This is an optimization exercise on Yosys and OpenROAD, whose aim is small area, not a production implementation. Not every run is shown, and edits may drop behaviour that the tests do not exercise. Function was not checked in any run shown here: the RTL went through the layout flow alone. No activity file was given, so power comes from the tool's default toggle rates.

[flow/standard.sh]
#!/bin/bash
# synth_recipe.tcl (not shown) runs the flow's synth.tcl, then flattens the netlist and writes it again
# the make line also repeats each setting of config.mk as NAME=value (left out here)
make -C /OpenROAD-flow-scripts/flow DESIGN_CONFIG=/design/flow/config.mk WORK_HOME=/design/flow/orfs CLKGATE_MAP_FILE= SYNTH_SCRIPT=/design/flow/synth_recipe.tcl "${@:-finish}"
[flow/design.v]
module disp_dec(input logic [2:0] sel, input logic [3:0] hi, input logic [4:0] lo, output logic [7:0] seg);
  wire new_n21, new_n22, new_n23, new_n24, new_n25, new_n26, new_n27, new_n28, new_n29, new_n30, new_n31, new_n32, new_n33, new_n34, new_n35, new_n36, new_n37, new_n38, new_n39, new_n40, new_n41, new_n42, new_n43, new_n44, new_n45, new_n46, new_n47, new_n48, new_n49, new_n50, new_n51, new_n52, new_n53, new_n54, new_n55, new_n56, new_n57, new_n58, new_n59, new_n60, new_n61, new_n62, new_n63, new_n64, new_n65, new_n66, new_n67, new_n68, new_n69, new_n70, new_n71, new_n72, new_n73, new_n74, new_n75, new_n76, new_n77, new_n78, new_n79, new_n80, new_n81, new_n82, new_n83, new_n84, new_n85, new_n86, new_n87, new_n88, new_n89, new_n90, new_n91, new_n92, new_n93, new_n94, new_n95, new_n96, new_n97, new_n98, new_n100, new_n101, new_n102, new_n103, new_n104, new_n105, new_n106, new_n107, new_n108, new_n109, new_n110, new_n111, new_n112, new_n113, new_n114, new_n115, new_n116, new_n117, new_n118, new_n119, new_n120, new_n121, new_n122, new_n123, new_n124, new_n125, new_n126, new_n127, new_n128, new_n129, new_n130, new_n131, new_n132, new_n133, new_n134, new_n135, new_n136, new_n137, new_n138, new_n139, new_n140, new_n141, new_n142, new_n143, new_n144, new_n145, new_n146, new_n147, new_n148, new_n149, new_n150, new_n151, new_n153, new_n154, new_n155, new_n156, new_n157, new_n158, new_n159, new_n160, new_n161, new_n162, new_n163, new_n164, new_n165, new_n166, new_n167, new_n168, new_n169, new_n170, new_n171, new_n172, new_n173, new_n174, new_n175, new_n176, new_n177, new_n178, new_n179, new_n180, new_n181, new_n182, new_n183, new_n184, new_n185, new_n187, new_n188, new_n189, new_n190, new_n191, new_n192, new_n193, new_n194, new_n195, new_n196, new_n197, new_n198, new_n199, new_n200, new_n201, new_n202, new_n203, new_n204, new_n205, new_n206, new_n207, new_n208, new_n210, new_n211, new_n212, new_n213, new_n214, new_n215, new_n216, new_n217, new_n218, new_n219, new_n220, new_n221, new_n222, new_n223, new_n224, new_n225, new_n226, new_n227, new_n228, new_n229, new_n230, new_n231, new_n232, new_n233, new_n234, new_n235, new_n236, new_n237, new_n238, new_n239, new_n240, new_n241, new_n242, new_n244, new_n245, new_n246, new_n247, new_n248, new_n249, new_n250, new_n251, new_n252, new_n253, new_n254, new_n255, new_n256, new_n257, new_n258, new_n259, new_n260, new_n261, new_n262, new_n263, new_n264, new_n266, new_n267, new_n268, new_n269, new_n270, new_n271, new_n272, new_n273, new_n274, new_n275, new_n276, new_n277, new_n278, new_n279, new_n280, new_n281, new_n282, new_n283, new_n284, new_n285, new_n286, new_n287, new_n288, new_n289, new_n290, new_n291, new_n292, new_n293, new_n294, new_n295, new_n296, new_n298, new_n299, new_n300, new_n301, new_n302, new_n303;
  assign new_n21 = ~sel[2] & ~lo[4];
  assign new_n22 = ~lo[2] & new_n21;
  assign new_n23 = ~lo[1] & new_n22;
  assign new_n24 = lo[3] & new_n21;
  assign new_n25 = lo[0] & new_n24;
  assign new_n26 = ~new_n23 & ~new_n25;
  assign new_n27 = ~sel[0] & ~new_n26;
  assign new_n28 = ~sel[2] & ~lo[2];
  assign new_n29 = ~sel[0] & new_n21;
  assign new_n30 = ~new_n28 & ~new_n29;
  assign new_n31 = ~lo[0] & ~lo[1];
  assign new_n32 = ~lo[3] & new_n31;
  assign new_n33 = ~new_n30 & new_n32;
  assign new_n34 = ~sel[2] & lo[4];
  assign new_n35 = ~lo[0] & lo[1];
  assign new_n36 = lo[3] & new_n35;
  assign new_n37 = ~lo[2] & ~new_n36;
  assign new_n38 = ~lo[1] & lo[3];
  assign new_n39 = lo[0] & new_n38;
  assign new_n40 = lo[2] & ~new_n39;
  assign new_n41 = new_n34 & ~new_n37;
  assign new_n42 = ~new_n40 & new_n41;
  assign new_n43 = ~new_n27 & ~new_n33;
  assign new_n44 = ~new_n42 & new_n43;
  assign new_n45 = sel[2] & hi[1];
  assign new_n46 = hi[0] & new_n45;
  assign new_n47 = ~sel[0] & sel[1];
  assign new_n48 = hi[2] & new_n47;
  assign new_n49 = new_n46 & new_n48;
  assign new_n50 = lo[3] & ~new_n31;
  assign new_n51 = sel[0] & ~sel[1];
  assign new_n52 = ~sel[2] & new_n51;
  assign new_n53 = ~new_n50 & new_n52;
  assign new_n54 = ~hi[0] & new_n45;
  assign new_n55 = ~new_n47 & ~new_n51;
  assign new_n56 = new_n54 & new_n55;
  assign new_n57 = ~sel[2] & lo[2];
  assign new_n58 = lo[1] & ~lo[3];
  assign new_n59 = sel[0] & new_n57;
  assign new_n60 = new_n58 & new_n59;
  assign new_n61 = lo[2] & new_n21;
  assign new_n62 = lo[1] & lo[3];
  assign new_n63 = lo[0] & new_n62;
  assign new_n64 = new_n61 & new_n63;
  assign new_n65 = ~sel[0] & ~sel[1];
  assign new_n66 = ~sel[2] & new_n65;
  assign new_n67 = sel[2] & hi[3];
  assign new_n68 = ~new_n21 & ~new_n67;
  assign new_n69 = ~new_n66 & new_n68;
  assign new_n70 = ~new_n64 & ~new_n69;
  assign new_n71 = new_n57 & new_n65;
  assign new_n72 = ~lo[4] & new_n62;
  assign new_n73 = new_n71 & new_n72;
  assign new_n74 = new_n70 & ~new_n73;
  assign new_n75 = lo[0] & new_n58;
  assign new_n76 = ~new_n51 & ~new_n75;
  assign new_n77 = new_n28 & ~new_n76;
  assign new_n78 = ~lo[3] & new_n35;
  assign new_n79 = new_n61 & new_n78;
  assign new_n80 = ~sel[1] & ~hi[2];
  assign new_n81 = new_n45 & new_n80;
  assign new_n82 = sel[2] & ~hi[1];
  assign new_n83 = sel[0] & sel[1];
  assign new_n84 = ~sel[0] & ~hi[2];
  assign new_n85 = sel[1] & ~hi[0];
  assign new_n86 = sel[0] & hi[2];
  assign new_n87 = ~new_n84 & ~new_n85;
  assign new_n88 = ~new_n86 & new_n87;
  assign new_n89 = new_n82 & ~new_n83;
  assign new_n90 = ~new_n88 & new_n89;
  assign new_n91 = ~new_n49 & ~new_n81;
  assign new_n92 = ~new_n53 & ~new_n56;
  assign new_n93 = ~new_n60 & ~new_n79;
  assign new_n94 = new_n92 & new_n93;
  assign new_n95 = ~new_n77 & new_n91;
  assign new_n96 = ~new_n90 & new_n95;
  assign new_n97 = new_n74 & new_n94;
  assign new_n98 = new_n96 & new_n97;
  assign seg[0] = new_n44 & new_n98;
  assign new_n100 = ~hi[2] & new_n67;
  assign new_n101 = hi[1] & new_n100;
  assign new_n102 = hi[2] & new_n67;
  assign new_n103 = ~hi[0] & new_n102;
  assign new_n104 = ~new_n101 & ~new_n103;
  assign new_n105 = new_n83 & ~new_n104;
  assign new_n106 = new_n38 & new_n51;
  assign new_n107 = ~lo[0] & new_n38;
  assign new_n108 = ~sel[1] & new_n107;
  assign new_n109 = ~new_n106 & ~new_n108;
  assign new_n110 = new_n57 & ~new_n109;
  assign new_n111 = lo[0] & new_n23;
  assign new_n112 = ~lo[3] & new_n83;
  assign new_n113 = new_n111 & new_n112;
  assign new_n114 = new_n22 & new_n35;
  assign new_n115 = lo[0] & ~lo[3];
  assign new_n116 = new_n61 & new_n115;
  assign new_n117 = ~new_n114 & ~new_n116;
  assign new_n118 = ~sel[1] & ~new_n117;
  assign new_n119 = new_n85 & new_n101;
  assign new_n120 = ~sel[0] & lo[1];
  assign new_n121 = ~new_n50 & ~new_n120;
  assign new_n122 = ~sel[0] & new_n62;
  assign new_n123 = ~sel[1] & new_n34;
  assign new_n124 = ~new_n122 & new_n123;
  assign new_n125 = ~new_n121 & new_n124;
  assign new_n126 = ~new_n119 & ~new_n125;
  assign new_n127 = new_n36 & new_n52;
  assign new_n128 = new_n34 & new_n65;
  assign new_n129 = ~lo[2] & new_n128;
  assign new_n130 = hi[1] & new_n65;
  assign new_n131 = new_n102 & new_n130;
  assign new_n132 = hi[0] & new_n67;
  assign new_n133 = sel[1] & ~hi[1];
  assign new_n134 = sel[0] & ~hi[2];
  assign new_n135 = new_n133 & ~new_n134;
  assign new_n136 = new_n132 & new_n135;
  assign new_n137 = new_n22 & new_n78;
  assign new_n138 = sel[0] & new_n137;
  assign new_n139 = new_n36 & new_n47;
  assign new_n140 = lo[1] & new_n112;
  assign new_n141 = ~new_n139 & ~new_n140;
  assign new_n142 = new_n61 & ~new_n141;
  assign new_n143 = ~new_n127 & ~new_n129;
  assign new_n144 = ~new_n131 & ~new_n136;
  assign new_n145 = new_n143 & new_n144;
  assign new_n146 = ~new_n138 & new_n145;
  assign new_n147 = ~new_n105 & ~new_n110;
  assign new_n148 = ~new_n113 & ~new_n118;
  assign new_n149 = new_n126 & ~new_n142;
  assign new_n150 = new_n148 & new_n149;
  assign new_n151 = new_n146 & new_n147;
  assign seg[1] = ~new_n150 | ~new_n151;
  assign new_n153 = lo[0] & ~lo[2];
  assign new_n154 = new_n34 & ~new_n153;
  assign new_n155 = ~new_n103 & ~new_n154;
  assign new_n156 = new_n65 & ~new_n155;
  assign new_n157 = new_n21 & ~new_n141;
  assign new_n158 = sel[1] & ~lo[0];
  assign new_n159 = new_n61 & new_n158;
  assign new_n160 = lo[2] & new_n34;
  assign new_n161 = ~sel[1] & new_n160;
  assign new_n162 = ~new_n159 & ~new_n161;
  assign new_n163 = lo[3] & ~new_n162;
  assign new_n164 = ~hi[1] & new_n100;
  assign new_n165 = new_n38 & new_n61;
  assign new_n166 = ~new_n164 & ~new_n165;
  assign new_n167 = sel[0] & ~new_n166;
  assign new_n168 = ~new_n65 & new_n137;
  assign new_n169 = lo[0] & ~new_n38;
  assign new_n170 = new_n21 & new_n83;
  assign new_n171 = new_n169 & new_n170;
  assign new_n172 = ~new_n127 & ~new_n171;
  assign new_n173 = ~lo[2] & ~new_n172;
  assign new_n174 = ~new_n55 & new_n116;
  assign new_n175 = hi[0] & new_n133;
  assign new_n176 = hi[2] & new_n83;
  assign new_n177 = ~new_n175 & ~new_n176;
  assign new_n178 = new_n67 & ~new_n177;
  assign new_n179 = ~new_n168 & ~new_n174;
  assign new_n180 = ~new_n178 & new_n179;
  assign new_n181 = new_n126 & ~new_n156;
  assign new_n182 = ~new_n157 & ~new_n163;
  assign new_n183 = ~new_n167 & ~new_n173;
  assign new_n184 = new_n182 & new_n183;
  assign new_n185 = new_n180 & new_n181;
  assign seg[2] = ~new_n184 | ~new_n185;
  assign new_n187 = ~new_n65 & ~new_n84;
  assign new_n188 = ~hi[0] & ~new_n187;
  assign new_n189 = ~new_n176 & ~new_n188;
  assign new_n190 = new_n82 & ~new_n189;
  assign new_n191 = ~sel[0] & new_n57;
  assign new_n192 = new_n78 & new_n191;
  assign new_n193 = ~sel[1] & new_n21;
  assign new_n194 = sel[2] & ~hi[2];
  assign new_n195 = new_n65 & new_n194;
  assign new_n196 = ~sel[0] & ~new_n75;
  assign new_n197 = sel[0] & ~new_n35;
  assign new_n198 = new_n28 & ~new_n197;
  assign new_n199 = ~new_n196 & new_n198;
  assign new_n200 = new_n46 & ~new_n86;
  assign new_n201 = new_n55 & new_n200;
  assign new_n202 = ~new_n193 & ~new_n195;
  assign new_n203 = ~new_n192 & new_n202;
  assign new_n204 = new_n70 & new_n203;
  assign new_n205 = ~new_n111 & ~new_n199;
  assign new_n206 = ~new_n201 & new_n205;
  assign new_n207 = ~new_n190 & new_n204;
  assign new_n208 = new_n206 & new_n207;
  assign seg[3] = new_n44 & new_n208;
  assign new_n210 = ~new_n47 & new_n114;
  assign new_n211 = ~hi[1] & new_n102;
  assign new_n212 = ~sel[1] & ~hi[0];
  assign new_n213 = sel[0] & ~new_n212;
  assign new_n214 = ~new_n65 & new_n67;
  assign new_n215 = ~new_n213 & new_n214;
  assign new_n216 = ~lo[4] & new_n127;
  assign new_n217 = lo[2] & new_n38;
  assign new_n218 = lo[0] & ~new_n58;
  assign new_n219 = new_n128 & new_n218;
  assign new_n220 = ~new_n217 & new_n219;
  assign new_n221 = hi[0] & new_n102;
  assign new_n222 = ~sel[1] & new_n221;
  assign new_n223 = new_n22 & new_n83;
  assign new_n224 = lo[3] & new_n223;
  assign new_n225 = ~new_n71 & ~new_n170;
  assign new_n226 = new_n115 & ~new_n225;
  assign new_n227 = new_n104 & ~new_n116;
  assign new_n228 = sel[0] & ~new_n227;
  assign new_n229 = new_n39 & new_n47;
  assign new_n230 = ~new_n47 & new_n107;
  assign new_n231 = ~new_n106 & ~new_n112;
  assign new_n232 = ~new_n229 & new_n231;
  assign new_n233 = ~new_n230 & new_n232;
  assign new_n234 = new_n61 & ~new_n233;
  assign new_n235 = ~new_n211 & ~new_n215;
  assign new_n236 = ~new_n210 & new_n235;
  assign new_n237 = ~new_n216 & ~new_n220;
  assign new_n238 = ~new_n222 & ~new_n224;
  assign new_n239 = ~new_n226 & new_n238;
  assign new_n240 = new_n236 & new_n237;
  assign new_n241 = new_n239 & new_n240;
  assign new_n242 = ~new_n228 & ~new_n234;
  assign seg[4] = ~new_n241 | ~new_n242;
  assign new_n244 = ~new_n25 & ~new_n194;
  assign new_n245 = new_n65 & ~new_n244;
  assign new_n246 = new_n21 & ~new_n83;
  assign new_n247 = ~new_n35 & new_n246;
  assign new_n248 = new_n34 & ~new_n38;
  assign new_n249 = ~new_n58 & new_n248;
  assign new_n250 = ~new_n247 & ~new_n249;
  assign new_n251 = ~lo[2] & ~new_n250;
  assign new_n252 = new_n54 & new_n176;
  assign new_n253 = ~new_n28 & ~new_n246;
  assign new_n254 = new_n32 & ~new_n253;
  assign new_n255 = new_n57 & new_n140;
  assign new_n256 = new_n107 & new_n160;
  assign new_n257 = ~new_n34 & ~new_n57;
  assign new_n258 = new_n78 & ~new_n257;
  assign new_n259 = ~new_n252 & ~new_n256;
  assign new_n260 = ~new_n258 & new_n259;
  assign new_n261 = ~new_n254 & ~new_n255;
  assign new_n262 = new_n260 & new_n261;
  assign new_n263 = new_n74 & ~new_n245;
  assign new_n264 = ~new_n251 & new_n263;
  assign seg[5] = new_n262 & new_n264;
  assign new_n266 = hi[1] & new_n51;
  assign new_n267 = new_n103 & ~new_n266;
  assign new_n268 = lo[2] & ~new_n58;
  assign new_n269 = ~new_n169 & ~new_n268;
  assign new_n270 = new_n128 & ~new_n269;
  assign new_n271 = ~new_n39 & ~new_n58;
  assign new_n272 = new_n170 & ~new_n271;
  assign new_n273 = ~new_n83 & new_n116;
  assign new_n274 = new_n61 & ~new_n83;
  assign new_n275 = ~new_n128 & ~new_n274;
  assign new_n276 = new_n107 & ~new_n275;
  assign new_n277 = new_n28 & new_n65;
  assign new_n278 = new_n78 & new_n277;
  assign new_n279 = sel[1] & new_n35;
  assign new_n280 = new_n24 & new_n279;
  assign new_n281 = hi[1] & new_n47;
  assign new_n282 = new_n132 & new_n281;
  assign new_n283 = new_n164 & new_n213;
  assign new_n284 = ~new_n133 & new_n221;
  assign new_n285 = ~new_n38 & ~new_n115;
  assign new_n286 = new_n223 & ~new_n285;
  assign new_n287 = ~new_n114 & ~new_n278;
  assign new_n288 = ~new_n280 & ~new_n282;
  assign new_n289 = new_n287 & new_n288;
  assign new_n290 = ~new_n267 & ~new_n270;
  assign new_n291 = ~new_n272 & ~new_n273;
  assign new_n292 = ~new_n283 & ~new_n284;
  assign new_n293 = ~new_n286 & new_n292;
  assign new_n294 = new_n290 & new_n291;
  assign new_n295 = ~new_n276 & new_n289;
  assign new_n296 = new_n294 & new_n295;
  assign seg[6] = ~new_n293 | ~new_n296;
  assign new_n298 = ~lo[2] & new_n31;
  assign new_n299 = lo[3] & ~new_n298;
  assign new_n300 = sel[0] & ~new_n299;
  assign new_n301 = ~sel[1] & ~new_n300;
  assign new_n302 = new_n34 & ~new_n301;
  assign new_n303 = new_n65 & new_n100;
  assign seg[7] = new_n302 | new_n303;
endmodule
module sequencer(
    input  logic CLK100MHZ,
    input  logic rst,
    input  logic BTNU, BTND, BTNL, BTNR, BTNC, CPU_RESETN,
    input  logic SW15,SW14,SW13,SW12,SW11,SW10,SW9,SW8,SW7,SW6,SW5,SW4,SW3,SW2,SW1,SW0,
    output logic [15:0] LED,
    output logic LED16_R,
    output logic LED17_R, LED17_G, LED17_B,
    output logic [7:0] AN,
    output logic DP,CG,CF,CE,CD,CC,CB,CA,
    output logic AUD_PWM,
    output logic AUD_SD
);
localparam logic PLAY = 1'b0, STOP = 1'b1;
localparam logic [1:0] STEP = 2'd0, SETTING_NAME = 2'd1, SETTING_VALUE = 2'd2;
localparam logic [2:0] SIGNAL = 3'd0, NOTE = 3'd5;
localparam logic[7:0] A_SSEG = 8'h77, B_SSEG = 8'h7C, C_SSEG = 8'h39, D_SSEG = 8'h5E,
                      E_SSEG = 8'h79, F_SSEG = 8'h71, G_SSEG = 8'h3D, H_SSEG = 8'h76,
                      I_SSEG = 8'h30, K_SSEG = 8'h75, N_SSEG = 8'h37, L_SSEG = 8'h38,
                      O_SSEG = 8'h3F, P_SSEG = 8'h73, Q_SSEG = 8'h6F, R_SSEG = 8'h33,
                      S_SSEG = 8'h6D, T_SSEG = 8'h78, U_SSEG = 8'h3E, V_SSEG = 8'h3E,
                      Y_SSEG = 8'h6E, DP_SSEG = 8'h80;
localparam logic[7:0] ZERO_SSEG = 8'h3F, ONE_SSEG = 8'h06, TWO_SSEG = 8'h5B, THREE_SSEG = 8'h4F,
                      FOUR_SSEG = 8'h66, FIVE_SSEG = 8'h6D, SIX_SSEG = 8'h7D, SEVEN_SSEG = 8'h07,
                      EIGHT_SSEG = 8'h7F, NINE_SSEG = 8'h6F;
logic meta, reset;
always_ff @(posedge CLK100MHZ) begin
  meta  <= rst;
  reset <= rst | meta;
end
logic [7:0] refresh;
wire [7:0] refreshInc;
ha_chain #(8) u_refresh(.a(refresh), .ci(1'b1), .s(refreshInc), .co());
always_ff @(posedge CLK100MHZ)
  if (rst) refresh <= 8'd0;
  else     refresh <= refreshInc;
wire tick0 = (refresh[3:0] == 4'd0);    
wire tick9 = (refresh[3:0] == 4'd9);    
wire [5:0] btn_in = {CPU_RESETN, BTNC, BTNR, BTNL, BTND, BTNU};
logic [5:0] db;
logic [1:0] wcnt [0:5];
logic [5:0] dn;
logic [5:0] pulse;
genvar gb;
generate
  for (gb = 0; gb < 6; gb = gb + 1) begin : g_btn
    wire d  = (btn_in[gb] ^ db[gb]) & ~rst;
    wire c1 = wcnt[gb][1];
    wire c0 = wcnt[gb][0];
    always_ff @(posedge CLK100MHZ) begin
      wcnt[gb][1] <= d & (c1 ^ (tick0 & c0));
      wcnt[gb][0] <= d & (~(c1 | c0) | (c0 ^ tick0));
      db[gb]      <= ~rst & (db[gb] ^ (d & tick0 & c1 & c0));
    end
    always_ff @(posedge CLK100MHZ)
      if (tick0) dn[gb] <= ~db[gb];
    assign pulse[gb] = db[gb] & dn[gb] & tick9;
  end
endgenerate
wire UP = pulse[0], DOWN = pulse[1], LEFT = pulse[2], RIGHT = pulse[3];
wire CENTER = pulse[4], RESET = pulse[5];
logic playState, playStateNext;
always_ff @(posedge CLK100MHZ) begin
  if (rst) begin
    playState     <= STOP;
    playStateNext <= STOP;
    LED16_R       <= 1'b1;
  end
  else begin
    playState <= RESET ? STOP : playStateNext;
    if (CENTER) playStateNext <= ~playState;
    LED16_R <= playState;
  end
end
wire playing = (playState == PLAY);
localparam logic [11:0] TEMPO_LAST = 12'd105;     
localparam logic [12:0] BLINK_LAST = 13'd5664;    
logic [11:0] tempoCnt;
logic [12:0] blinkCnt;
wire tempoTick  = (tempoCnt == TEMPO_LAST);
wire blinkTick  = (blinkCnt == BLINK_LAST);
always_ff @(posedge CLK100MHZ) begin
  if (reset || tempoTick) tempoCnt <= 12'd0;
  else tempoCnt <= {tempoCnt[10:0], ~(tempoCnt[11] ^ tempoCnt[5] ^ tempoCnt[3] ^ tempoCnt[0])};
  if (reset || blinkTick) blinkCnt <= 13'd0;
  else blinkCnt <= {blinkCnt[11:0], ~(blinkCnt[12] ^ blinkCnt[2])};
end
logic [3:0] audioStepState;
wire [3:0] audioStepInc;
ha_chain #(4) u_astep(.a(audioStepState), .ci(tempoTick & playing), .s(audioStepInc), .co());
always_ff @(posedge CLK100MHZ)
  if (rst) audioStepState <= 4'd0;
  else     audioStepState <= audioStepInc;
logic [3:0] menuStepState;
logic [2:0] menuHorizontalState;
logic [1:0] menuVerticalState;
wire inValue = (menuVerticalState == SETTING_VALUE);
logic [4:0] curNote;      
wire noteWr = inValue && (menuHorizontalState == NOTE) && (LEFT ^ RIGHT);
wire [4:0] noteT = curNote ^ {5{~RIGHT}};
wire [4:0] noteU;
ha_chain #(5) u_note(.a(noteT), .ci(1'b1), .s(noteU), .co());
wire [4:0] noteNew = noteU ^ {5{~RIGHT}};
wire inStep = (menuVerticalState == STEP);
wire stepDec = inStep & LEFT;
wire [3:0] stepT = menuStepState ^ {4{stepDec}};
wire [3:0] stepU;
ha_chain #(4) u_step(.a(stepT), .ci(inStep & (LEFT | RIGHT)), .s(stepU), .co());
wire [3:0] stepNext = stepU ^ {4{stepDec}};
wire sigTgl = inValue && (menuHorizontalState == SIGNAL) && (UP ^ DOWN);
function automatic logic [2:0] hNext(input logic [2:0] h);
  if (h == 3'd2)      hNext = 3'd4;
  else if (h == 3'd4) hNext = 3'd6;
  else if (h == 3'd6) hNext = 3'd1;
  else if (h == 3'd1) hNext = 3'd3;
  else if (h == 3'd3) hNext = 3'd0;
  else if (h == 3'd0) hNext = 3'd5;
  else                hNext = 3'd2;
endfunction
function automatic logic [2:0] hPrev(input logic [2:0] h);
  if (h == 3'd4)      hPrev = 3'd2;
  else if (h == 3'd6) hPrev = 3'd4;
  else if (h == 3'd1) hPrev = 3'd6;
  else if (h == 3'd3) hPrev = 3'd1;
  else if (h == 3'd0) hPrev = 3'd3;
  else if (h == 3'd5) hPrev = 3'd0;
  else                hPrev = 3'd5;
endfunction
always_ff @(posedge CLK100MHZ) begin
  if (rst) begin
    menuStepState       <= 4'd0;
    menuHorizontalState <= NOTE;
    menuVerticalState   <= STEP;
  end
  else begin
    menuStepState <= stepNext;
    case (menuVerticalState)
      STEP: begin
        if (DOWN) menuVerticalState <= SETTING_NAME;
      end
      SETTING_NAME: begin
        if (DOWN)    menuVerticalState <= SETTING_VALUE;
        else if (UP) menuVerticalState <= STEP;
        if (RIGHT)     menuHorizontalState <= hNext(menuHorizontalState);
        else if (LEFT) menuHorizontalState <= hPrev(menuHorizontalState);
      end
      default: begin
        if (UP) menuVerticalState <= SETTING_NAME;
      end
    endcase
  end
end
logic [4:0] ring [0:15];
logic [15:0] sring;       
logic curNoteValid;
logic ringClr;
logic [4:0] audNote;
wire [3:0] ringStep = refresh[3:0];
wire hitM = (ringStep == menuStepState);
wire hitA = (ringStep == audioStepState);
wire [4:0] ringOut = ringClr ? 5'd3 : ring[0];
wire ownM = hitM & curNoteValid;
wire [4:0] ringIn = ownM ? (noteWr ? noteNew : curNote) : ringOut;
wire stepMove = inStep & (LEFT | RIGHT);
always_ff @(posedge CLK100MHZ) begin
  for (int k = 0; k < 15; k = k + 1) ring[k] <= ring[k+1];
  ring[15] <= ringIn;
  sring <= {sIn, sring[15:1]};
end
logic sigW, sigWValid, sigM, sigA, sigN, hitAq;
wire [3:0] stepW = ~menuStepState;                  
wire hitW = (ringStep == stepW);
wire sOut = ringClr ? ringStep[0] : sring[0];       
wire ownW = hitW & sigWValid;
wire sigWNext = sigW ^ sigTgl;
wire sIn = ownW ? sigWNext : sOut;
wire [3:0] audioStepP1;
ha_chain #(4) u_astep1(.a(audioStepState), .ci(1'b1), .s(audioStepP1), .co());
wire tglA = sigTgl & (stepW == audioStepState);
wire tglN = sigTgl & (stepW == audioStepP1);
wire stepAdvance = tempoTick & playing;
always_ff @(posedge CLK100MHZ) begin
  hitAq <= hitA;           
  if (rst) begin
    sigW      <= 1'b1;     
    sigWValid <= 1'b1;
    sigM      <= 1'b0;     
    sigA      <= 1'b0;     
    sigN      <= 1'b1;     
  end
  else begin
    if (sigTgl) sigW <= sigWNext;
    else if (hitW & ~sigWValid) sigW <= sOut;
    if (stepMove) sigWValid <= 1'b0;
    else if (hitW) sigWValid <= 1'b1;
    if (hitM) sigM <= sOut;
    if (stepAdvance) sigA <= sigN ^ tglN;
    else sigA <= sigA ^ tglA;
    if (hitAq) sigN <= sIn;
    else sigN <= sigN ^ tglN;
  end
end
always_ff @(posedge CLK100MHZ) begin
  if (rst) begin
    ringClr      <= 1'b1;
    curNote      <= 5'd3;
    curNoteValid <= 1'b1;
    audNote      <= 5'd3;
  end
  else begin
    if (ringStep == 4'd15) ringClr <= 1'b0;
    if (noteWr) curNote <= noteNew;
    else if (hitM & ~curNoteValid) curNote <= ringOut;
    if (stepMove) curNoteValid <= 1'b0;
    else if (hitM) curNoteValid <= 1'b1;
    if (hitA) audNote <= ringIn;
    else if (noteWr && menuStepState == audioStepState) audNote <= noteNew;
  end
end
logic [3:0] dispHi;
logic [4:0] dispLo;
always_ff @(posedge CLK100MHZ) begin
  if (rst) begin
    dispHi <= 4'd0;
    dispLo <= 5'd0;
  end
  else begin
    case (menuVerticalState)
      STEP: begin
        dispHi <= 4'd15;
        dispLo <= {1'b1, menuStepState};
      end
      SETTING_NAME: begin
        dispHi <= {1'b1, menuHorizontalState};
        dispLo <= 5'd0;
      end
      default: begin
        if (menuHorizontalState == NOTE) begin
          if (curNote < 5'd12) dispLo <= curNote + 5'd1;
        end
        else if (menuHorizontalState == SIGNAL)
          dispLo <= sigM ? 5'd14 : 5'd13;
      end
    endcase
  end
end
logic [2:0] sel;
logic [7:0] seg;
assign sel = refresh[7:5];
disp_dec u_dec(.sel(sel), .hi(dispHi), .lo(dispLo), .seg(seg));
assign AN = ~(8'd1 << sel);
assign {DP,CG,CF,CE,CD,CC,CB,CA} = ~seg;
always_ff @(posedge CLK100MHZ)
  LED <= {SW15,SW14,SW13,SW12,SW11,SW10,SW9,SW8,SW7,SW6,SW5,SW4,SW3,SW2,SW1,SW0};
always_ff @(posedge CLK100MHZ) begin
  if (rst) begin
    LED17_R <= 1'b0;
    LED17_G <= 1'b0;
    LED17_B <= 1'b0;
  end
  else if (blinkTick) begin
    if (playing) begin
      LED17_R <= ~LED17_G;
      LED17_G <= ~LED17_B;
      LED17_B <= LED17_G;
    end
    else begin
      LED17_R <= 1'b0;
      LED17_G <= 1'b0;
      LED17_B <= 1'b0;
    end
  end
end
function automatic logic [18:0] fccwOf(input logic [3:0] c);
  fccwOf = 19'd0;
  if (c == 4'd0) fccwOf = 19'd4724;
  else if (c == 4'd1) fccwOf = 19'd5005;
  else if (c == 4'd2) fccwOf = 19'd5303;
  else if (c == 4'd3) fccwOf = 19'd5618;
  else if (c == 4'd4) fccwOf = 19'd5952;
  else if (c == 4'd5) fccwOf = 19'd6306;
  else if (c == 4'd6) fccwOf = 19'd6681;
  else if (c == 4'd7) fccwOf = 19'd7079;
  else if (c == 4'd8) fccwOf = 19'd7500;
  else if (c == 4'd9) fccwOf = 19'd7946;
  else if (c == 4'd10) fccwOf = 19'd8418;
  else if (c == 4'd11) fccwOf = 19'd8919;
  else if (c == 4'd15) fccwOf = 19'd514724;
endfunction
logic [3:0] fcode;       
always_ff @(posedge CLK100MHZ)
  if (rst) fcode <= 4'd14;
  else if (tempoTick)
    fcode <= LED[4'd15 - audioStepState] ? ((audNote < 5'd12) ? audNote[3:0] : 4'd12) : 4'd15;
wire soundOn = ~(fcode[3] & fcode[2] & fcode[1]);
logic [18:0] phaseLo;
logic [10:0] phaseHi;
logic [3:0] phaseCy;
wire [18:0] phaseLoSum;
wire [10:0] phaseHiSum;
wire phaseLoCo;
fa_chain #(19) u_phlo(.a(phaseLo), .b(fccwOf(fcode)), .ci(1'b0), .s(phaseLoSum), .co(phaseLoCo));
ha_chain #(11) u_phhi(.a(phaseHi), .ci(phaseCy[3]), .s(phaseHiSum), .co());
always_ff @(posedge CLK100MHZ) begin
  if (reset) begin
    phaseLo <= 19'd0;
    phaseCy <= 4'd0;
    phaseHi <= 11'd0;
  end
  else begin
    phaseLo <= phaseLoSum;
    phaseCy <= {phaseCy[2:0], phaseLoCo};
    phaseHi <= phaseHiSum;
  end
end
logic [2:0] sigDly, enDly;
always_ff @(posedge CLK100MHZ) begin
  sigDly <= {sigDly[1:0], sigA};
  enDly  <= {enDly[1] , enDly[0] & ~reset, soundOn & playing};
end
function automatic logic [14:0] qsin(input logic [5:0] j);
  case (j)
    6'd0: qsin = 15'd0;
    6'd1: qsin = 15'd706;
    6'd2: qsin = 15'd1413;
    6'd3: qsin = 15'd2119;
    6'd4: qsin = 15'd2823;
    6'd5: qsin = 15'd3525;
    6'd6: qsin = 15'd4225;
    6'd7: qsin = 15'd4923;
    6'd8: qsin = 15'd5618;
    6'd9: qsin = 15'd6310;
    6'd10: qsin = 15'd6997;
    6'd11: qsin = 15'd7681;
    6'd12: qsin = 15'd8360;
    6'd13: qsin = 15'd9034;
    6'd14: qsin = 15'd9702;
    6'd15: qsin = 15'd10364;
    6'd16: qsin = 15'd11021;
    6'd17: qsin = 15'd11670;
    6'd18: qsin = 15'd12313;
    6'd19: qsin = 15'd12948;
    6'd20: qsin = 15'd13576;
    6'd21: qsin = 15'd14195;
    6'd22: qsin = 15'd14806;
    6'd23: qsin = 15'd15408;
    6'd24: qsin = 15'd16000;
    6'd25: qsin = 15'd16583;
    6'd26: qsin = 15'd17156;
    6'd27: qsin = 15'd17718;
    6'd28: qsin = 15'd18270;
    6'd29: qsin = 15'd18811;
    6'd30: qsin = 15'd19341;
    6'd31: qsin = 15'd19858;
    6'd32: qsin = 15'd20364;
    6'd33: qsin = 15'd20858;
    6'd34: qsin = 15'd21338;
    6'd35: qsin = 15'd21807;
    6'd36: qsin = 15'd22262;
    6'd37: qsin = 15'd22704;
    6'd38: qsin = 15'd23132;
    6'd39: qsin = 15'd23546;
    6'd40: qsin = 15'd23946;
    6'd41: qsin = 15'd24331;
    6'd42: qsin = 15'd24702;
    6'd43: qsin = 15'd25058;
    6'd44: qsin = 15'd25399;
    6'd45: qsin = 15'd25724;
    6'd46: qsin = 15'd26034;
    6'd47: qsin = 15'd26329;
    6'd48: qsin = 15'd26608;
    6'd49: qsin = 15'd26869;
    6'd50: qsin = 15'd27116;
    6'd51: qsin = 15'd27346;
    6'd52: qsin = 15'd27559;
    6'd53: qsin = 15'd27756;
    6'd54: qsin = 15'd27936;
    6'd55: qsin = 15'd28100;
    6'd56: qsin = 15'd28246;
    6'd57: qsin = 15'd28376;
    6'd58: qsin = 15'd28487;
    6'd59: qsin = 15'd28583;
    6'd60: qsin = 15'd28661;
    6'd61: qsin = 15'd28721;
    6'd62: qsin = 15'd28765;
    6'd63: qsin = 15'd28791;
    default: qsin = 15'd0;
  endcase
endfunction
localparam logic [14:0] QPEAK = 15'd28799;
wire [7:0] addr = phaseHi[10:3];
wire [5:0] qidx = addr[6] ? (6'd0 - addr[5:0]) : addr[5:0];
wire qpeak = addr[6] & (addr[5:0] == 6'd0);
wire [14:0] mag = sigDly[2] ? 15'd4394 : (qpeak ? QPEAK : qsin(qidx));
wire zeroPt = ~sigDly[2] & (addr == 8'd128);
wire en = enDly[2] & ~zeroPt;
wire [15:0] dacIn = {~(en & addr[7]), en ? (mag ^ {15{addr[7]}}) : 15'd0};
logic [16:0] acc;
wire [15:0] accSum;
wire accCo;
fa_chain #(16) u_acc(.a(acc[15:0]), .b(dacIn), .ci(1'b0), .s(accSum), .co(accCo));
always_ff @(posedge CLK100MHZ)
  if (reset) acc <= 17'd0;
  else       acc <= {accCo, accSum};
assign AUD_PWM = acc[16];
assign AUD_SD  = 1'b1;
endmodule
module ha_chain #(parameter W = 8) (
  input  logic [W-1:0] a,
  input  logic ci,
  output logic [W-1:0] s,
  output logic co
);
  logic [W:0] c;
  assign c[0] = ci;
  genvar i;
  generate
    for (i = 0; i < W; i = i + 1) begin : g
      assign s[i]   = a[i] ^ c[i];
      assign c[i+1] = a[i] & c[i];
    end
  endgenerate
  assign co = c[W];
endmodule
module fa_chain #(parameter W = 8) (
  input  logic [W-1:0] a,
  input  logic [W-1:0] b,
  input  logic ci,
  output logic [W-1:0] s,
  output logic co
);
  logic [W:0] c;
  assign c[0] = ci;
  genvar i;
  generate
    for (i = 0; i < W; i = i + 1) begin : g
      assign s[i]   = a[i] ^ b[i] ^ c[i];
      assign c[i+1] = (a[i] & b[i]) | (c[i] & (a[i] ^ b[i]));
    end
  endgenerate
  assign co = c[W];
endmodule
[flow/flow/run.sh]
#!/bin/bash
# Own layout flow: the standard flow (standard.sh: the standard synthesis script and ORFS's
# make targets) with three changes:
# - ABC maps the combinational logic for area (resyn2 twice, &deepsyn, &dch -f, &nf) instead of ORFS's
#   area script (dch; map -B 0.9; buffer).  It runs after the flip-flops are mapped, so the registers,
#   their names and cells are the standard synthesis's.
# - the port buffers are sky130_fd_sc_hd__buf_1 (buffer_ports would pick a larger cell);
# - clock tree synthesis uses the standard arguments, clkbuf_4 buffers, clusters of at most
#   8 sinks, and no dummy loads.
# Every tool's output goes to the ORFS logs under orfs/logs and to make_finish.log here.
set -euo pipefail
work=$(pwd)
rm -rf "$work/scripts_local"
cp -r "$FLOW_HOME/scripts" "$work/scripts_local"
cat > "$work/scripts_local/abc_area.script" <<'ABC'
strash
balance; rewrite; refactor; balance; rewrite; rewrite -z; balance; refactor -z; rewrite -z; balance
balance; rewrite; refactor; balance; rewrite; rewrite -z; balance; refactor -z; rewrite -z; balance
&get -n
&deepsyn -T 30
&dch -f
&nf -R 1000
&put
topo
ABC
bash standard.sh \
  "SCRIPTS_DIR=$work/scripts_local" \
  "BUFFER_PORTS_ARGS=-buffer_cell sky130_fd_sc_hd__buf_1" \
  "CTS_ARGS=-sink_clustering_enable -repair_clock_nets -dont_use_dummy_load -sink_clustering_size 8 -sink_clustering_max_diameter 40 -buf_list sky130_fd_sc_hd__clkbuf_4" \
  finish > make_finish.log 2>&1
[flow/config.mk]
export PLATFORM = sky130hd
export DESIGN_NAME = sequencer
export DESIGN_NICKNAME = sequencer
export VERILOG_FILES = /design/flow/design.v
export SDC_FILE = /design/flow/constraint.sdc
export NUM_CORES = 4
export LEC_CHECK = 0
export ABC_AREA = 1
export CAP_MARGIN = 0
export CORE_AREA = 8 8 157 157
export DIE_AREA = 0 0 165 165
export SLEW_MARGIN = 0
[flow/constraint.sdc]
create_clock -name core_clock -period 10.0 [get_ports {CLK100MHZ}]
set_input_delay 2.0000 -clock core_clock [delete_from_list [all_inputs] [get_ports {CLK100MHZ}]]
set_output_delay 2.0000 -clock core_clock [all_outputs]
set_load 0.01 [all_outputs]
==> impl_metrics.toml, run 1 <==
[placement]
hpwl_mm = 19.73
numPortBuffers = 60
place.gp.congestion = 0.9568
place_inst = 1596

[synth]
syn_inst = 1210
ys_seq_area_frac = 0.4829
syn_area_um2 = 11650
syn_nets = 1318
yosysWarningCount = 3
ys_types = 62
ys.flop_type = "dfxtp_1"
synthArstFlopShare = 0
ys_ff_latch = 278
synth_edf_count = 6
avgSynthCellArea_um2 = 9.627

[clock_tree]
clock_sinks = 278
clkTransAtPathRegs_ns = 0.09
htreeDepth = 2
clock_path_buffers = 3
cts_buffers = 43
clock-root-buffer = "clkbuf_4"
clk_latency_ns = 0.67
tritoncts = "done"

[cells_and_area]
fin_cells = 1643
final_common_cell = "dfxtp_1"
drive_above_1_share = 0.07935
multi_input_area_um2 = 5806
ff_latch_area_um2 = 5627
nets = 1471
layout_common_cells = "dfxtp_1 (271), nor2_1 (152), nand2_1 (103)"
n_fill_cell = 1936

[sta]
tightest_slew_ns = 0.7918
final_max_slew_viol_count = 0
max_slew_margin = 0.4673
fmaxAchievable_mhz = 106.4
finalSetupViolCount = 0
fin_crit_sh = 0.9397
finalCriticalPeriod_ns = 9.397
hold_viol_final = 0
clock_skew_ns = 0.1034
grt_setup_unrepaired = "no"
fin_tns_setup_ns = 0

[job]
maxCapViolCount = 0

[route]
firstDrtPassIters = 7
wl_mm = 26.95
wl_per_cell_um = 16.40
vias = 9185
ant_nets = 0
viasPerCell = 5.590
drc_errors = 0
drt-initial-drc-count = 723

[die]
dieArea_um2 = 27230
initial_core_util = 0.5338
pin_count = 62
die_height_um = 165
dieWidth_um = 165

[power]
leakage_uw = 0.004819
ir_drop_mv = 0.1360
internal_power_uw = 1360
clkPwrFrac = 0.303
p_per_area_nw_per_um2 = 136.2
seq_power_share = 0.650
switching_share = 0.2298
combPwrFrac = 0.047
p_sw_uw = 405.6

[worst_setup_path]
start_kind = "register"
arrival_ns = 9.89
cp.required_ns = 10.49
cp_max_fo = 5
end_kind = "register"
crit_type = "reg -> reg"
slowest_delay_ns = 0.43
crit_slowest_cell = "fa_1"
crit_top_cell = "fa_1"

[global_route]
grtUsageTotal = 0.2027
grt_overflow = 0
grt_first_pass_wirelength_mm = 44.99
grt_pass1_vias = 8869
grt_max_degree = 72
antenna_found_initial = 1

[status]
outcome = "no timing/DRC/antenna violations"

[worst_hold_path]
hp-class = "reg -> reg"
==> run 1: cell usage after synthesis (6+ instances only) <==
cell type,n,area share
a211oi_1,17,0.011
a21oi_1,71,0.031
a31oi_1,21,0.011
and2_0,16,0.0086
and3_1,8,0.0043
clkinv_1,68,0.022
dfxtp_1,272,0.47
edfxtp_1,6,0.015
fa_1,33,0.057
ha_1,51,0.055
mux2i_1,12,0.010
nand2_1,103,0.033
nand2b_1,17,0.0091
nand3_1,31,0.013
nor2_1,152,0.049
nor2b_1,55,0.030
nor3_1,39,0.017
nor4_1,11,0.0059
o211ai_1,6,0.0039
o21ai_0,52,0.022
o22ai_1,10,0.0054
o31ai_1,9,0.0058
xnor2_1,35,0.026
xor2_1,18,0.014
==> run 1: logic make-up after synthesis <==
| kind of cell | Yosys count | synth area share |
|---|---|---|
| muxes | 19 | 0.02095 |
| DFF | 278 | 0.4829 |
| other | 1 | 0.0003219 |
| and+or+nand+nor | 459 | 0.1861 |
| xor gates and xnor gates | 53 | 0.03985 |
| adders and majority gates | 84 | 0.1115 |
| AOI/OAI and AO/OA | 247 | 0.1358 |
| buffers and inverters | 69 | 0.02256 |
==> run 1: path summary, 6_finish.rpt <==
| check | startpoint | to | slack [ns] | cells after the start |
|---|---|---|---|---|
| min | ring[11][1]$_DFF_P_ | ring[10][1]$_DFF_P_ | 0.30 | 0 |
| min reg2reg | ring[11][1]$_DFF_P_ | ring[10][1]$_DFF_P_ | 0.30 | 0 |
| max | phaseHi[4]$_SDFF_PP0_ | acc[15]$_SDFF_PP0_ | 0.60 | 35 |
| max reg2reg | phaseHi[4]$_SDFF_PP0_ | acc[15]$_SDFF_PP0_ | 0.60 | 35 |
==> run 1: metrics by stage <==
step	setup WS, ns	hold WS [ns]	area (um^2)	power (uW)
after floorplan	0.02472	0.3096	11660	1225
after global placement	0.3752	0.3098	12590	1255
after detailed placement	0.2182	0.3121	12590	1256
after CTS	0.2917	0.3043	12910	1796
after global routing	0.01357	0.2987	12960	1856
final	0.6030	0.2977	12960	1765
==> run 1: power by group through the flow <==
stage / Combinational [uW] / Clock (uW) / Sequential [uW]
2_1_floorplan: 52.8 / 0 / 1170
4_1_cts: 83.0 / 565 / 1150
5_1_grt: 94.4 / 610 / 1150
3_3_place_gp: 81.4 / 0 / 1170
3_5_place_dp: 82.6 / 0 / 1170
6_report: 82.6 / 535 / 1150
==> run 1: final cells by class <==
type | instances | area share
tap | 280 | 0.02703
sequential | 278 | 0.4342
multi-input combinational | 863 | 0.4480
timing repair buffer | 109 | 0.04586
antenna | 2 | 0.0003862
inverter | 68 | 0.01969
clock buffer | 43 | 0.02491
==> run 1: critical path: cells and delay by family, from the launching register on <==
family	cells	cell delay [ns]
DFF	1	0.34
and+or+nand+nor	4	0.42
adders and majority gates	16	6.23
buffers and inverters	3	0.23
AOI/OAI and AO/OA	11	1.83
xor gates and xnor gates	1	0.26
==> run 1: sequential cells by signal (all words and copies together), names as in the netlist, 12 cells and up <==
signal	count
ring	80
phaseLo	19
acc	17
LED	16
sring	16
blinkCnt	13
tempoCnt	12
wcnt	12
==> run 1: layer usage <==
metal,track usage,vias up,share of wire
met2,0.2981,294,0.43
met4,0.08231,0,0.028
met1,0.2864,4273,0.48
li1,-,4552,-
met5,0,-,0
met3,0.03963,66,0.069
==> run 1: what timing repair did <==
action | 4_1_cts | 5_1_grt
setup buffers | 0 | 2
hold buffers | 0 | 0
resized for setup | 0 | 8
endpoints found under the setup margin | 0 | 2
==> run_1/placement.png <==
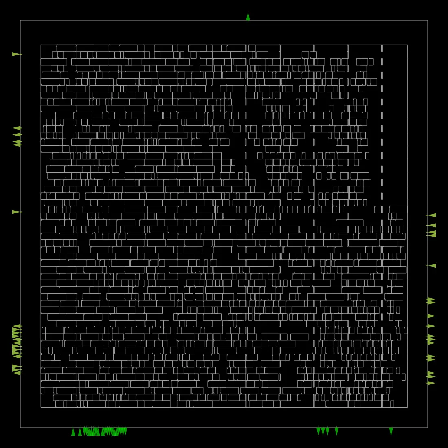
Core Area: 21820 um^2
num rows: 54

==> run_1/sizes.png <==
Drawn at 3 px/um.
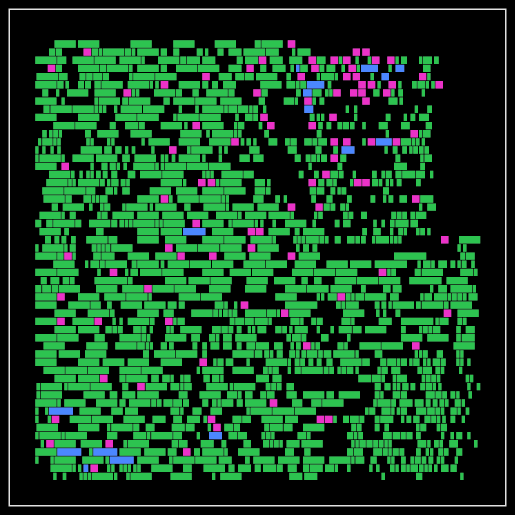
Key: green = _0 and _1 cells [cells 1253, share 92%]; blue = _2 cells [cells 16, share 1.2%]; magenta = _3 and _4 cells [cells 92, share 6.8%]
final instance area: 12960 um^2
Buffers, non-clock: 109
synthesis-to-layout area growth: 11.26%
Final Worst Setup Slack: 0.6030 ns

==> run_1/placement_by_type.png <==
Drawn at 4 px/um.
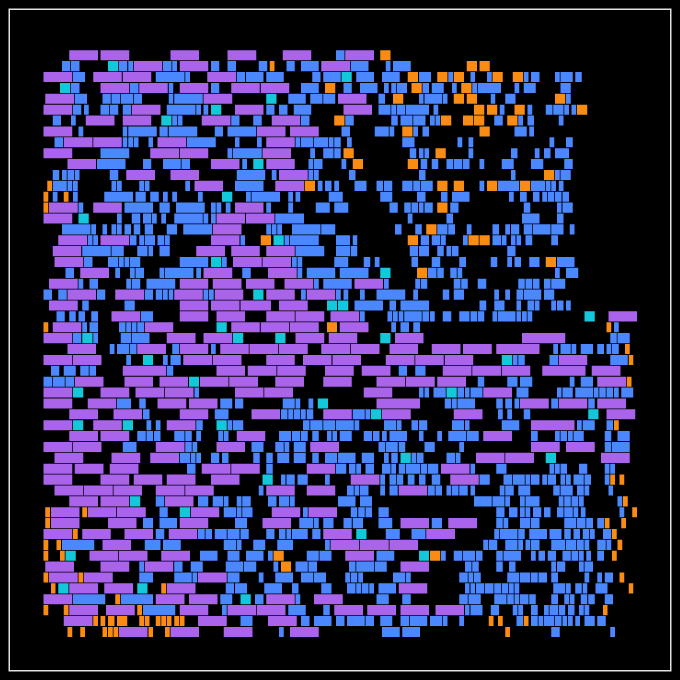
Key: orange = other buffers and delay cells [cells 109]; blue = combinational and other logic [cells 931]; purple = flops [cells 278]; cyan = clock drivers [cells 43]
Layout Utilization: 0.5939
Seq/total area: 0.4342

==> run_1/cell_density.png <==
Drawn at 2 px/um. 16 x 16 tiles, from dark blue (low) to red (high), 0 to 100% covered.
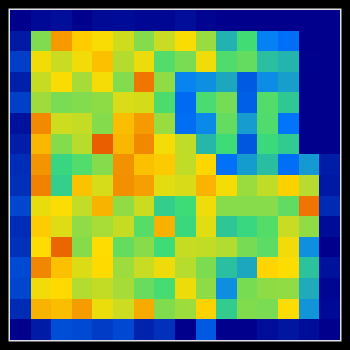

==> run 2: changes to the inputs <==
--- a/flow/flow/run.sh
+++ b/flow/flow/run.sh
@@ -23,7 +23,9 @@
 &put
 topo
 ABC
+DONT_USE_CELLS="sky130_fd_sc_hd__buf_4 sky130_fd_sc_hd__buf_6 sky130_fd_sc_hd__buf_8 sky130_fd_sc_hd__buf_12 sky130_fd_sc_hd__buf_16" \
 bash standard.sh \
+  "MIN_BUF_CELL_AND_PORTS=sky130_fd_sc_hd__buf_2 A X" \
   "SCRIPTS_DIR=$work/scripts_local" \
   "BUFFER_PORTS_ARGS=-buffer_cell sky130_fd_sc_hd__buf_1" \
   "CTS_ARGS=-sink_clustering_enable -repair_clock_nets -dont_use_dummy_load -sink_clustering_size 8 -sink_clustering_max_diameter 40 -buf_list sky130_fd_sc_hd__clkbuf_4" \
--- a/flow/config.mk
+++ b/flow/config.mk
@@ -6,7 +6,7 @@
 export NUM_CORES = 4
 export LEC_CHECK = 0
 export ABC_AREA = 1
-export CAP_MARGIN = 0
+export CAP_MARGIN = 20
 export CORE_AREA = 8 8 157 157
 export DIE_AREA = 0 0 165 165
-export SLEW_MARGIN = 0
+export SLEW_MARGIN = 20
==> run_2/cell_density.png <==
Drawn at 2 px/um. 16 x 16 tiles, from dark blue (low) to red (high), 0 to 100% covered.
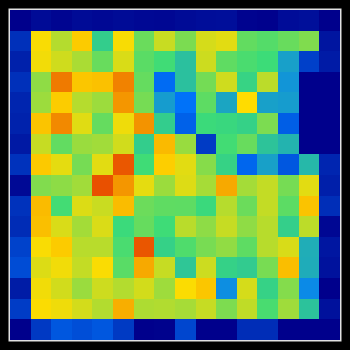
The fullest tile reaches 91%. The emptiest ninth of the die: upper right. The mean over all tiles is 46%. 11% of the tiles are nearly empty.
Initial Utilization: 0.5337
Layout Utilization: 0.5951

==> impl_metrics.toml, run 2 <==
[clock_tree]
cts_buffers = 43
clock-root-buffer = "clkbuf_4"
clock_path_buffers = 3
tritoncts = "done"
clock_sinks = 278
clk_latency_ns = 0.63
cts_hold_buf = 0

[global_route]
grt_pass1_vias = 8725
grt_first_pass_wirelength_mm = 44.19
grtUsageTotal = 0.1978
grt_overflow = 0
antenna_found_initial = 3

[power]
switching_share = 0.2288
clkPwrFrac = 0.302
leakage_uw = 0.004818
seq_power_share = 0.651
power_uw = 1763
combPwrFrac = 0.046
p_sw_uw = 403.4
p_per_area_nw_per_um2 = 135.8
internal_power_uw = 1360

[job]
maxCapViolCount = 0

[synth]
ys_seq_area_frac = 0.4830
yosysWarningCount = 3
yosys-top-cells-area = "dfxtp_1 (47%), fa_1 (5.7%), ha_1 (5.5%)"
synth_top_area_frac = 0.4676
syn_inst = 1210
ys_ff_latch = 278
syn_nets = 1318
synth.largest_area_cell = "dfxtp_1"
synth_common_cells = "dfxtp_1 (272), nor2_1 (152), nand2_1 (103), a21oi_1 (71), clkinv_1 (68)"
avgSynthCellArea_um2 = 9.625
syn_area_um2 = 11650
synth_edf_count = 6
ys_types = 62
yosysMostFrequentCell = "dfxtp_1"
synthArstFlopShare = 0
ys.flop_type = "dfxtp_1"

[worst_setup_path]
crit_top_cell = "fa_1"
start_kind = "register"
crit_slowest_cell = "fa_1"
cp_max_fo = 5
slowest_delay_ns = 0.43
cp.required_ns = 10.50
arrival_ns = 10.05
crit_type = "reg -> reg"

[route]
met1_length_mm = 12.95
firstDrtPassIters = 5
highest_layer = "met4"
drc_errors = 0
drt-initial-drc-count = 708
wl_per_cell_um = 16.08
wl_mm = 26.41
wl_met3_mm = 1.821
wl_met2_mm = 10.96
vias = 9139
viasPerCell = 5.562
ant_nets = 0

[cells_and_area]
final_common_cell = "dfxtp_1"
largest_reg_flops = 80
multi_input_area_um2 = 5834
ff_latch_area_um2 = 5629
drive_above_1_share = 0.08235
top_regs = "ring x80, phaseLo x19, acc x17"
nets = 1470
layout_common_cells = "dfxtp_1 (269), nor2_1 (151), nand2_1 (103)"
syn_to_final_growth_pct = 11.51
largest-register = "ring"

[die]
die_height_um = 165
row_count = 54
dieWidth_um = 165
pin_count = 62
coreArea_um2 = 21820
dieArea_um2 = 27230

[sta]
clock_skew_ns = 0.07201
final_max_slew_viol_count = 0
hold_viol_final = 0
fmaxAchievable_mhz = 104.7
finalCriticalPeriod_ns = 9.547
hold_ws_ns = 0.3138
setup_ws_ns = 0.4534
tightest_slew_ns = 0.8428
fin_tns_setup_ns = 0
finalSetupViolCount = 0
fin_crit_sh = 0.9547
max_slew_margin = 0.4329

[placement]
place.gp.congestion = 0.9551
pre_cts_slack_ns = 0.1742
numPortBuffers = 60
hpwl_mm = 19.13

[status]
outcome = "no timing/DRC/antenna violations"

[worst_hold_path]
hp-class = "reg -> reg"
==> run_2/placement.png <==
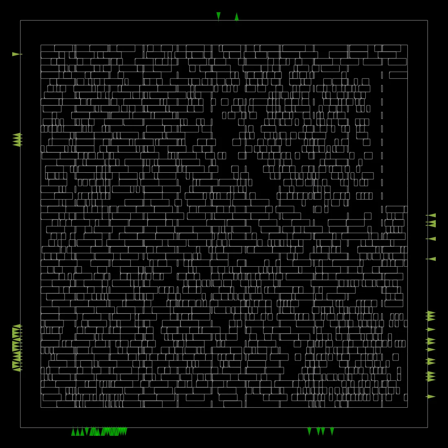
Fill cells: 1961
Seq/total area: 0.4335
FFs & Latches: 278
# Taps: 280
non-filler cells, final: 1643

[run 2: cell types whose count changed in the layout (fill, tap and decap cells not counted), moves of 2 or more]
cell	before	now
a21oi_1	70	68
a21oi_2	1	3
dfxtp_1	271	269
dfxtp_2	1	3
[run 2: per-layer routing]
layer,global-route usage,vias to the layer above
met3,0.03963,56
met5,0,-
li1,-,4545
met1,0.2901,4254
met2,0.2820,284
met4,0.07043,0
[run 2: final timing paths]
| check | startpoint | end | slack, ns | cells after the start |
|---|---|---|---|---|
| min | ring[5][3]$_DFF_P_ | ring[4][3]$_DFF_P_ | 0.31 | 0 |
| min reg2reg | ring[5][3]$_DFF_P_ | ring[4][3]$_DFF_P_ | 0.31 | 0 |
| max | phaseHi[4]$_SDFF_PP0_ | acc[15]$_SDFF_PP0_ | 0.45 | 34 |
| max reg2reg | phaseHi[4]$_SDFF_PP0_ | acc[15]$_SDFF_PP0_ | 0.45 | 34 |
[run 2: layout make-up]
type	count	share of cell area
Clock buffer	43	0.02486
Sequential cell	278	0.4335
Timing Repair Buffer	108	0.04519
Tap cell	280	0.02698
Multi-Input combinational cell	863	0.4493
Inverter	68	0.01966
Antenna cell	3	0.0005781
[run 2: critical path, delay by kind of cell, from the launching register on]
kind            cells  cell delay, ns
fa+ha+maj          16            6.23
compound gates     10            1.73
buf+inv             4            0.45
flops               1            0.37
simple gates        3            0.37
xor+xnor            1            0.28
[run 2: through the flow]
step / std cells / instance area, um^2
after global placement: 1592 / 12560
after floorplan: 1210 / 11660
after CTS: 1635 / 12880
final: 1643 / 12990
after detailed placement: 1592 / 12560
after global routing: 1643 / 12990
[run 2: cells by family (layout without fill, tap and decap cells)]
logic type                 Yosys count  in the layout  share of synthesized area
and+or+nand+nor                    459            459                     0.1862
DFF                                278            278                     0.4830
AOI/OAI and AO/OA                  247            247                     0.1358
adders and majority gates           84             84                     0.1115
buffers and inverters               69            219                    0.02235
xor gates and xnor gates            53             53                    0.03986
muxes                               19             19                    0.02095
other                                1              4                  0.0003220
[run 2: power by group through the flow]
stage	clock, uW	combinational [uW]	sequential [uW]
after floorplan	0	52.7	1170
after global placement	0	80.6	1170
after detailed placement	0	81.7	1170
after CTS	564	82.2	1150
after global routing	619	92.5	1150
final	533	81.7	1150
[run 2: what timing repair did]
item                                    in CTS  in global routing
endpoints found under the setup margin       0                  3
resized for setup                            0                 17
setup buffers                                0                  5
==> run_2/sizes.png <==
Drawn at 3 px/um.
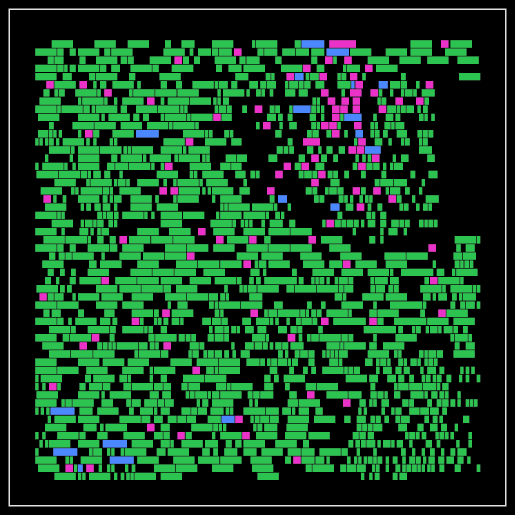

==> run 3: changes to the inputs <==
--- a/flow/flow/run.sh
+++ b/flow/flow/run.sh
@@ -5,8 +5,8 @@
 #   area script (dch; map -B 0.9; buffer).  It runs after the flip-flops are mapped, so the registers,
 #   their names and cells are the standard synthesis's.
 # - the port buffers are sky130_fd_sc_hd__buf_1 (buffer_ports would pick a larger cell);
-# - clock tree synthesis uses the standard arguments, clkbuf_4 buffers, clusters of at most
-#   8 sinks, and no dummy loads.
+# - clock tree synthesis uses the standard arguments, clkbuf_8 buffers, clusters of at most
+#   15 sinks, and no dummy loads.
 # Every tool's output goes to the ORFS logs under orfs/logs and to make_finish.log here.
 set -euo pipefail
 work=$(pwd)
@@ -23,10 +23,8 @@
 &put
 topo
 ABC
-DONT_USE_CELLS="sky130_fd_sc_hd__buf_4 sky130_fd_sc_hd__buf_6 sky130_fd_sc_hd__buf_8 sky130_fd_sc_hd__buf_12 sky130_fd_sc_hd__buf_16" \
 bash standard.sh \
-  "MIN_BUF_CELL_AND_PORTS=sky130_fd_sc_hd__buf_2 A X" \
   "SCRIPTS_DIR=$work/scripts_local" \
   "BUFFER_PORTS_ARGS=-buffer_cell sky130_fd_sc_hd__buf_1" \
-  "CTS_ARGS=-sink_clustering_enable -repair_clock_nets -dont_use_dummy_load -sink_clustering_size 8 -sink_clustering_max_diameter 40 -buf_list sky130_fd_sc_hd__clkbuf_4" \
+  "CTS_ARGS=-sink_clustering_enable -repair_clock_nets -dont_use_dummy_load -sink_clustering_size 15 -sink_clustering_max_diameter 60 -buf_list sky130_fd_sc_hd__clkbuf_8" \
   finish > make_finish.log 2>&1
==> run_3/sizes.png <==
Drawn at 3 px/um.
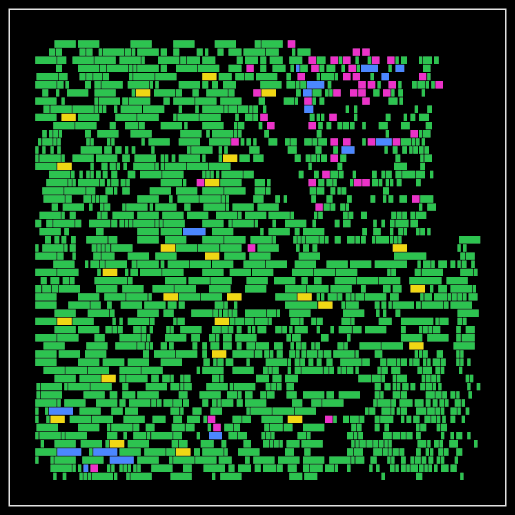
Key: blue = _2 cells [cells 16, share 1.2%]; magenta = _3 and _4 cells [cells 49, share 3.6%]; yellow = _6 and larger [cells 25, share 1.9%]; green = _0 and _1 cells [cells 1253, share 93%]
synthesis-to-layout area growth: 11.40%
Final Worst Setup Slack: 0.6170 ns
final instance area: 12980 um^2

==> run_3/placement.png <==
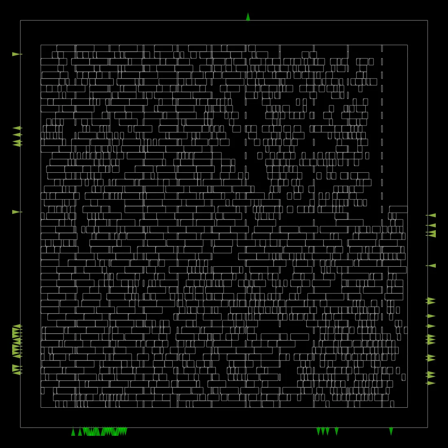
Fill cells: 1938
Seq/total area: 0.4336
Layout Utilization: 0.5946
non-filler cells, final: 1623

==> impl_metrics.toml, run 3 <==
[route]
drc_errors = 0
viasPerCell = 5.575
wl_mm = 26.79
vias = 9048
drt-initial-drc-count = 739
ant_nets = 0
wl_per_cell_um = 16.50
firstDrtPassIters = 7

[worst_setup_path]
crit_type = "reg -> reg"
start_kind = "register"
arrival_ns = 9.76
cp_max_fo = 5
crit_top_cell = "fa_1"
critical-path-top-delay-family = "adder cells"
cp.required_ns = 10.38
slowest_delay_ns = 0.43
crit_slowest_cell = "fa_1"
crit_buf_inv = 3
end_kind = "register"

[synth]
synth_compound_area_frac = 0.1358
ys_ff_latch = 278
synth_top_area_frac = 0.4675
synth_edf_count = 6
yosys.area_share.adder = 0.1115
syn_inst = 1210
syn_area_um2 = 11650
synth_top_family_by_area = "simple AND/OR/NAND/NOR gates"
ys_types = 62
ys.flop_type = "dfxtp_1"
synthArstFlopShare = 0
ys_seq_area_frac = 0.4829
avgSynthCellArea_um2 = 9.627
synth_xor_area_frac = 0.03985
yosys-top-cells-area = "dfxtp_1 (47%), fa_1 (5.7%), ha_1 (5.5%)"
yosysMostFrequentCell = "dfxtp_1"
yosysWarningCount = 3
synth_mux_area_frac = 0.02095
syn_nets = 1318
synth_common_cells = "dfxtp_1 (272), nor2_1 (152), nand2_1 (103), a21oi_1 (71), clkinv_1 (68)"
synth.largest_area_cell = "dfxtp_1"
synth-simple-area-share = 0.1861

[cells_and_area]
n_antenna_cell = 0
nets = 1453
largest-register = "ring"
drive_above_1_share = 0.06701
top_regs = "ring x80, phaseLo x19, acc x17"
ff_latch_area_um2 = 5627
multi_input_area_um2 = 5806
largest_reg_flops = 80
layout_common_cells = "dfxtp_1 (271), nor2_1 (152), nand2_1 (103)"
final_common_cell = "dfxtp_1"

[global_route]
antenna_found_initial = 0
grt_first_pass_wirelength_mm = 44.60
grtUsageTotal = 0.2001
grt_pass1_vias = 8730
grt_overflow = 0
grt_max_degree = 72

[die]
row_count = 54
coreArea_um2 = 21820
initial_core_util = 0.5338
dieWidth_um = 165
pin_count = 62
dieArea_um2 = 27230
die_height_um = 165

[clock_tree]
clock_sinks = 278
htreeDepth = 1
tritoncts = "done"
clkTransAtPathRegs_ns = 0.08
clock-root-buffer = "clkbuf_8"
cts_buffers = 25
clk_latency_ns = 0.56
clock_path_buffers = 3

[sta]
fin_crit_sh = 0.9383
finalSetupViolCount = 0
grt_setup_unrepaired = "no"
fmaxAchievable_mhz = 106.6
max_slew_margin = 0.4720
clock_skew_ns = 0.1096
final_max_slew_viol_count = 0
finalCriticalPeriod_ns = 9.383
tightest_slew_ns = 0.7847
fin_tns_setup_ns = 0
hold_viol_final = 0

[job]
maxCapViolCount = 0

[worst_hold_path]
hp-class = "reg -> reg"

[power]
seq_power_share = 0.646
switching_share = 0.2209
combPwrFrac = 0.047
ir_drop_mv = 0.1364
internal_power_uw = 1385
p_sw_uw = 392.6
clkPwrFrac = 0.307
leakage_uw = 0.004801
p_per_area_nw_per_um2 = 137.0

[placement]
place_inst = 1596
numPortBuffers = 60
pre_cts_slack_ns = 0.2182
hpwl_mm = 19.73
place.gp.congestion = 0.9568

[status]
outcome = "no timing/DRC/antenna violations"
## run 3: cell count changes in the layout (fill, tap and decap cells not counted), sizes merged
cell / previous run / this run
diode: 3 / 0
buf: 107 / 108
clkbuf: 44 / 26
## run 3: power by group through the flow
stage | logic (uW) | registers (uW) | clock network, uW
floorplan | 52.8 | 1170 | 0
global placement | 81.4 | 1170 | 0
detailed placement | 82.6 | 1170 | 0
CTS | 83.2 | 1150 | 572
global route | 94.6 | 1150 | 616
finish | 82.9 | 1150 | 546
## run 3: area by class of cell
class	count	share of cell area
flip-flops and latches	278	0.4336
multi-input cells	863	0.4474
clock buffers	25	0.02652
repair buffers	109	0.04580
inverters	68	0.01967
well taps	280	0.02700
## run 3: final timing paths
check / start / to / slack (ns) / cells after the start
worst max-delay path: phaseHi[4]$_SDFF_PP0_ / acc[15]$_SDFF_PP0_ / 0.62 / 35
worst min-delay path: ring[7][4]$_DFF_P_ / ring[6][4]$_DFF_P_ / 0.27 / 0
worst max register to register: phaseHi[4]$_SDFF_PP0_ / acc[15]$_SDFF_PP0_ / 0.62 / 35
worst min register to register: ring[7][4]$_DFF_P_ / ring[6][4]$_DFF_P_ / 0.27 / 0
## run 3: layer usage
layer	track usage	share of wire	vias to the layer above
met2	0.3011	0.43	300
li1	-	-	4490
met1	0.2859	0.48	4201
met4	0.06634	0.024	0
met5	0	0	-
met3	0.03415	0.069	57
## run 3: worst reg2reg max path, delay by kind of cell, from the launching register on
kind,cells,cell delay (ns)
flops,1,0.34
compound gates,11,1.82
buf+inv,3,0.23
xor+xnor,1,0.26
fa+ha+maj,16,6.24
simple gates,4,0.42
## run 3: cells by family (layout without fill, tap and decap cells)
logic type      Yosys count  after routing
fa+ha+maj                84             84
other cells               1              1
mux                      19             19
simple gates            459            459
compound gates          247            247
flops                   278            278
xor+xnor                 53             53
buf+inv                  69            202
## run 3: per-stage QoR
stage,instance area [um^2],total power [uW],hold WS (ns)
after floorplan,11660,1225,0.3096
after global placement,12590,1255,0.3098
after detailed placement,12590,1256,0.3121
after CTS,12930,1804,0.2765
after global routing,12980,1862,0.2699
final,12980,1777,0.2683
## run 3: repair_timing
item                       CTS  global route
resized for setup            0             8
setup endpoints to repair    0             2
hold buffers                 0             0
buffers inserted             0             2
==> run_3/power_grid.png <==
Drawn at 3 px/um. Pins as bars on the die edge. Tap cells in grey.
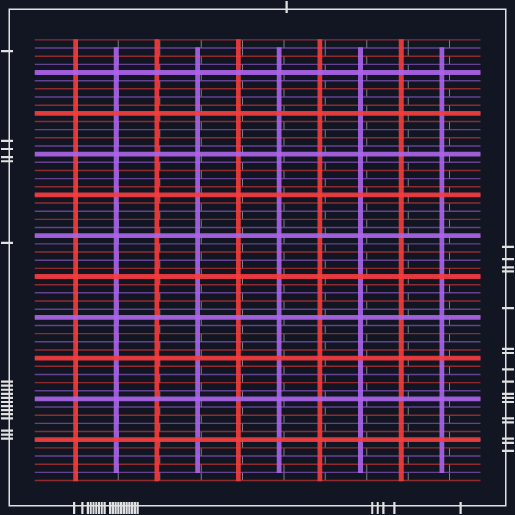

==> run 4: changes to the inputs <==
--- a/flow/config.mk
+++ b/flow/config.mk
@@ -7,6 +7,9 @@
 export LEC_CHECK = 0
 export ABC_AREA = 1
 export CAP_MARGIN = 20
-export CORE_AREA = 8 8 157 157
-export DIE_AREA = 0 0 165 165
+export CORE_AREA = 10 10 190 190
+export CTS_BUF_LIST = sky130_fd_sc_hd__clkbuf_8
+export CTS_CLUSTER_DIAMETER = 60
+export CTS_CLUSTER_SIZE = 15
+export DIE_AREA = 0 0 200 200
 export SLEW_MARGIN = 20
==> run_4/power_grid.png <==
Drawn at 2 px/um. Pins as bars on the die edge. Tap cells in grey.
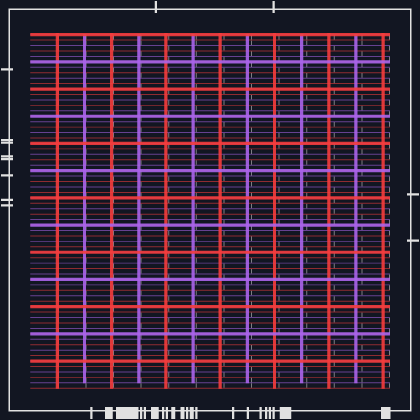
Key: red = VSS; purple = VDD
66 met1 rails follow the rows. 435 tap cells. 13 straps on met5. The core has 65 rows.
VDD IR-drop max: 0.1397 mV
Die Height: 200 um
Chip Width: 200 um

==> impl_metrics.toml, run 4 <==
[power]
seq_power_share = 0.651
clkPwrFrac = 0.302
p_per_area_nw_per_um2 = 133.9
internal_power_uw = 1368
combPwrFrac = 0.047
leakage_uw = 0.004785
switching_share = 0.2240
p_sw_uw = 394.9

[route]
wl_per_cell_um = 15.62
drc_errors = 0
firstDrtPassIters = 5
drt-initial-drc-count = 666
ant_nets = 0
viasPerCell = 5.087

[worst_setup_path]
r2r-end = "acc[15]$_SDFF_PP0_"
reg2reg_depth = 35
worstReg2RegStart = "phaseHi[4]$_SDFF_PP0_"
slowest_delay_ns = 0.43
crit_type = "reg -> reg"
reg2reg_setup_slack_ns = 0.67
endpoint = "acc[15]$_SDFF_PP0_"
end_kind = "register"
crit_top_cell = "fa_1"
crit_start = "phaseHi[4]$_SDFF_PP0_"
cp_max_fo = 7
cp.required_ns = 10.39
start_kind = "register"
crit_slowest_cell = "fa_1"
arrival_ns = 9.71

[sta]
hold_viol_final = 0
final_max_slew_viol_count = 0
finalSetupViolCount = 0
setup_ws_ns = 0.6737
finalCriticalPeriod_ns = 9.326
fin_crit_sh = 0.9326
max_slew_margin = 0.4163
clock_skew_ns = 0.03479
tightest_slew_ns = 0.8676
fmaxAchievable_mhz = 107.2
hold_ws_ns = 0.3091

[synth]
syn_nets = 1318
yosys-top-cells-area = "dfxtp_1 (47%), fa_1 (5.7%), ha_1 (5.5%)"
synth_edf_count = 6
ys_types = 62
syn_inst = 1210
avgSynthCellArea_um2 = 9.627
synth_top_area_frac = 0.4675
synthArstFlopShare = 0
ys.flop_type = "dfxtp_1"
ys_seq_area_frac = 0.4829
ys_ff_latch = 278
yosysMostFrequentCell = "dfxtp_1"
synth_common_cells = "dfxtp_1 (272), nor2_1 (152), nand2_1 (103), a21oi_1 (71), clkinv_1 (68)"
synth.largest_area_cell = "dfxtp_1"
yosysWarningCount = 3
syn_area_um2 = 11650

[global_route]
grt_pass1_vias = 8819
grt_overflow = 0
grt_first_pass_wirelength_mm = 45.67
grt_max_degree = 72
grtUsageTotal = 0.1392
antenna_found_initial = 0

[placement]
numPortBuffers = 60
pre_cts_slack_ns = 0.3848
hpwl_mm = 20.72
place.gp.congestion = 0.9677

[die]
pin_count = 62
row_count = 65
coreArea_um2 = 31800
dieArea_um2 = 40000

[status]
outcome = "no timing/DRC/antenna violations"

[clock_tree]
tritoncts = "done"
clock_path_buffers = 3
clock_sinks = 278
cts_buffers = 23
clkTransAtPathRegs_ns = 0.09
clock-root-buffer = "clkbuf_8"

[cells_and_area]
n_fill_cell = 3142
largest_reg_flops = 80
top_regs = "ring x80, phaseLo x19, acc x17"
syn_to_final_growth_pct = 13.06
nets = 1452
drive_above_1_share = 0.07004
final_common_cell = "dfxtp_1"
multi_input_area_um2 = 5823
n_antenna_cell = 0
layout_common_cells = "dfxtp_1 (269), nor2_1 (151), nand2_1 (102)"
largest-register = "ring"
ff_latch_area_um2 = 5629

[worst_hold_path]
hp-class = "reg -> reg"

[job]
maxCapViolCount = 0
==> run_4/cell_density.png <==
Drawn at 2 px/um. 20 x 20 tiles, from dark blue (low) to red (high), 0 to 100% covered.
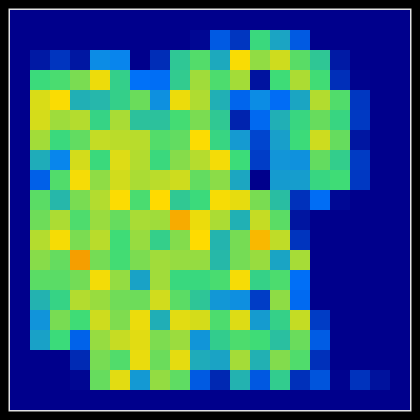
The mean over all tiles is 32%. The densest ninth of the die: centre. 1.3% of the tiles are over 75% full. The emptiest ninth of the die: lower right. 35% of the tiles are nearly empty.
Initial Utilization: 0.3663
Layout Utilization: 0.4142

[run 4: area by class of cell]
| cell class | instances | area share |
|---|---|---|
| Inverter | 68 | 0.01938 |
| Sequential cell | 278 | 0.4274 |
| Multi-Input combinational cell | 863 | 0.4421 |
| Timing Repair Buffer | 110 | 0.04570 |
| Clock buffer | 23 | 0.02404 |
| Tap cell | 435 | 0.04133 |
[run 4: logic make-up (layout without fill, tap and decap cells)]
family,Yosys count,count (layout),synth area share
buf+inv,69,201,0.02256
fa+ha+maj,84,84,0.1115
flops,278,278,0.4829
xor+xnor,53,53,0.03985
simple gates,459,459,0.1861
mux,19,19,0.02095
other cells,1,1,0.0003219
compound gates,247,247,0.1358
[run 4: worst max-delay path: cells and delay by family, from the launching register on]
family | cells | cell delay, ns
fa+ha+maj | 16 | 6.23
compound gates | 10 | 1.46
buf+inv | 5 | 0.50
simple gates | 3 | 0.47
flops | 1 | 0.34
xor+xnor | 1 | 0.22
[run 4: worst min-delay path by stage]
stage                              startpoint                  end
after detailed placement  ring[12][4]$_DFF_P_  ring[11][4]$_DFF_P_
after CTS                 ring[15][3]$_DFF_P_  ring[14][3]$_DFF_P_
after floorplan              enDly[1]$_DFF_P_     enDly[2]$_DFF_P_
after global placement    ring[14][1]$_DFF_P_  ring[13][1]$_DFF_P_
final                      ring[6][1]$_DFF_P_   ring[5][1]$_DFF_P_
after global routing       ring[6][1]$_DFF_P_   ring[5][1]$_DFF_P_
[run 4: power groups by stage]
stage / clock network [uW] / logic, uW / registers (uW)
2_1_floorplan: 0 / 52.8 / 1170
3_3_place_gp: 0 / 82.2 / 1170
3_5_place_dp: 0 / 83.8 / 1170
4_1_cts: 565 / 84.2 / 1150
5_1_grt: 604 / 95.2 / 1150
6_report: 532 / 83.3 / 1150
[run 4: what timing repair did]
action	4_1_cts	5_1_grt
hold buffers	0	0
setup endpoints to repair	0	1
setup buffers	0	1
resized for setup	0	15
[run 4: per-stage QoR]
step                      cells  setup TNS [ns]  instance area (um^2)  power (uW)    util
final                      1777               0                 13170        1763  0.4142
after detailed placement   1753               0                 12800        1257  0.4024
after global routing       1777        -0.02610                 13170        1850  0.4142
after CTS                  1776               0                 13110        1797  0.4124
after global placement     1753               0                 12800        1256  0.4024
after floorplan            1210               0                 11660        1225       -
[run 4: metal layers]
metal  vias to the layer above  share of wire  global-route usage
met5                         -              0                   0
met4                         0          0.029             0.04767
met3                        69          0.053             0.02076
met2                       246           0.44              0.2181
met1                      4239           0.48              0.1919
li1                       4485              -                   -
==> run_4/placement.png <==
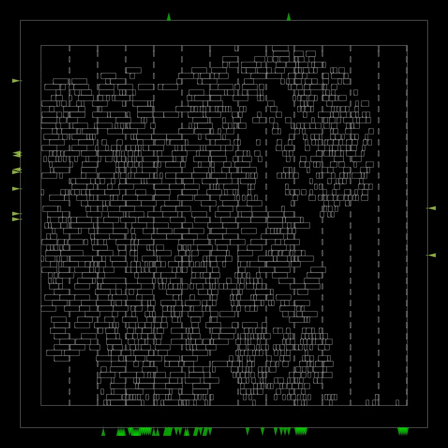

==> run 5: a larger rewrite; changed files in full <==
removed: flow/flow/run.sh
removed: flow/standard.sh
==> flow/design.v <==
module sequencer(
    input  logic CLK100MHZ,
    input  logic rst,
    input  logic BTNU, BTND, BTNL, BTNR, BTNC, CPU_RESETN,
    input  logic SW15,SW14,SW13,SW12,SW11,SW10,SW9,SW8,SW7,SW6,SW5,SW4,SW3,SW2,SW1,SW0,
    output logic [15:0] LED,
    output logic LED16_R,
    output logic LED17_R, LED17_G, LED17_B,
    output logic [7:0] AN,
    output logic DP,CG,CF,CE,CD,CC,CB,CA,
    output logic AUD_PWM,
    output logic AUD_SD
);
localparam logic PLAY = 1'b0, STOP = 1'b1;
localparam logic [1:0] STEP = 2'd0, SETTING_NAME = 2'd1, SETTING_VALUE = 2'd2;
localparam logic [2:0] SIGNAL = 3'd5, NOTE = 3'd6;
localparam logic[7:0] A_SSEG = 8'h77, B_SSEG = 8'h7C, C_SSEG = 8'h39, D_SSEG = 8'h5E,
                      E_SSEG = 8'h79, F_SSEG = 8'h71, G_SSEG = 8'h3D, H_SSEG = 8'h76,
                      I_SSEG = 8'h30, K_SSEG = 8'h75, N_SSEG = 8'h37, L_SSEG = 8'h38,
                      O_SSEG = 8'h3F, P_SSEG = 8'h73, Q_SSEG = 8'h6F, R_SSEG = 8'h33,
                      S_SSEG = 8'h6D, T_SSEG = 8'h78, U_SSEG = 8'h3E, V_SSEG = 8'h3E,
                      Y_SSEG = 8'h6E, DP_SSEG = 8'h80;
localparam logic[7:0] ZERO_SSEG = 8'h3F, ONE_SSEG = 8'h06, TWO_SSEG = 8'h5B, THREE_SSEG = 8'h4F,
                      FOUR_SSEG = 8'h66, FIVE_SSEG = 8'h6D, SIX_SSEG = 8'h7D, SEVEN_SSEG = 8'h07,
                      EIGHT_SSEG = 8'h7F, NINE_SSEG = 8'h6F;
logic meta, reset;
always_ff @(posedge CLK100MHZ) begin
  meta  <= rst;
  reset <= rst | meta;
end
logic [7:0] refresh;
always_ff @(posedge CLK100MHZ)
  if (rst) refresh <= 8'd0;
  else     refresh <= refresh + 8'd1;
wire tick0 = (refresh[3:0] == 4'd0);    
wire tick9 = (refresh[3:0] == 4'd9);    
wire [5:0] btn_in = {CPU_RESETN, BTNC, BTNR, BTNL, BTND, BTNU};
logic [5:0] db;
logic [1:0] wcnt [0:5];
logic [5:0] dn;
logic [5:0] pulse;
genvar gb;
generate
  for (gb = 0; gb < 6; gb = gb + 1) begin : g_btn
    wire d = btn_in[gb] ^ db[gb];
    always_ff @(posedge CLK100MHZ) begin
      if (rst) begin
        db[gb]   <= 1'b0;
        wcnt[gb] <= 2'd0;
      end
      else if (!d)
        wcnt[gb] <= 2'd0;
      else if (wcnt[gb] == 2'd0)
        wcnt[gb] <= 2'd1;
      else if (tick0) begin
        wcnt[gb] <= wcnt[gb] + 2'd1;
        if (wcnt[gb] == 2'd3) db[gb] <= ~db[gb];
      end
    end
    always_ff @(posedge CLK100MHZ)
      if (tick0) dn[gb] <= ~db[gb];
    assign pulse[gb] = db[gb] & dn[gb] & tick9;
  end
endgenerate
wire UP = pulse[0], DOWN = pulse[1], LEFT = pulse[2], RIGHT = pulse[3];
wire CENTER = pulse[4], RESET = pulse[5];
logic playState, playStateNext;
always_ff @(posedge CLK100MHZ) begin
  if (rst) begin
    playState     <= STOP;
    playStateNext <= STOP;
    LED16_R       <= 1'b1;
  end
  else begin
    playState <= RESET ? STOP : playStateNext;
    if (CENTER) playStateNext <= ~playState;
    LED16_R <= playState;
  end
end
wire playing = (playState == PLAY);
logic [11:0] tempoCnt;
logic [12:0] blinkCnt;
always_ff @(posedge CLK100MHZ) begin
  if (reset) begin
    tempoCnt <= 12'd0;
    blinkCnt <= 13'd0;
  end
  else begin
    tempoCnt <= (tempoCnt == 12'd4000) ? 12'd0 : tempoCnt + 12'd1;
    blinkCnt <= (blinkCnt == 13'd7164) ? 13'd0 : blinkCnt + 13'd1;
  end
end
wire tempoTick  = (tempoCnt == 12'd4000);
wire tempoTick4 = (tempoCnt == 12'd3);    
wire blinkTick  = (blinkCnt == 13'd7164);
logic [3:0] audioStepState;
always_ff @(posedge CLK100MHZ)
  if (rst) audioStepState <= 4'd0;
  else if (tempoTick && playing) audioStepState <= audioStepState + 4'd1;
logic [3:0] menuStepState;
logic [2:0] menuHorizontalState;
logic [1:0] menuVerticalState;
logic [4:0] noteIndex [0:15];
logic [15:0] sigArr;      
wire inValue = (menuVerticalState == SETTING_VALUE);
wire [4:0] curNote = noteIndex[menuStepState];
wire noteWr = inValue && (menuHorizontalState == NOTE) && (LEFT ^ RIGHT);
wire [4:0] noteWData = rst ? 5'd3 : (RIGHT ? curNote + 5'd1 : curNote - 5'd1);
wire sigTgl = inValue && (menuHorizontalState == SIGNAL) && (UP ^ DOWN);
always_ff @(posedge CLK100MHZ) begin
  if (rst) begin
    menuStepState       <= 4'd0;
    menuHorizontalState <= NOTE;
    menuVerticalState   <= STEP;
  end
  else begin
    case (menuVerticalState)
      STEP: begin
        if (LEFT)       menuStepState <= menuStepState - 4'd1;
        else if (RIGHT) menuStepState <= menuStepState + 4'd1;
        if (DOWN) menuVerticalState <= SETTING_NAME;
      end
      SETTING_NAME: begin
        if (DOWN)    menuVerticalState <= SETTING_VALUE;
        else if (UP) menuVerticalState <= STEP;
        if (RIGHT)     menuHorizontalState <= (menuHorizontalState == 3'd6) ? 3'd0 : menuHorizontalState + 3'd1;
        else if (LEFT) menuHorizontalState <= (menuHorizontalState == 3'd0) ? 3'd6 : menuHorizontalState - 3'd1;
      end
      default: begin
        if (UP) menuVerticalState <= SETTING_NAME;
      end
    endcase
  end
end
genvar gs;
generate
  for (gs = 0; gs < 16; gs = gs + 1) begin : g_step
    always_ff @(posedge CLK100MHZ)
      if (rst || (noteWr && menuStepState == gs)) noteIndex[gs] <= noteWData;
    always_ff @(posedge CLK100MHZ)
      if (rst) sigArr[gs] <= gs[0];
      else if (sigTgl && (4'd15 - menuStepState) == gs) sigArr[gs] <= ~sigArr[gs];
  end
endgenerate
logic [3:0] dispHi;
logic [4:0] dispLo;
always_ff @(posedge CLK100MHZ) begin
  if (rst) begin
    dispHi <= 4'd0;
    dispLo <= 5'd0;
  end
  else begin
    case (menuVerticalState)
      STEP: begin
        dispHi <= 4'd15;
        dispLo <= {1'b1, menuStepState};
      end
      SETTING_NAME: begin
        dispHi <= {1'b1, menuHorizontalState};
        dispLo <= 5'd0;
      end
      default: begin
        if (menuHorizontalState == NOTE) begin
          if (curNote < 5'd12) dispLo <= curNote + 5'd1;
        end
        else if (menuHorizontalState == SIGNAL)
          dispLo <= sigArr[menuStepState] ? 5'd14 : 5'd13;
      end
    endcase
  end
end
function automatic logic [7:0] hiSeg(input logic [3:0] c, input logic [1:0] p);
  hiSeg = 8'h00;
  if ({c, p} == 6'd32) hiSeg = 8'h80;
  else if ({c, p} == 6'd33) hiSeg = 8'h38;
  else if ({c, p} == 6'd34) hiSeg = 8'h3F;
  else if ({c, p} == 6'd35) hiSeg = 8'h3E;
  else if ({c, p} == 6'd36) hiSeg = 8'h75;
  else if ({c, p} == 6'd37) hiSeg = 8'h78;
  else if ({c, p} == 6'd38) hiSeg = 8'h78;
  else if ({c, p} == 6'd39) hiSeg = 8'h77;
  else if ({c, p} == 6'd40) hiSeg = 8'h6E;
  else if ({c, p} == 6'd41) hiSeg = 8'h39;
  else if ({c, p} == 6'd42) hiSeg = 8'h79;
  else if ({c, p} == 6'd43) hiSeg = 8'h5E;
  else if ({c, p} == 6'd44) hiSeg = 8'h80;
  else if ({c, p} == 6'd45) hiSeg = 8'h6D;
  else if ({c, p} == 6'd46) hiSeg = 8'h3E;
  else if ({c, p} == 6'd47) hiSeg = 8'h6D;
  else if ({c, p} == 6'd48) hiSeg = 8'h80;
  else if ({c, p} == 6'd49) hiSeg = 8'h38;
  else if ({c, p} == 6'd50) hiSeg = 8'h79;
  else if ({c, p} == 6'd51) hiSeg = 8'h33;
  else if ({c, p} == 6'd52) hiSeg = 8'h80;
  else if ({c, p} == 6'd53) hiSeg = 8'h3D;
  else if ({c, p} == 6'd54) hiSeg = 8'h30;
  else if ({c, p} == 6'd55) hiSeg = 8'h6D;
  else if ({c, p} == 6'd56) hiSeg = 8'h79;
  else if ({c, p} == 6'd57) hiSeg = 8'h78;
  else if ({c, p} == 6'd58) hiSeg = 8'h3F;
  else if ({c, p} == 6'd59) hiSeg = 8'h37;
  else if ({c, p} == 6'd60) hiSeg = 8'h73;
  else if ({c, p} == 6'd61) hiSeg = 8'h79;
  else if ({c, p} == 6'd62) hiSeg = 8'h78;
  else if ({c, p} == 6'd63) hiSeg = 8'h6D;
endfunction
function automatic logic [7:0] loSeg(input logic [4:0] c, input logic [1:0] p);
  loSeg = 8'h00;
  if ({c, p} == 7'd7) loSeg = 8'h77;
  else if ({c, p} == 7'd8) loSeg = 8'h73;
  else if ({c, p} == 7'd9) loSeg = 8'h76;
  else if ({c, p} == 7'd10) loSeg = 8'h6D;
  else if ({c, p} == 7'd11) loSeg = 8'h77;
  else if ({c, p} == 7'd15) loSeg = 8'h7C;
  else if ({c, p} == 7'd19) loSeg = 8'h39;
  else if ({c, p} == 7'd20) loSeg = 8'h73;
  else if ({c, p} == 7'd21) loSeg = 8'h76;
  else if ({c, p} == 7'd22) loSeg = 8'h6D;
  else if ({c, p} == 7'd23) loSeg = 8'h39;
  else if ({c, p} == 7'd27) loSeg = 8'h5E;
  else if ({c, p} == 7'd28) loSeg = 8'h73;
  else if ({c, p} == 7'd29) loSeg = 8'h76;
  else if ({c, p} == 7'd30) loSeg = 8'h6D;
  else if ({c, p} == 7'd31) loSeg = 8'h5E;
  else if ({c, p} == 7'd35) loSeg = 8'h79;
  else if ({c, p} == 7'd39) loSeg = 8'h71;
  else if ({c, p} == 7'd40) loSeg = 8'h73;
  else if ({c, p} == 7'd41) loSeg = 8'h76;
  else if ({c, p} == 7'd42) loSeg = 8'h6D;
  else if ({c, p} == 7'd43) loSeg = 8'h71;
  else if ({c, p} == 7'd47) loSeg = 8'h3D;
  else if ({c, p} == 7'd48) loSeg = 8'h73;
  else if ({c, p} == 7'd49) loSeg = 8'h76;
  else if ({c, p} == 7'd50) loSeg = 8'h6D;
  else if ({c, p} == 7'd51) loSeg = 8'h3D;
  else if ({c, p} == 7'd53) loSeg = 8'h37;
  else if ({c, p} == 7'd54) loSeg = 8'h30;
  else if ({c, p} == 7'd55) loSeg = 8'h6D;
  else if ({c, p} == 7'd57) loSeg = 8'h33;
  else if ({c, p} == 7'd58) loSeg = 8'h6F;
  else if ({c, p} == 7'd59) loSeg = 8'h6D;
  else if ({c, p} == 7'd64) loSeg = 8'h06;
  else if ({c, p} == 7'd65) loSeg = 8'h80;
  else if ({c, p} == 7'd66) loSeg = 8'h80;
  else if ({c, p} == 7'd67) loSeg = 8'h80;
  else if ({c, p} == 7'd68) loSeg = 8'h5B;
  else if ({c, p} == 7'd69) loSeg = 8'h80;
  else if ({c, p} == 7'd70) loSeg = 8'h80;
  else if ({c, p} == 7'd71) loSeg = 8'h80;
  else if ({c, p} == 7'd72) loSeg = 8'h4F;
  else if ({c, p} == 7'd73) loSeg = 8'h80;
  else if ({c, p} == 7'd74) loSeg = 8'h80;
  else if ({c, p} == 7'd75) loSeg = 8'h80;
  else if ({c, p} == 7'd76) loSeg = 8'h66;
  else if ({c, p} == 7'd77) loSeg = 8'h80;
  else if ({c, p} == 7'd78) loSeg = 8'h80;
  else if ({c, p} == 7'd79) loSeg = 8'h80;
  else if ({c, p} == 7'd80) loSeg = 8'h6D;
  else if ({c, p} == 7'd81) loSeg = 8'h80;
  else if ({c, p} == 7'd82) loSeg = 8'h80;
  else if ({c, p} == 7'd83) loSeg = 8'h80;
  else if ({c, p} == 7'd84) loSeg = 8'h7D;
  else if ({c, p} == 7'd85) loSeg = 8'h80;
  else if ({c, p} == 7'd86) loSeg = 8'h80;
  else if ({c, p} == 7'd87) loSeg = 8'h80;
  else if ({c, p} == 7'd88) loSeg = 8'h07;
  else if ({c, p} == 7'd89) loSeg = 8'h80;
  else if ({c, p} == 7'd90) loSeg = 8'h80;
  else if ({c, p} == 7'd91) loSeg = 8'h80;
  else if ({c, p} == 7'd92) loSeg = 8'h7F;
  else if ({c, p} == 7'd93) loSeg = 8'h80;
  else if ({c, p} == 7'd94) loSeg = 8'h80;
  else if ({c, p} == 7'd95) loSeg = 8'h80;
  else if ({c, p} == 7'd96) loSeg = 8'h6F;
  else if ({c, p} == 7'd97) loSeg = 8'h80;
  else if ({c, p} == 7'd98) loSeg = 8'h80;
  else if ({c, p} == 7'd99) loSeg = 8'h80;
  else if ({c, p} == 7'd100) loSeg = 8'h3F;
  else if ({c, p} == 7'd101) loSeg = 8'h06;
  else if ({c, p} == 7'd102) loSeg = 8'h80;
  else if ({c, p} == 7'd103) loSeg = 8'h80;
  else if ({c, p} == 7'd104) loSeg = 8'h06;
  else if ({c, p} == 7'd105) loSeg = 8'h06;
  else if ({c, p} == 7'd106) loSeg = 8'h80;
  else if ({c, p} == 7'd107) loSeg = 8'h80;
  else if ({c, p} == 7'd108) loSeg = 8'h5B;
  else if ({c, p} == 7'd109) loSeg = 8'h06;
  else if ({c, p} == 7'd110) loSeg = 8'h80;
  else if ({c, p} == 7'd111) loSeg = 8'h80;
  else if ({c, p} == 7'd112) loSeg = 8'h4F;
  else if ({c, p} == 7'd113) loSeg = 8'h06;
  else if ({c, p} == 7'd114) loSeg = 8'h80;
  else if ({c, p} == 7'd115) loSeg = 8'h80;
  else if ({c, p} == 7'd116) loSeg = 8'h66;
  else if ({c, p} == 7'd117) loSeg = 8'h06;
  else if ({c, p} == 7'd118) loSeg = 8'h80;
  else if ({c, p} == 7'd119) loSeg = 8'h80;
  else if ({c, p} == 7'd120) loSeg = 8'h6D;
  else if ({c, p} == 7'd121) loSeg = 8'h06;
  else if ({c, p} == 7'd122) loSeg = 8'h80;
  else if ({c, p} == 7'd123) loSeg = 8'h80;
  else if ({c, p} == 7'd124) loSeg = 8'h7D;
  else if ({c, p} == 7'd125) loSeg = 8'h06;
  else if ({c, p} == 7'd126) loSeg = 8'h80;
  else if ({c, p} == 7'd127) loSeg = 8'h80;
endfunction
logic [2:0] sel;
logic [7:0] seg;
assign sel = refresh[7:5];
assign seg = sel[2] ? hiSeg(dispHi, sel[1:0]) : loSeg(dispLo, sel[1:0]);
assign AN = ~(8'd1 << sel);
assign {DP,CG,CF,CE,CD,CC,CB,CA} = ~seg;
always_ff @(posedge CLK100MHZ)
  LED <= {SW15,SW14,SW13,SW12,SW11,SW10,SW9,SW8,SW7,SW6,SW5,SW4,SW3,SW2,SW1,SW0};
always_ff @(posedge CLK100MHZ) begin
  if (rst) begin
    LED17_R <= 1'b0;
    LED17_G <= 1'b0;
    LED17_B <= 1'b0;
  end
  else if (blinkTick) begin
    if (playing) begin
      LED17_R <= ~LED17_G;
      LED17_G <= ~LED17_B;
      LED17_B <= LED17_G;
    end
    else begin
      LED17_R <= 1'b0;
      LED17_G <= 1'b0;
      LED17_B <= 1'b0;
    end
  end
end
function automatic logic [18:0] fccwOf(input logic [3:0] c);
  fccwOf = 19'd0;
  if (c == 4'd0) fccwOf = 19'd4724;
  else if (c == 4'd1) fccwOf = 19'd5005;
  else if (c == 4'd2) fccwOf = 19'd5303;
  else if (c == 4'd3) fccwOf = 19'd5618;
  else if (c == 4'd4) fccwOf = 19'd5952;
  else if (c == 4'd5) fccwOf = 19'd6306;
  else if (c == 4'd6) fccwOf = 19'd6681;
  else if (c == 4'd7) fccwOf = 19'd7079;
  else if (c == 4'd8) fccwOf = 19'd7500;
  else if (c == 4'd9) fccwOf = 19'd7946;
  else if (c == 4'd10) fccwOf = 19'd8418;
  else if (c == 4'd11) fccwOf = 19'd8919;
  else if (c == 4'd15) fccwOf = 19'd514724;
endfunction
logic [3:0] fcode;       
logic [3:0] fcodeLag;    
wire [4:0] audNote = noteIndex[audioStepState];
always_ff @(posedge CLK100MHZ) begin
  if (rst) begin
    fcode    <= 4'd14;
    fcodeLag <= 4'd14;
  end
  else begin
    if (tempoTick)
      fcode <= LED[4'd15 - audioStepState] ? ((audNote < 5'd12) ? audNote[3:0] : 4'd12) : 4'd15;
    if (tempoTick4)
      fcodeLag <= fcode;
  end
end
wire soundOn = ~(fcode[3] & fcode[2] & fcode[1]);
logic [29:0] phase;
always_ff @(posedge CLK100MHZ)
  if (reset) phase <= 30'd0;
  else       phase <= phase + {11'd0, fccwOf(fcodeLag)};
logic [2:0] sigDly, enDly;
always_ff @(posedge CLK100MHZ) begin
  sigDly <= {sigDly[1:0], sigArr[audioStepState]};
  enDly  <= {enDly[1] , enDly[0] & ~reset, soundOn & playing};
end
function automatic logic [14:0] qsin(input logic [6:0] j);
  case (j)
    7'd0: qsin = 15'd0;
    7'd1: qsin = 15'd706;
    7'd2: qsin = 15'd1413;
    7'd3: qsin = 15'd2119;
    7'd4: qsin = 15'd2823;
    7'd5: qsin = 15'd3525;
    7'd6: qsin = 15'd4225;
    7'd7: qsin = 15'd4923;
    7'd8: qsin = 15'd5618;
    7'd9: qsin = 15'd6310;
    7'd10: qsin = 15'd6997;
    7'd11: qsin = 15'd7681;
    7'd12: qsin = 15'd8360;
    7'd13: qsin = 15'd9034;
    7'd14: qsin = 15'd9702;
    7'd15: qsin = 15'd10364;
    7'd16: qsin = 15'd11021;
    7'd17: qsin = 15'd11670;
    7'd18: qsin = 15'd12313;
    7'd19: qsin = 15'd12948;
    7'd20: qsin = 15'd13576;
    7'd21: qsin = 15'd14195;
    7'd22: qsin = 15'd14806;
    7'd23: qsin = 15'd15408;
    7'd24: qsin = 15'd16000;
    7'd25: qsin = 15'd16583;
    7'd26: qsin = 15'd17156;
    7'd27: qsin = 15'd17718;
    7'd28: qsin = 15'd18270;
    7'd29: qsin = 15'd18811;
    7'd30: qsin = 15'd19341;
    7'd31: qsin = 15'd19858;
    7'd32: qsin = 15'd20364;
    7'd33: qsin = 15'd20858;
    7'd34: qsin = 15'd21338;
    7'd35: qsin = 15'd21807;
    7'd36: qsin = 15'd22262;
    7'd37: qsin = 15'd22704;
    7'd38: qsin = 15'd23132;
    7'd39: qsin = 15'd23546;
    7'd40: qsin = 15'd23946;
    7'd41: qsin = 15'd24331;
    7'd42: qsin = 15'd24702;
    7'd43: qsin = 15'd25058;
    7'd44: qsin = 15'd25399;
    7'd45: qsin = 15'd25724;
    7'd46: qsin = 15'd26034;
    7'd47: qsin = 15'd26329;
    7'd48: qsin = 15'd26608;
    7'd49: qsin = 15'd26869;
    7'd50: qsin = 15'd27116;
    7'd51: qsin = 15'd27346;
    7'd52: qsin = 15'd27559;
    7'd53: qsin = 15'd27756;
    7'd54: qsin = 15'd27936;
    7'd55: qsin = 15'd28100;
    7'd56: qsin = 15'd28246;
    7'd57: qsin = 15'd28376;
    7'd58: qsin = 15'd28487;
    7'd59: qsin = 15'd28583;
    7'd60: qsin = 15'd28661;
    7'd61: qsin = 15'd28721;
    7'd62: qsin = 15'd28765;
    7'd63: qsin = 15'd28791;
    7'd64: qsin = 15'd28799;
    default: qsin = 15'd0;
  endcase
endfunction
wire [7:0] addr = phase[29:22];
wire [6:0] qidx = addr[6] ? (7'd64 - {1'b0, addr[5:0]}) : {1'b0, addr[5:0]};
wire [14:0] mag = sigDly[2] ? 15'd4394 : qsin(qidx);
wire zeroPt = ~sigDly[2] & (addr == 8'd128);
wire en = enDly[2] & ~zeroPt;
wire [15:0] dacIn = {~(en & addr[7]), en ? (mag ^ {15{addr[7]}}) : 15'd0};
logic [16:0] acc;
always_ff @(posedge CLK100MHZ)
  if (reset) acc <= 17'd0;
  else       acc <= {1'b0, acc[15:0]} + {1'b0, dacIn};
assign AUD_PWM = acc[16];
assign AUD_SD  = 1'b1;
endmodule
==> flow/run.sh <==
#!/bin/bash
# synth_recipe.tcl (not shown) runs the flow's synth.tcl, then flattens the netlist and writes it again
# the make line also repeats each setting of config.mk as NAME=value (left out here)
make -C /OpenROAD-flow-scripts/flow DESIGN_CONFIG=/design/flow/config.mk WORK_HOME=/design/flow/orfs CLKGATE_MAP_FILE= SYNTH_SCRIPT=/design/flow/synth_recipe.tcl finish
==> flow/config.mk <==
export PLATFORM = sky130hd
export DESIGN_NAME = sequencer
export DESIGN_NICKNAME = sequencer
export VERILOG_FILES = /design/flow/design.v
export SDC_FILE = /design/flow/constraint.sdc
export NUM_CORES = 4
export LEC_CHECK = 0
export CAP_MARGIN = 20
export CORE_AREA = 10 10 320 320
export DIE_AREA = 0 0 330 330
export SLEW_MARGIN = 20
==> run_5/placement.png <==
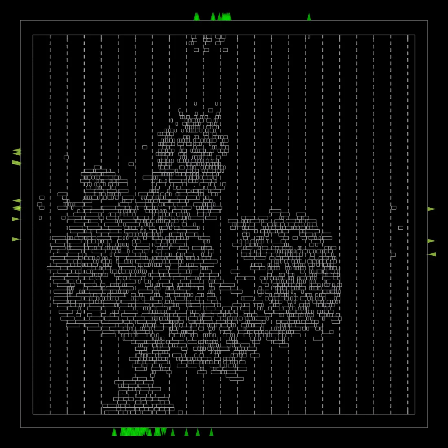
Layout Utilization: 0.2030
non-filler cells, final: 3223

==> run_5/cell_density.png <==
Drawn at 1 px/um. 33 x 33 tiles, from dark blue (low) to red (high), 0 to 100% covered.
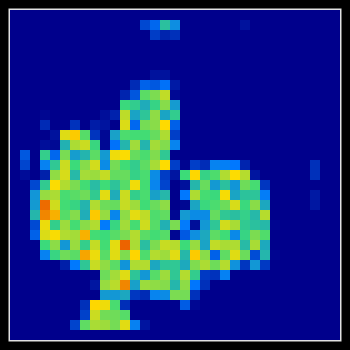
The mean over all tiles is 16%. 64% of the tiles are nearly empty. The emptiest ninth of the die: upper right. The fullest tile reaches 89%. 1.3% of the tiles are over 75% full.
Core Area: 95150 um^2
Initial Utilization: 0.1733

==> impl_metrics.toml, run 5 <==
[placement]
place_inst = 3169
place.gp.congestion = 0.9164
hpwl_mm = 32.65
numPortBuffers = 60

[sta]
clock_skew_ns = 0.01939
finalSetupViolCount = 0
final_max_slew_viol_count = 0
finalCriticalPeriod_ns = 6.653
tightest_slew_ns = 1.064
grt_setup_unrepaired = "no"
max_slew_margin = 0.2907
fin_crit_sh = 0.6653
hold_viol_final = 0
fin_tns_setup_ns = 0
hold_ws_ns = 0.3264

[synth]
synth_top_area_frac = 0.2113
syn_inst = 1955
ys_types = 93
synth_edf_count = 86
yosysMostFrequentCell = "nor2_1"
syn_nets = 2060
synthArstFlopShare = 0
yosysWarningCount = 3
ys.flop_type = "dfxtp_1"
synth_common_cells = "nor2_1 (231), nand2_1 (204), dfxtp_1 (174), a21oi_1 (144), o21ai_0 (116)"
syn_area_um2 = 16490
synth.largest_area_cell = "dfxtp_1"
avgSynthCellArea_um2 = 8.433
ys_seq_area_frac = 0.3679

[worst_setup_path]
crit_type = "reg -> reg"
cp_max_fo = 29
crit_start = "phase[22]$_SDFF_PP0_"
arrival_ns = 7.11
worstReg2RegStart = "phase[22]$_SDFF_PP0_"
start_kind = "register"
reg2reg_setup_slack_ns = 3.35
reg2reg_depth = 21
cp.required_ns = 10.46
end_kind = "register"

[cells_and_area]
n_antenna_cell = 0
layout_common_cells = "nor2_1 (231), nand2_1 (204), dfxtp_1 (173)"
n_fill_cell = 10470
drive_above_1_share = 0.06946
syn_to_final_growth_pct = 17.17
top_regs = "noteIndex x80, phase x30, acc x17"
largest-register = "noteIndex"
final_common_cell = "nor2_1"

[die]
die_height_um = 330
dieWidth_um = 330
pin_count = 62
dieArea_um2 = 108900

[worst_hold_path]
hold_start = "sigDly[1]$_DFF_P_"
hold_end = "sigDly[2]$_DFF_P_"
hp-class = "reg -> reg"
min_path_cells = 0

[global_route]
use_met3 = 0.01572
antenna_found_initial = 0
grtUsageTotal = 0.08363
grt_overflow = 0
grt_busiest_layer = "met2"
grt_max_degree = 59
grtUsageMet1 = 0.1112
use_met2 = 0.1374

[clock_tree]
clock_path_buffers = 3
clkTransAtPathRegs_ns = 0.06
cts_setup_buffers = 0
cts_hold_buf = 0
htreeDepth = 1
clk_latency_ns = 0.58
cts.repair.resized = 0
tritoncts = "done"
clock_sinks = 260
clock-root-buffer = "clkbuf_16"

[power]
leakage_uw = 0.006879
power_uw = 2393
ir_drop_mv = 0.1312
p_per_area_nw_per_um2 = 123.9

[route]
vias = 14640
ant_nets = 0
drt-initial-drc-count = 1614
wl_per_cell_um = 14.78
viasPerCell = 4.543

[status]
outcome = "no timing/DRC/antenna violations"
-- run 5: cell count changes after synthesis, moves of 24 or more --
cell / delta
ha_1: +28
inv_1: +65
nor2_1: +79
xor2_1: +34
edfxtp_1: +80
a21oi_1: +73
clkinv_1: -65
dfxtp_1: -98
nand2_1: +101
o21ai_0: +64
fa_1: -31
nor2b_1: -24
clkbuf_1: +98
nand3_1: +34
-- run 5: worst max-delay path by stage --
stage / to / slack [ns] / depth (start not counted)
after floorplan: acc[15]$_SDFF_PP0_ / 4.80 / 24
after global placement: acc[15]$_SDFF_PP0_ / 3.56 / 21
after detailed placement: acc[15]$_SDFF_PP0_ / 3.57 / 21
after CTS: acc[15]$_SDFF_PP0_ / 3.53 / 21
after global routing: acc[15]$_SDFF_PP0_ / 2.93 / 21
final: acc[15]$_SDFF_PP0_ / 3.35 / 21
-- run 5: per-layer routing --
metal | vias up | part of all wire
met5 | - | 0
met4 | 0 | 0.024
met3 | 92 | 0.071
met2 | 560 | 0.46
met1 | 6912 | 0.45
li1 | 7077 | -
-- run 5: cell families after synthesis --
family	share of synthesized area
AOI/OAI and AO/OA	0.2185
xor gates and xnor gates	0.05070
adders and majority gates	0.06239
buffers and inverters	0.05100
DFF	0.3679
muxes	0.05093
other	0.0002275
and+or+nand+nor	0.1983
-- run 5: metrics by stage --
stage          area, um^2  utilization  setup WS (ns)
2_1_floorplan       16490            -          4.800
3_3_place_gp        18310       0.1925          3.564
3_5_place_dp        18310       0.1925          3.567
4_1_cts             19320       0.2030          3.534
5_1_grt             19320       0.2030          2.932
6_report            19320       0.2030          3.347
-- run 5: final cells by class --
| class | count | area (um^2) | area share |
|---|---|---|---|
| tap | 1265 | 1583 | 0.08194 |
| sequential | 260 | 6067 | 0.3141 |
| timing repair buffer | 90 | 820.8 | 0.04249 |
| clock inverter | 11 | 172.7 | 0.008939 |
| inverter | 69 | 259.0 | 0.01341 |
| multi-input combinational | 1485 | 9584 | 0.4962 |
| clock buffer | 43 | 829.5 | 0.04295 |
-- run 5: power breakdown --
group / internal [uW] / switching (uW) / leakage, uW / total (uW)
logic: 44.9 / 69.5 / 0.00416 / 114
clock network: 679 / 452 / 0.000489 / 1130
registers: 1130 / 21.7 / 0.00223 / 1150
-- run 5: worst max-delay path, stage by stage (launching register included) --
cell and delay (ns):
dfxtp_1 0.31, buf_4 0.32, clkinv_1 0.39, ha_1 0.62, and2b_2 0.39, xor2_2 0.13, buf_4 0.30, inv_1 0.40
nor2_1 0.42, o22ai_1 0.12, o311ai_0 0.46, and3_4 0.29, mux2i_1 0.18, ha_1 0.25, a21oi_1 0.19, o2111ai_1 0.26
o21ai_0 0.30, a31oi_1 0.17, a21o_1 0.22, a211o_1 0.29, a21oi_1 0.16, mux2_2 0.34
==> run_5/power_grid.png <==
Drawn at 1.5 px/um. Pins as bars on the die edge. Tap cells in grey.
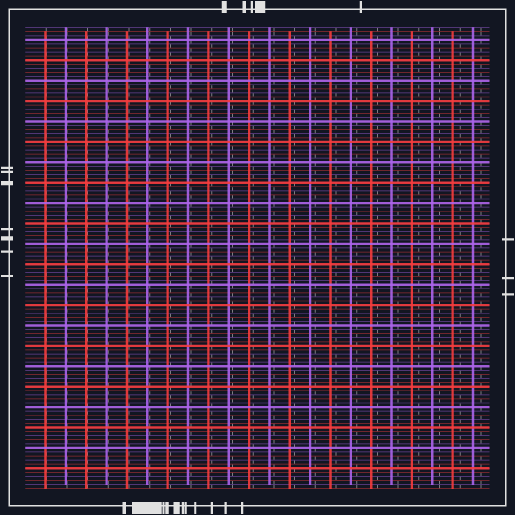

==> run 6: changes to the inputs <==
--- a/flow/design.v
+++ b/flow/design.v
@@ -29,9 +29,11 @@
   reset <= rst | meta;
 end
 logic [7:0] refresh;
+wire [7:0] refreshInc;
+ha_chain #(8) u_refresh(.a(refresh), .ci(1'b1), .s(refreshInc), .co());
 always_ff @(posedge CLK100MHZ)
   if (rst) refresh <= 8'd0;
-  else     refresh <= refresh + 8'd1;
+  else     refresh <= refreshInc;
 wire tick0 = (refresh[3:0] == 4'd0);    
 wire tick9 = (refresh[3:0] == 4'd9);    
 wire [5:0] btn_in = {CPU_RESETN, BTNC, BTNR, BTNL, BTND, BTNU};
@@ -78,25 +80,26 @@
   end
 end
 wire playing = (playState == PLAY);
+localparam logic [11:0] TEMPO_LAST = 12'd105;     
+localparam logic [11:0] TEMPO_2    = 12'd2;       
+localparam logic [12:0] BLINK_LAST = 13'd5664;    
 logic [11:0] tempoCnt;
 logic [12:0] blinkCnt;
+wire tempoTick  = (tempoCnt == TEMPO_LAST);
+wire tempoTick3 = (tempoCnt == TEMPO_2);    
+wire blinkTick  = (blinkCnt == BLINK_LAST);
 always_ff @(posedge CLK100MHZ) begin
-  if (reset) begin
-    tempoCnt <= 12'd0;
-    blinkCnt <= 13'd0;
-  end
-  else begin
-    tempoCnt <= (tempoCnt == 12'd4000) ? 12'd0 : tempoCnt + 12'd1;
-    blinkCnt <= (blinkCnt == 13'd7164) ? 13'd0 : blinkCnt + 13'd1;
-  end
+  if (reset || tempoTick) tempoCnt <= 12'd0;
+  else tempoCnt <= {tempoCnt[10:0], ~(tempoCnt[11] ^ tempoCnt[5] ^ tempoCnt[3] ^ tempoCnt[0])};
+  if (reset || blinkTick) blinkCnt <= 13'd0;
+  else blinkCnt <= {blinkCnt[11:0], ~(blinkCnt[12] ^ blinkCnt[2])};
 end
-wire tempoTick  = (tempoCnt == 12'd4000);
-wire tempoTick4 = (tempoCnt == 12'd3);    
-wire blinkTick  = (blinkCnt == 13'd7164);
 logic [3:0] audioStepState;
+wire [3:0] audioStepInc;
+ha_chain #(4) u_astep(.a(audioStepState), .ci(tempoTick & playing), .s(audioStepInc), .co());
 always_ff @(posedge CLK100MHZ)
   if (rst) audioStepState <= 4'd0;
-  else if (tempoTick && playing) audioStepState <= audioStepState + 4'd1;
+  else     audioStepState <= audioStepInc;
 logic [3:0] menuStepState;
 logic [2:0] menuHorizontalState;
 logic [1:0] menuVerticalState;
@@ -105,7 +108,16 @@
 wire inValue = (menuVerticalState == SETTING_VALUE);
 wire [4:0] curNote = noteIndex[menuStepState];
 wire noteWr = inValue && (menuHorizontalState == NOTE) && (LEFT ^ RIGHT);
-wire [4:0] noteWData = rst ? 5'd3 : (RIGHT ? curNote + 5'd1 : curNote - 5'd1);
+wire [4:0] noteT = curNote ^ {5{~RIGHT}};
+wire [4:0] noteU;
+ha_chain #(5) u_note(.a(noteT), .ci(1'b1), .s(noteU), .co());
+wire [4:0] noteWData = rst ? 5'd3 : (noteU ^ {5{~RIGHT}});
+wire inStep = (menuVerticalState == STEP);
+wire stepDec = inStep & LEFT;
+wire [3:0] stepT = menuStepState ^ {4{stepDec}};
+wire [3:0] stepU;
+ha_chain #(4) u_step(.a(stepT), .ci(inStep & (LEFT | RIGHT)), .s(stepU), .co());
+wire [3:0] stepNext = stepU ^ {4{stepDec}};
 wire sigTgl = inValue && (menuHorizontalState == SIGNAL) && (UP ^ DOWN);
 always_ff @(posedge CLK100MHZ) begin
   if (rst) begin
@@ -114,10 +126,9 @@
     menuVerticalState   <= STEP;
   end
   else begin
+    menuStepState <= stepNext;
     case (menuVerticalState)
       STEP: begin
-        if (LEFT)       menuStepState <= menuStepState - 4'd1;
-        else if (RIGHT) menuStepState <= menuStepState + 4'd1;
         if (DOWN) menuVerticalState <= SETTING_NAME;
       end
       SETTING_NAME: begin
@@ -358,15 +369,30 @@
   else begin
     if (tempoTick)
       fcode <= LED[4'd15 - audioStepState] ? ((audNote < 5'd12) ? audNote[3:0] : 4'd12) : 4'd15;
-    if (tempoTick4)
+    if (tempoTick3)
       fcodeLag <= fcode;
   end
 end
 wire soundOn = ~(fcode[3] & fcode[2] & fcode[1]);
-logic [29:0] phase;
-always_ff @(posedge CLK100MHZ)
-  if (reset) phase <= 30'd0;
-  else       phase <= phase + {11'd0, fccwOf(fcodeLag)};
+logic [18:0] phaseLo;
+logic [10:0] phaseHi;
+logic phaseCy;
+wire [18:0] phaseLoSum;
+wire [10:0] phaseHiSum;
+wire phaseLoCo;
+fa_chain #(19) u_phlo(.a(phaseLo), .b(fccwOf(fcodeLag)), .ci(1'b0), .s(phaseLoSum), .co(phaseLoCo));
+ha_chain #(11) u_phhi(.a(phaseHi), .ci(phaseCy), .s(phaseHiSum), .co());
+always_ff @(posedge CLK100MHZ) begin
+  phaseCy <= phaseLoCo;
+  if (reset) begin
+    phaseLo <= 19'd0;
+    phaseHi <= 11'd0;
+  end
+  else begin
+    phaseLo <= phaseLoSum;
+    phaseHi <= phaseHiSum;
+  end
+end
 logic [2:0] sigDly, enDly;
 always_ff @(posedge CLK100MHZ) begin
   sigDly <= {sigDly[1:0], sigArr[audioStepState]};
@@ -442,16 +468,54 @@
     default: qsin = 15'd0;
   endcase
 endfunction
-wire [7:0] addr = phase[29:22];
+wire [7:0] addr = phaseHi[10:3];
 wire [6:0] qidx = addr[6] ? (7'd64 - {1'b0, addr[5:0]}) : {1'b0, addr[5:0]};
 wire [14:0] mag = sigDly[2] ? 15'd4394 : qsin(qidx);
 wire zeroPt = ~sigDly[2] & (addr == 8'd128);
 wire en = enDly[2] & ~zeroPt;
 wire [15:0] dacIn = {~(en & addr[7]), en ? (mag ^ {15{addr[7]}}) : 15'd0};
 logic [16:0] acc;
+wire [15:0] accSum;
+wire accCo;
+fa_chain #(16) u_acc(.a(acc[15:0]), .b(dacIn), .ci(1'b0), .s(accSum), .co(accCo));
 always_ff @(posedge CLK100MHZ)
   if (reset) acc <= 17'd0;
-  else       acc <= {1'b0, acc[15:0]} + {1'b0, dacIn};
+  else       acc <= {accCo, accSum};
 assign AUD_PWM = acc[16];
 assign AUD_SD  = 1'b1;
 endmodule
+module ha_chain #(parameter W = 8) (
+  input  logic [W-1:0] a,
+  input  logic ci,
+  output logic [W-1:0] s,
+  output logic co
+);
+  logic [W:0] c;
+  assign c[0] = ci;
+  genvar i;
+  generate
+    for (i = 0; i < W; i = i + 1) begin : g
+      assign s[i]   = a[i] ^ c[i];
+      assign c[i+1] = a[i] & c[i];
+    end
+  endgenerate
+  assign co = c[W];
+endmodule
+module fa_chain #(parameter W = 8) (
+  input  logic [W-1:0] a,
+  input  logic [W-1:0] b,
+  input  logic ci,
+  output logic [W-1:0] s,
+  output logic co
+);
+  logic [W:0] c;
+  assign c[0] = ci;
+  genvar i;
+  generate
+    for (i = 0; i < W; i = i + 1) begin : g
+      assign s[i]   = a[i] ^ b[i] ^ c[i];
+      assign c[i+1] = (a[i] & b[i]) | (c[i] & (a[i] ^ b[i]));
+    end
+  endgenerate
+  assign co = c[W];
+endmodule
--- a/flow/config.mk
+++ b/flow/config.mk
@@ -5,6 +5,7 @@
 export SDC_FILE = /design/flow/constraint.sdc
 export NUM_CORES = 4
 export LEC_CHECK = 0
+export ABC_AREA = 1
 export CAP_MARGIN = 20
 export CORE_AREA = 10 10 320 320
 export DIE_AREA = 0 0 330 330
==> run_6/power_grid.png <==
Drawn at 1.5 px/um. Pins as bars on the die edge. Tap cells in grey.
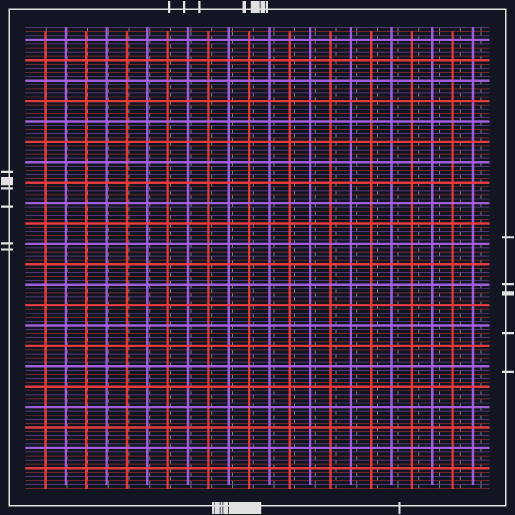
Key: red = VSS; purple = VDD
The core has 113 rows. 22 straps on met5. 62 signal pins sit on the boundary. 1265 tap cells. 22 straps on met4.
VDD IR-drop max: 0.1164 mV
Chip Width: 330 um
Die Height: 330 um

==> impl_metrics.toml, run 6 <==
[power]
leakage_uw = 0.007326
p_per_area_nw_per_um2 = 135.2
switching_share = 0.2354
combPwrFrac = 0.049
internal_power_uw = 1886

[global_route]
grt_overflow = 0
grtUsageMet1 = 0.09991
antenna_found_initial = 5
use_met2 = 0.1344
grtUsageTotal = 0.07876
grt_first_pass_wirelength_mm = 70.46
grt_pass1_vias = 13140
grt_busiest_layer = "met2"
grt_max_degree = 49
use_met3 = 0.01351

[worst_setup_path]
crit_type = "reg -> reg"
crit_top_cell = "fa_1"
crit_start = "phaseHi[3]$_SDFF_PP0_"
arrival_ns = 9.46
worstReg2RegStart = "phaseHi[3]$_SDFF_PP0_"
crit_slowest_cell = "dfxtp_1"
slowest_delay_ns = 0.45
end_kind = "register"
cp.required_ns = 10.45

[worst_hold_path]
hp-class = "reg -> reg"
hold_start = "enDly[1]$_DFF_P_"

[sta]
finalSetupViolCount = 0
fin_tns_setup_ns = 0
hold_viol_final = 0
fmaxAchievable_mhz = 111.0
finalCriticalPeriod_ns = 9.009
hold_ws_ns = 0.3319
fin_crit_sh = 0.9009
tightest_slew_ns = 0.8314
final_max_slew_viol_count = 0
clock_skew_ns = 0.01992
max_slew_margin = 0.4399
setup_ws_ns = 0.9912
grt_setup_unrepaired = "no"

[job]
maxCapViolCount = 0

[synth]
ys_ff_latch = 261
yosysWarningCount = 3
synth.largest_area_cell = "dfxtp_1"
ys_seq_area_frac = 0.4026
synth_edf_count = 86
avgSynthCellArea_um2 = 7.543
synth_common_cells = "inv_1 (340), nand2_1 (328), nor2_1 (276), dfxtp_1 (175), o21ai_0 (134)"
yosysMostFrequentCell = "inv_1"
synthArstFlopShare = 0
ys_types = 61
syn_area_um2 = 15120
yosys-top-cells-area = "dfxtp_1 (23%), edfxtp_1 (17%), inv_1 (8.4%)"
syn_nets = 2122
ys.flop_type = "dfxtp_1"

[placement]
place.gp.congestion = 0.9372
pre_cts_slack_ns = 0.9807
hpwl_mm = 33.79
numPortBuffers = 60

[clock_tree]
cts_buffers = 31
clock_path_buffers = 3
clock_sinks = 261
tritoncts = "done"
cts_setup_buffers = 0
htreeDepth = 1
clock-root-buffer = "clkbuf_16"
cts.repair.resized = 0
cts_hold_buf = 0
clkTransAtPathRegs_ns = 0.06
clk_latency_ns = 0.58

[cells_and_area]
final_common_cell = "inv_1"
largest_reg_flops = 80
largest-register = "noteIndex"
drive_above_1_share = 0.04863
n_fill_cell = 10590
syn_to_final_growth_pct = 20.67
nets = 2170
n_antenna_cell = 0
multi_input_area_um2 = 7452

[route]
drc_errors = 0
vias = 13690
viasPerCell = 4.096
drt-initial-drc-count = 1204
firstDrtPassIters = 6
ant_nets = 0

[die]
dieArea_um2 = 108900
coreArea_um2 = 95150
row_count = 113
pin_count = 62

[status]
outcome = "no timing/DRC/antenna violations"
==> run_6/cell_density.png <==
Drawn at 1 px/um. 33 x 33 tiles, from dark blue (low) to red (high), 0 to 100% covered.
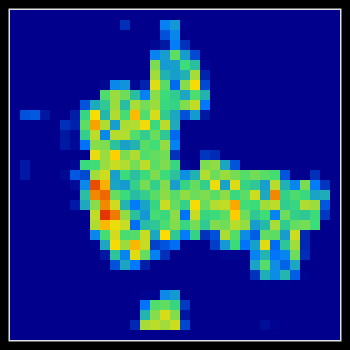
The densest ninth of the die: centre. The emptiest ninth of the die: upper right. 1.5% of the tiles are over 75% full. The mean over all tiles is 15%. 66% of the tiles are nearly empty. The fullest tile reaches 94%.
Initial Utilization: 0.1589
Layout Utilization: 0.1917

==> run 6: cell count changes after synthesis, moves of 33 or more <==
cell      before  now
a21oi_1      144   58
clkbuf_1      98   34
inv_1         65  340
nand2_1      204  328
nand3_1       65  133
nor2_1       231  276
o22ai_1       17   50
xor2_1        52    7
==> run 6: worst paths after layout <==
path / slack, ns / cells after the start / endpoint
worst min-delay path: 0.33 / 0 / enDly[2]$_DFF_P_
worst min register to register: 0.33 / 0 / enDly[2]$_DFF_P_
worst max register to register: 0.99 / 38 / acc[15]$_SDFF_PP0_
worst max-delay path: 0.99 / 38 / acc[15]$_SDFF_PP0_
==> run 6: worst max-delay path, delay by kind of cell, from the launching register on <==
| kind | cells | cell delay, ns |
|---|---|---|
| buffers and inverters | 6 | 0.72 |
| AOI/OAI and AO/OA | 5 | 0.57 |
| DFF | 1 | 0.45 |
| adders and majority gates | 18 | 6.40 |
| and+or+nand+nor | 9 | 0.75 |
==> run 6: cell families (layout without fill, tap and decap cells) <==
kind of cell               after synthesis  after routing  synth area share
muxes                                    2              2          0.001324
buffers and inverters                  412            485            0.1044
other                                    1              1         0.0002481
AOI/OAI and AO/OA                      368            368            0.1495
DFF                                    261            261            0.4026
xor gates and xnor gates                15             15          0.009188
adders and majority gates               94             94           0.09420
and+or+nand+nor                        851            851            0.2386
==> run 6: final cells by class <==
cell class                 instances  share of cell area
clock buffer                      33             0.04349
clock inverter                    25             0.01660
inverter                         354             0.07285
multi-input combinational       1331              0.4086
sequential                       261              0.3337
tap                             1265             0.08677
timing repair buffer              73             0.03800
==> run 6: power by group through the flow <==
stage | clock network (uW) | registers (uW) | logic, uW
finish | 1190 | 1150 | 121
global route | 1270 | 1160 | 137
CTS | 1230 | 1150 | 123
detailed placement | 0 | 1180 | 122
global placement | 0 | 1180 | 121
floorplan | 0 | 1170 | 74.7
==> run 6: stage by stage <==
step | cells | cell area, um^2
floorplan | 2004 | 15120
global placement | 3284 | 17140
detailed placement | 3284 | 17140
CTS | 3342 | 18240
global route | 3342 | 18240
finish | 3342 | 18240
==> run 6: layer usage <==
layer,vias up,wire length [um]
li1,6755,-
met1,6322,19050
met2,502,20900
met3,101,3073
met4,8,1289
met5,-,37
==> run_6/sizes.png <==
Drawn at 1.5 px/um.
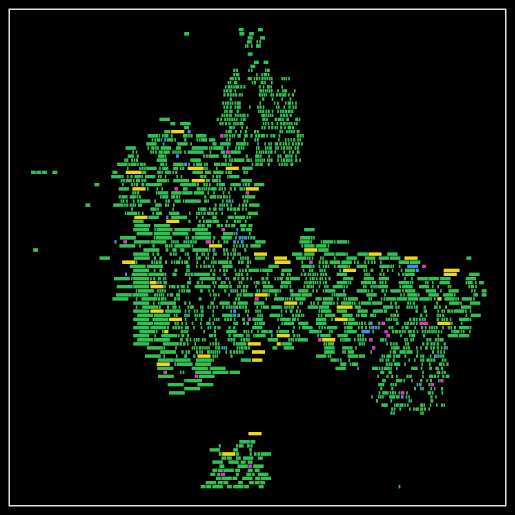

==> run 7: changes to the inputs <==
--- a/flow/config.mk
+++ b/flow/config.mk
@@ -7,6 +7,6 @@
 export LEC_CHECK = 0
 export ABC_AREA = 1
 export CAP_MARGIN = 20
-export CORE_AREA = 10 10 320 320
-export DIE_AREA = 0 0 330 330
+export CORE_AREA = 10 10 190 190
+export DIE_AREA = 0 0 200 200
 export SLEW_MARGIN = 20
==> run_7/sizes.png <==
Drawn at 2 px/um.
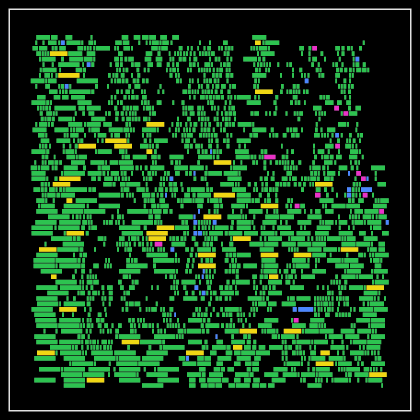
Key: magenta = _3 and _4 cells [cells 13, share 0.63%]; blue = _2 cells [cells 32, share 1.5%]; yellow = _6 and larger [cells 42, share 2.0%]; green = _0 and _1 cells [cells 1981, share 96%]
Buffers, non-clock: 70
final instance area: 17100 um^2
synthesis-to-layout area growth: 13.15%
Final Worst Setup Slack: 0.6211 ns

==> impl_metrics.toml, run 7 <==
[clock_tree]
cts.repair.resized = 0
clk_latency_ns = 0.54
clkTransAtPathRegs_ns = 0.06
htreeDepth = 1
tritoncts = "done"
clock-root-buffer = "clkbuf_16"
cts_buffers = 29
clock_sinks = 261
clock_path_buffers = 3
cts_setup_buffers = 0

[route]
ant_nets = 0
wl_per_cell_um = 17.18
drc_errors = 0
vias = 13700
firstDrtPassIters = 7
drt-initial-drc-count = 1423
wl_mm = 43.01

[cells_and_area]
drive_above_1_share = 0.04207
n_fill_cell = 3013
top_regs = "noteIndex x80, phaseLo x19, acc x17"
largest_reg_flops = 80
n_antenna_cell = 0
final_common_cell = "inv_1"
layout_common_cells = "inv_1 (340), nand2_1 (328), nor2_1 (276)"
largest-register = "noteIndex"
nets = 2165

[synth]
yosys-top-cells-area = "dfxtp_1 (23%), edfxtp_1 (17%), inv_1 (8.4%)"
yosysWarningCount = 3
ys.flop_type = "dfxtp_1"
synth-simple-area-share = 0.2386
synthArstFlopShare = 0
synth_mux_area_frac = 0.001324
synth_top_family_by_area = "simple AND/OR/NAND/NOR gates"
synth_edf_count = 86
ys_seq_area_frac = 0.4026
syn_inst = 2004
syn_nets = 2122
synth_top_area_frac = 0.2318
syn_area_um2 = 15120
synth.largest_area_cell = "dfxtp_1"

[worst_hold_path]
min_path_cells = 0
hold_start = "sigDly[1]$_DFF_P_"
hold_end = "sigDly[2]$_DFF_P_"
hp-class = "reg -> reg"

[power]
leakage_uw = 0.007294
internal_power_uw = 1874
clkPwrFrac = 0.471
p_per_area_nw_per_um2 = 140.7
seq_power_share = 0.480
ir_drop_mv = 0.1458

[placement]
pre_cts_slack_ns = 0.7072
hpwl_mm = 32.31
numPortBuffers = 60

[die]
dieArea_um2 = 40000
pin_count = 62
row_count = 65

[global_route]
antenna_found_initial = 0
grtUsageTotal = 0.2146
grt_pass1_vias = 13110
grt_max_degree = 50
grt_overflow = 0

[worst_setup_path]
cp.required_ns = 10.38
r2r-end = "acc[15]$_SDFF_PP0_"
reg2reg_setup_slack_ns = 0.62
reg2reg_depth = 37
arrival_ns = 9.76
cp_max_fo = 10
worstReg2RegStart = "phaseHi[3]$_SDFF_PP0_"
crit_top_cell = "fa_1"
crit_type = "reg -> reg"
slowest_delay_ns = 0.47
start_kind = "register"
crit_slowest_cell = "dfxtp_1"
end_kind = "register"

[sta]
max_slew_margin = 0.3066
finalSetupViolCount = 0
clock_skew_ns = 0.01803
fmaxAchievable_mhz = 106.6
tightest_slew_ns = 1.029
hold_ws_ns = 0.3249
final_max_slew_viol_count = 0
finalCriticalPeriod_ns = 9.379

[status]
outcome = "no timing/DRC/antenna violations"
==> run_7/power_grid.png <==
Drawn at 2 px/um. Pins as bars on the die edge. Tap cells in grey.
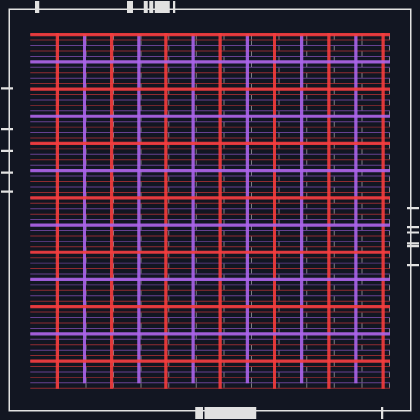
Key: red = VSS; purple = VDD
13 straps on met4. The core has 65 rows. 62 signal pins sit on the boundary.
Core Area: 31800 um^2
Chip Width: 200 um

==> run 7: logic make-up (layout without fill, tap and decap cells) <==
group                      after synthesis  count (layout)
AOI/OAI and AO/OA                      368             368
other                                    1               1
DFF                                    261             261
adders and majority gates               94              94
xor gates and xnor gates                15              15
muxes                                    2               2
buffers and inverters                  412             476
and+or+nand+nor                        851             851
==> run 7: worst max path at each step <==
stage,to,from,cells after the start
2_1_floorplan,acc[15]$_SDFF_PP0_,phaseHi[3]$_SDFF_PP0_,37
3_3_place_gp,acc[15]$_SDFF_PP0_,phaseHi[3]$_SDFF_PP0_,37
3_5_place_dp,acc[15]$_SDFF_PP0_,phaseHi[3]$_SDFF_PP0_,37
4_1_cts,acc[15]$_SDFF_PP0_,phaseHi[3]$_SDFF_PP0_,37
5_1_grt,acc[15]$_SDFF_PP0_,phaseHi[3]$_SDFF_PP0_,37
6_report,acc[15]$_SDFF_PP0_,phaseHi[3]$_SDFF_PP0_,37
==> run 7: critical path: cells and delay by family (launching register included) <==
kind	cells	cell delay, ns
AOI/OAI and AO/OA	5	0.90
adders and majority gates	18	6.52
buffers and inverters	5	0.56
DFF	1	0.47
and+or+nand+nor	9	0.78
==> run 7: power groups by stage <==
stage	logic [uW]	registers, uW	clock network (uW)
after global placement	116	1180	0
after CTS	118	1150	1160
after detailed placement	118	1180	0
final	117	1160	1130
after floorplan	74.7	1170	0
after global routing	132	1160	1210
==> run 7: metal layers <==
layer	wire length, um	global-route usage	vias to the layer above
met2	19990	0.3587	504
met1	18910	0.2847	6349
met3	2863	0.02880	104
met5	0	0	-
met4	1249	0.06029	0
li1	-	-	6744
==> run 7: per-stage QoR <==
stage	total power, uW	instances	utilization
6_report	2407	2503	0.5379
5_1_grt	2496	2503	0.5379
4_1_cts	2437	2503	0.5379
3_5_place_dp	1296	2451	0.5058
3_3_place_gp	1293	2451	0.5058
2_1_floorplan	1244	2004	-
==> run 7: final cells by class <==
class / count / area [um^2] / share of cell area
Multi-Input combinational cell: 1331 / 7452 / 0.4357
Timing Repair Buffer: 70 / 670.6 / 0.03921
Sequential cell: 261 / 6087 / 0.3559
Clock inverter: 13 / 206.4 / 0.01207
Tap cell: 435 / 544.3 / 0.03182
Inverter: 354 / 1329 / 0.07769
Clock buffer: 39 / 814.5 / 0.04762
==> run_7/placement.png <==
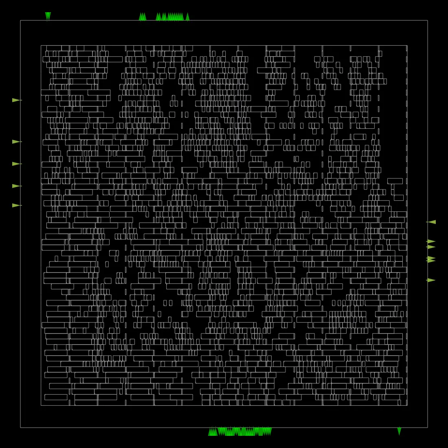

## Run 8: large edit since run 7, in outline
flow/design.v: 521 -> 542 lines; modules unchanged: 2
  sequencer: edited, 486 -> 507 lines
--- a/flow/config.mk
+++ b/flow/config.mk
@@ -8,5 +8,5 @@
 export ABC_AREA = 1
 export CAP_MARGIN = 20
-export CORE_AREA = 10 10 190 190
-export DIE_AREA = 0 0 200 200
+export CORE_AREA = 10 10 320 320
+export DIE_AREA = 0 0 330 330
 export SLEW_MARGIN = 20
==> run_8/placement.png <==
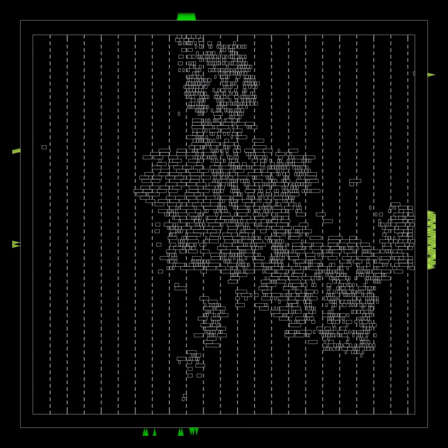
Core Area: 95150 um^2
num rows: 113
Seq/total area: 0.3303
Layout Utilization: 0.1758
FFs & Latches: 273

==> impl_metrics.toml, run 8 <==
[worst_hold_path]
hp-class = "reg -> reg"
hold_start = "ring[6][4]$_DFF_P_"

[power]
power_uw = 2398
p_per_area_nw_per_um2 = 143.4
ir_drop_mv = 0.1223
leakage_uw = 0.006648

[worst_setup_path]
crit_type = "reg -> reg"
arrival_ns = 9.62
cp_max_fo = 9
crit_slowest_cell = "dfxtp_1"
crit_buf_inv = 7
end_kind = "register"
start_kind = "register"
worstReg2RegStart = "phaseHi[3]$_SDFF_PP0_"
cp.required_ns = 10.41
slowest_delay_ns = 0.57
crit_top_cell = "fa_1"
critical-path-top-delay-family = "adder cells"
crit_start = "phaseHi[3]$_SDFF_PP0_"

[synth]
synth_top_area_frac = 0.3902
avgSynthCellArea_um2 = 7.560
ys_ff_latch = 273
yosys-top-cells-area = "dfxtp_1 (39%), inv_1 (7.9%), nor2_1 (7.2%)"
syn_nets = 1924
yosysMostFrequentCell = "inv_1"
synth_common_cells = "inv_1 (290), dfxtp_1 (267), nor2_1 (263), nand2_1 (236), o21ai_0 (121)"
ys_types = 59
synthArstFlopShare = 0
yosysWarningCount = 3
syn_area_um2 = 13700
syn_inst = 1812
ys_seq_area_frac = 0.4034
ys.flop_type = "dfxtp_1"
synth.largest_area_cell = "dfxtp_1"
synth_edf_count = 6

[route]
drc_errors = 0
wl_mm = 34.98
wl_per_cell_um = 11.13
ant_nets = 0
drt-initial-drc-count = 706
vias = 11760
firstDrtPassIters = 5
viasPerCell = 3.742

[cells_and_area]
drive_above_1_share = 0.04633
nets = 1968
largest_reg_flops = 80
top_regs = "ring x80, phaseLo x19, acc x17"
layout_common_cells = "inv_1 (290), dfxtp_1 (267), nor2_1 (263)"
ff_latch_area_um2 = 5525
n_antenna_cell = 0
largest-register = "ring"
syn_to_final_growth_pct = 22.10
n_fill_cell = 10650
final_common_cell = "inv_1"
multi_input_area_um2 = 6768

[sta]
tightest_slew_ns = 0.8700
finalSetupViolCount = 0
grt_setup_unrepaired = "no"
fin_tns_setup_ns = 0
hold_viol_final = 0
finalCriticalPeriod_ns = 9.205
clock_skew_ns = 0.05648
max_slew_margin = 0.4178
fmaxAchievable_mhz = 108.6
final_max_slew_viol_count = 0
fin_crit_sh = 0.9205

[global_route]
grt_pass1_vias = 11380
grt_max_degree = 52
antenna_found_initial = 5
grt_overflow = 0
grtUsageTotal = 0.06292
grt_first_pass_wirelength_mm = 57.59

[placement]
hpwl_mm = 26.31
numPortBuffers = 60
place.gp.congestion = 0.8961

[clock_tree]
tritoncts = "done"
cts_hold_buf = 0
cts_setup_buffers = 0
clkTransAtPathRegs_ns = 0.06
clock_path_buffers = 3
clock_sinks = 273
cts.repair.resized = 0
clock-root-buffer = "clkbuf_16"
cts_buffers = 30
htreeDepth = 1
clk_latency_ns = 0.59

[status]
outcome = "no timing/DRC/antenna violations"

[die]
initial_core_util = 0.1440
die_height_um = 330
dieWidth_um = 330
dieArea_um2 = 108900
pin_count = 62

[job]
maxCapViolCount = 0
==> run_8/placement_by_type.png <==
Drawn at 2 px/um.
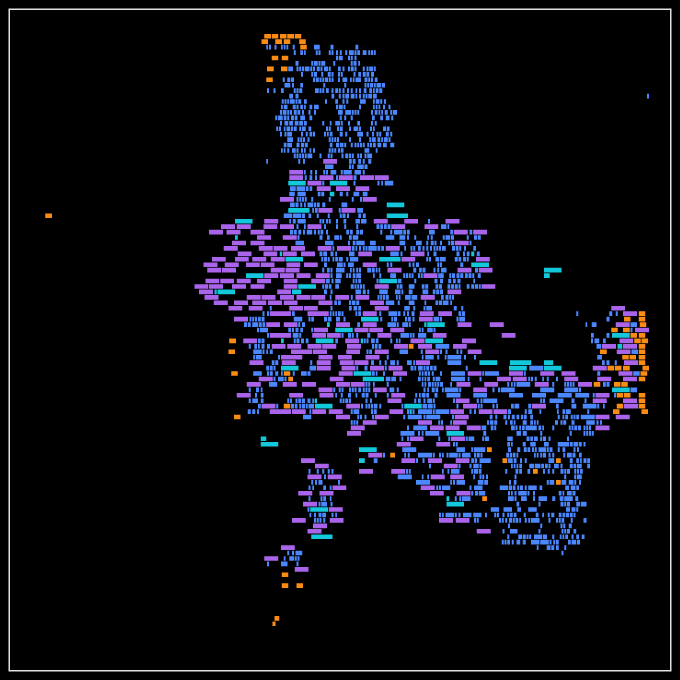
Key: cyan = clock drivers and dummy loads [cells 54]; blue = combinational and other logic [cells 1481]; orange = other buffers and delay cells [cells 70]; purple = flops [cells 273]
final instance area: 16730 um^2

run 8: cell types whose count changed in the layout (fill, tap and decap cells not counted), sizes merged, moves of 6 or more:
cell,delta
edfxtp,-80
dfxtp,+92
xor2,+13
nor2,-13
xnor2,+9
nand2,-94
o22ai,-48
clkinv,+6
a21oi,+23
ha,-6
nor3,+16
nand4,-10
nand3,-20
inv,-58
run 8: area by class of cell:
type	count	share of cell area
clock inverter	16	0.01474
multi-input combinational	1180	0.4046
tap	1265	0.09463
inverter	301	0.06770
clock buffer	38	0.04788
timing repair buffer	70	0.04010
sequential	273	0.3303
run 8: report_power, final:
part	internal (uW)	switching, uW	total [uW]
Clock	699	454	1150
Combinational	38.7	62.7	101
Sequential	1130	15.0	1140
Total	1870	532	2400
run 8: path summary, 6_finish.rpt:
check | slack (ns) | cells past startpoint | endpoint
setup / recovery | 0.79 | 35 | acc[15]$_SDFF_PP0_
hold / removal | 0.32 | 0 | ring[5][4]$_DFF_P_
setup reg to reg | 0.79 | 35 | acc[15]$_SDFF_PP0_
hold reg to reg | 0.32 | 0 | ring[5][4]$_DFF_P_
run 8: worst reg2reg max path: cells and delay by family (launching register included):
family                     cells  cell delay, ns
adders and majority gates     18            6.31
buffers and inverters          7            0.85
AOI/OAI and AO/OA              4            0.73
and+or+nand+nor                6            0.61
DFF                            1            0.57
run 8: layer usage:
layer / vias up / GRT usage / share of wire
met4: 2 / 0.02106 / 0.031
met1: 5364 / 0.08151 / 0.47
li1: 5981 / - / -
met5: - / 0 / 0.00023
met3: 84 / 0.01351 / 0.053
met2: 329 / 0.1026 / 0.45
run 8: cell families after synthesis:
kind of cell / share of synthesized area
other: 0.0002738
muxes: 0.004385
AOI/OAI and AO/OA: 0.1390
and+or+nand+nor: 0.2272
adders and majority gates: 0.09847
xor gates and xnor gates: 0.02475
buffers and inverters: 0.1026
DFF: 0.4034
run 8: metrics by stage:
stage | cell area, um^2 | setup slack [ns] | std cells | hold WS [ns] | util
after CTS | 16730 | 0.8139 | 3143 | 0.3248 | 0.1758
after global placement | 15680 | 0.9505 | 3089 | 0.3103 | 0.1648
after global routing | 16730 | 0.2456 | 3143 | 0.3286 | 0.1758
final | 16730 | 0.7947 | 3143 | 0.3236 | 0.1758
after floorplan | 13700 | 1.487 | 1812 | 0.3096 | -
after detailed placement | 15680 | 0.8432 | 3089 | 0.3121 | 0.1648

Re-timed with assumed drivers on the ports (clkbuf_16 on the clock, buf_2 on other inputs), run 8 has 0.795 ns of setup slack against 0.795 ns with ideal ports, and 0.795 ns once port delays also move by the mid clock arrival of 0.621 ns.
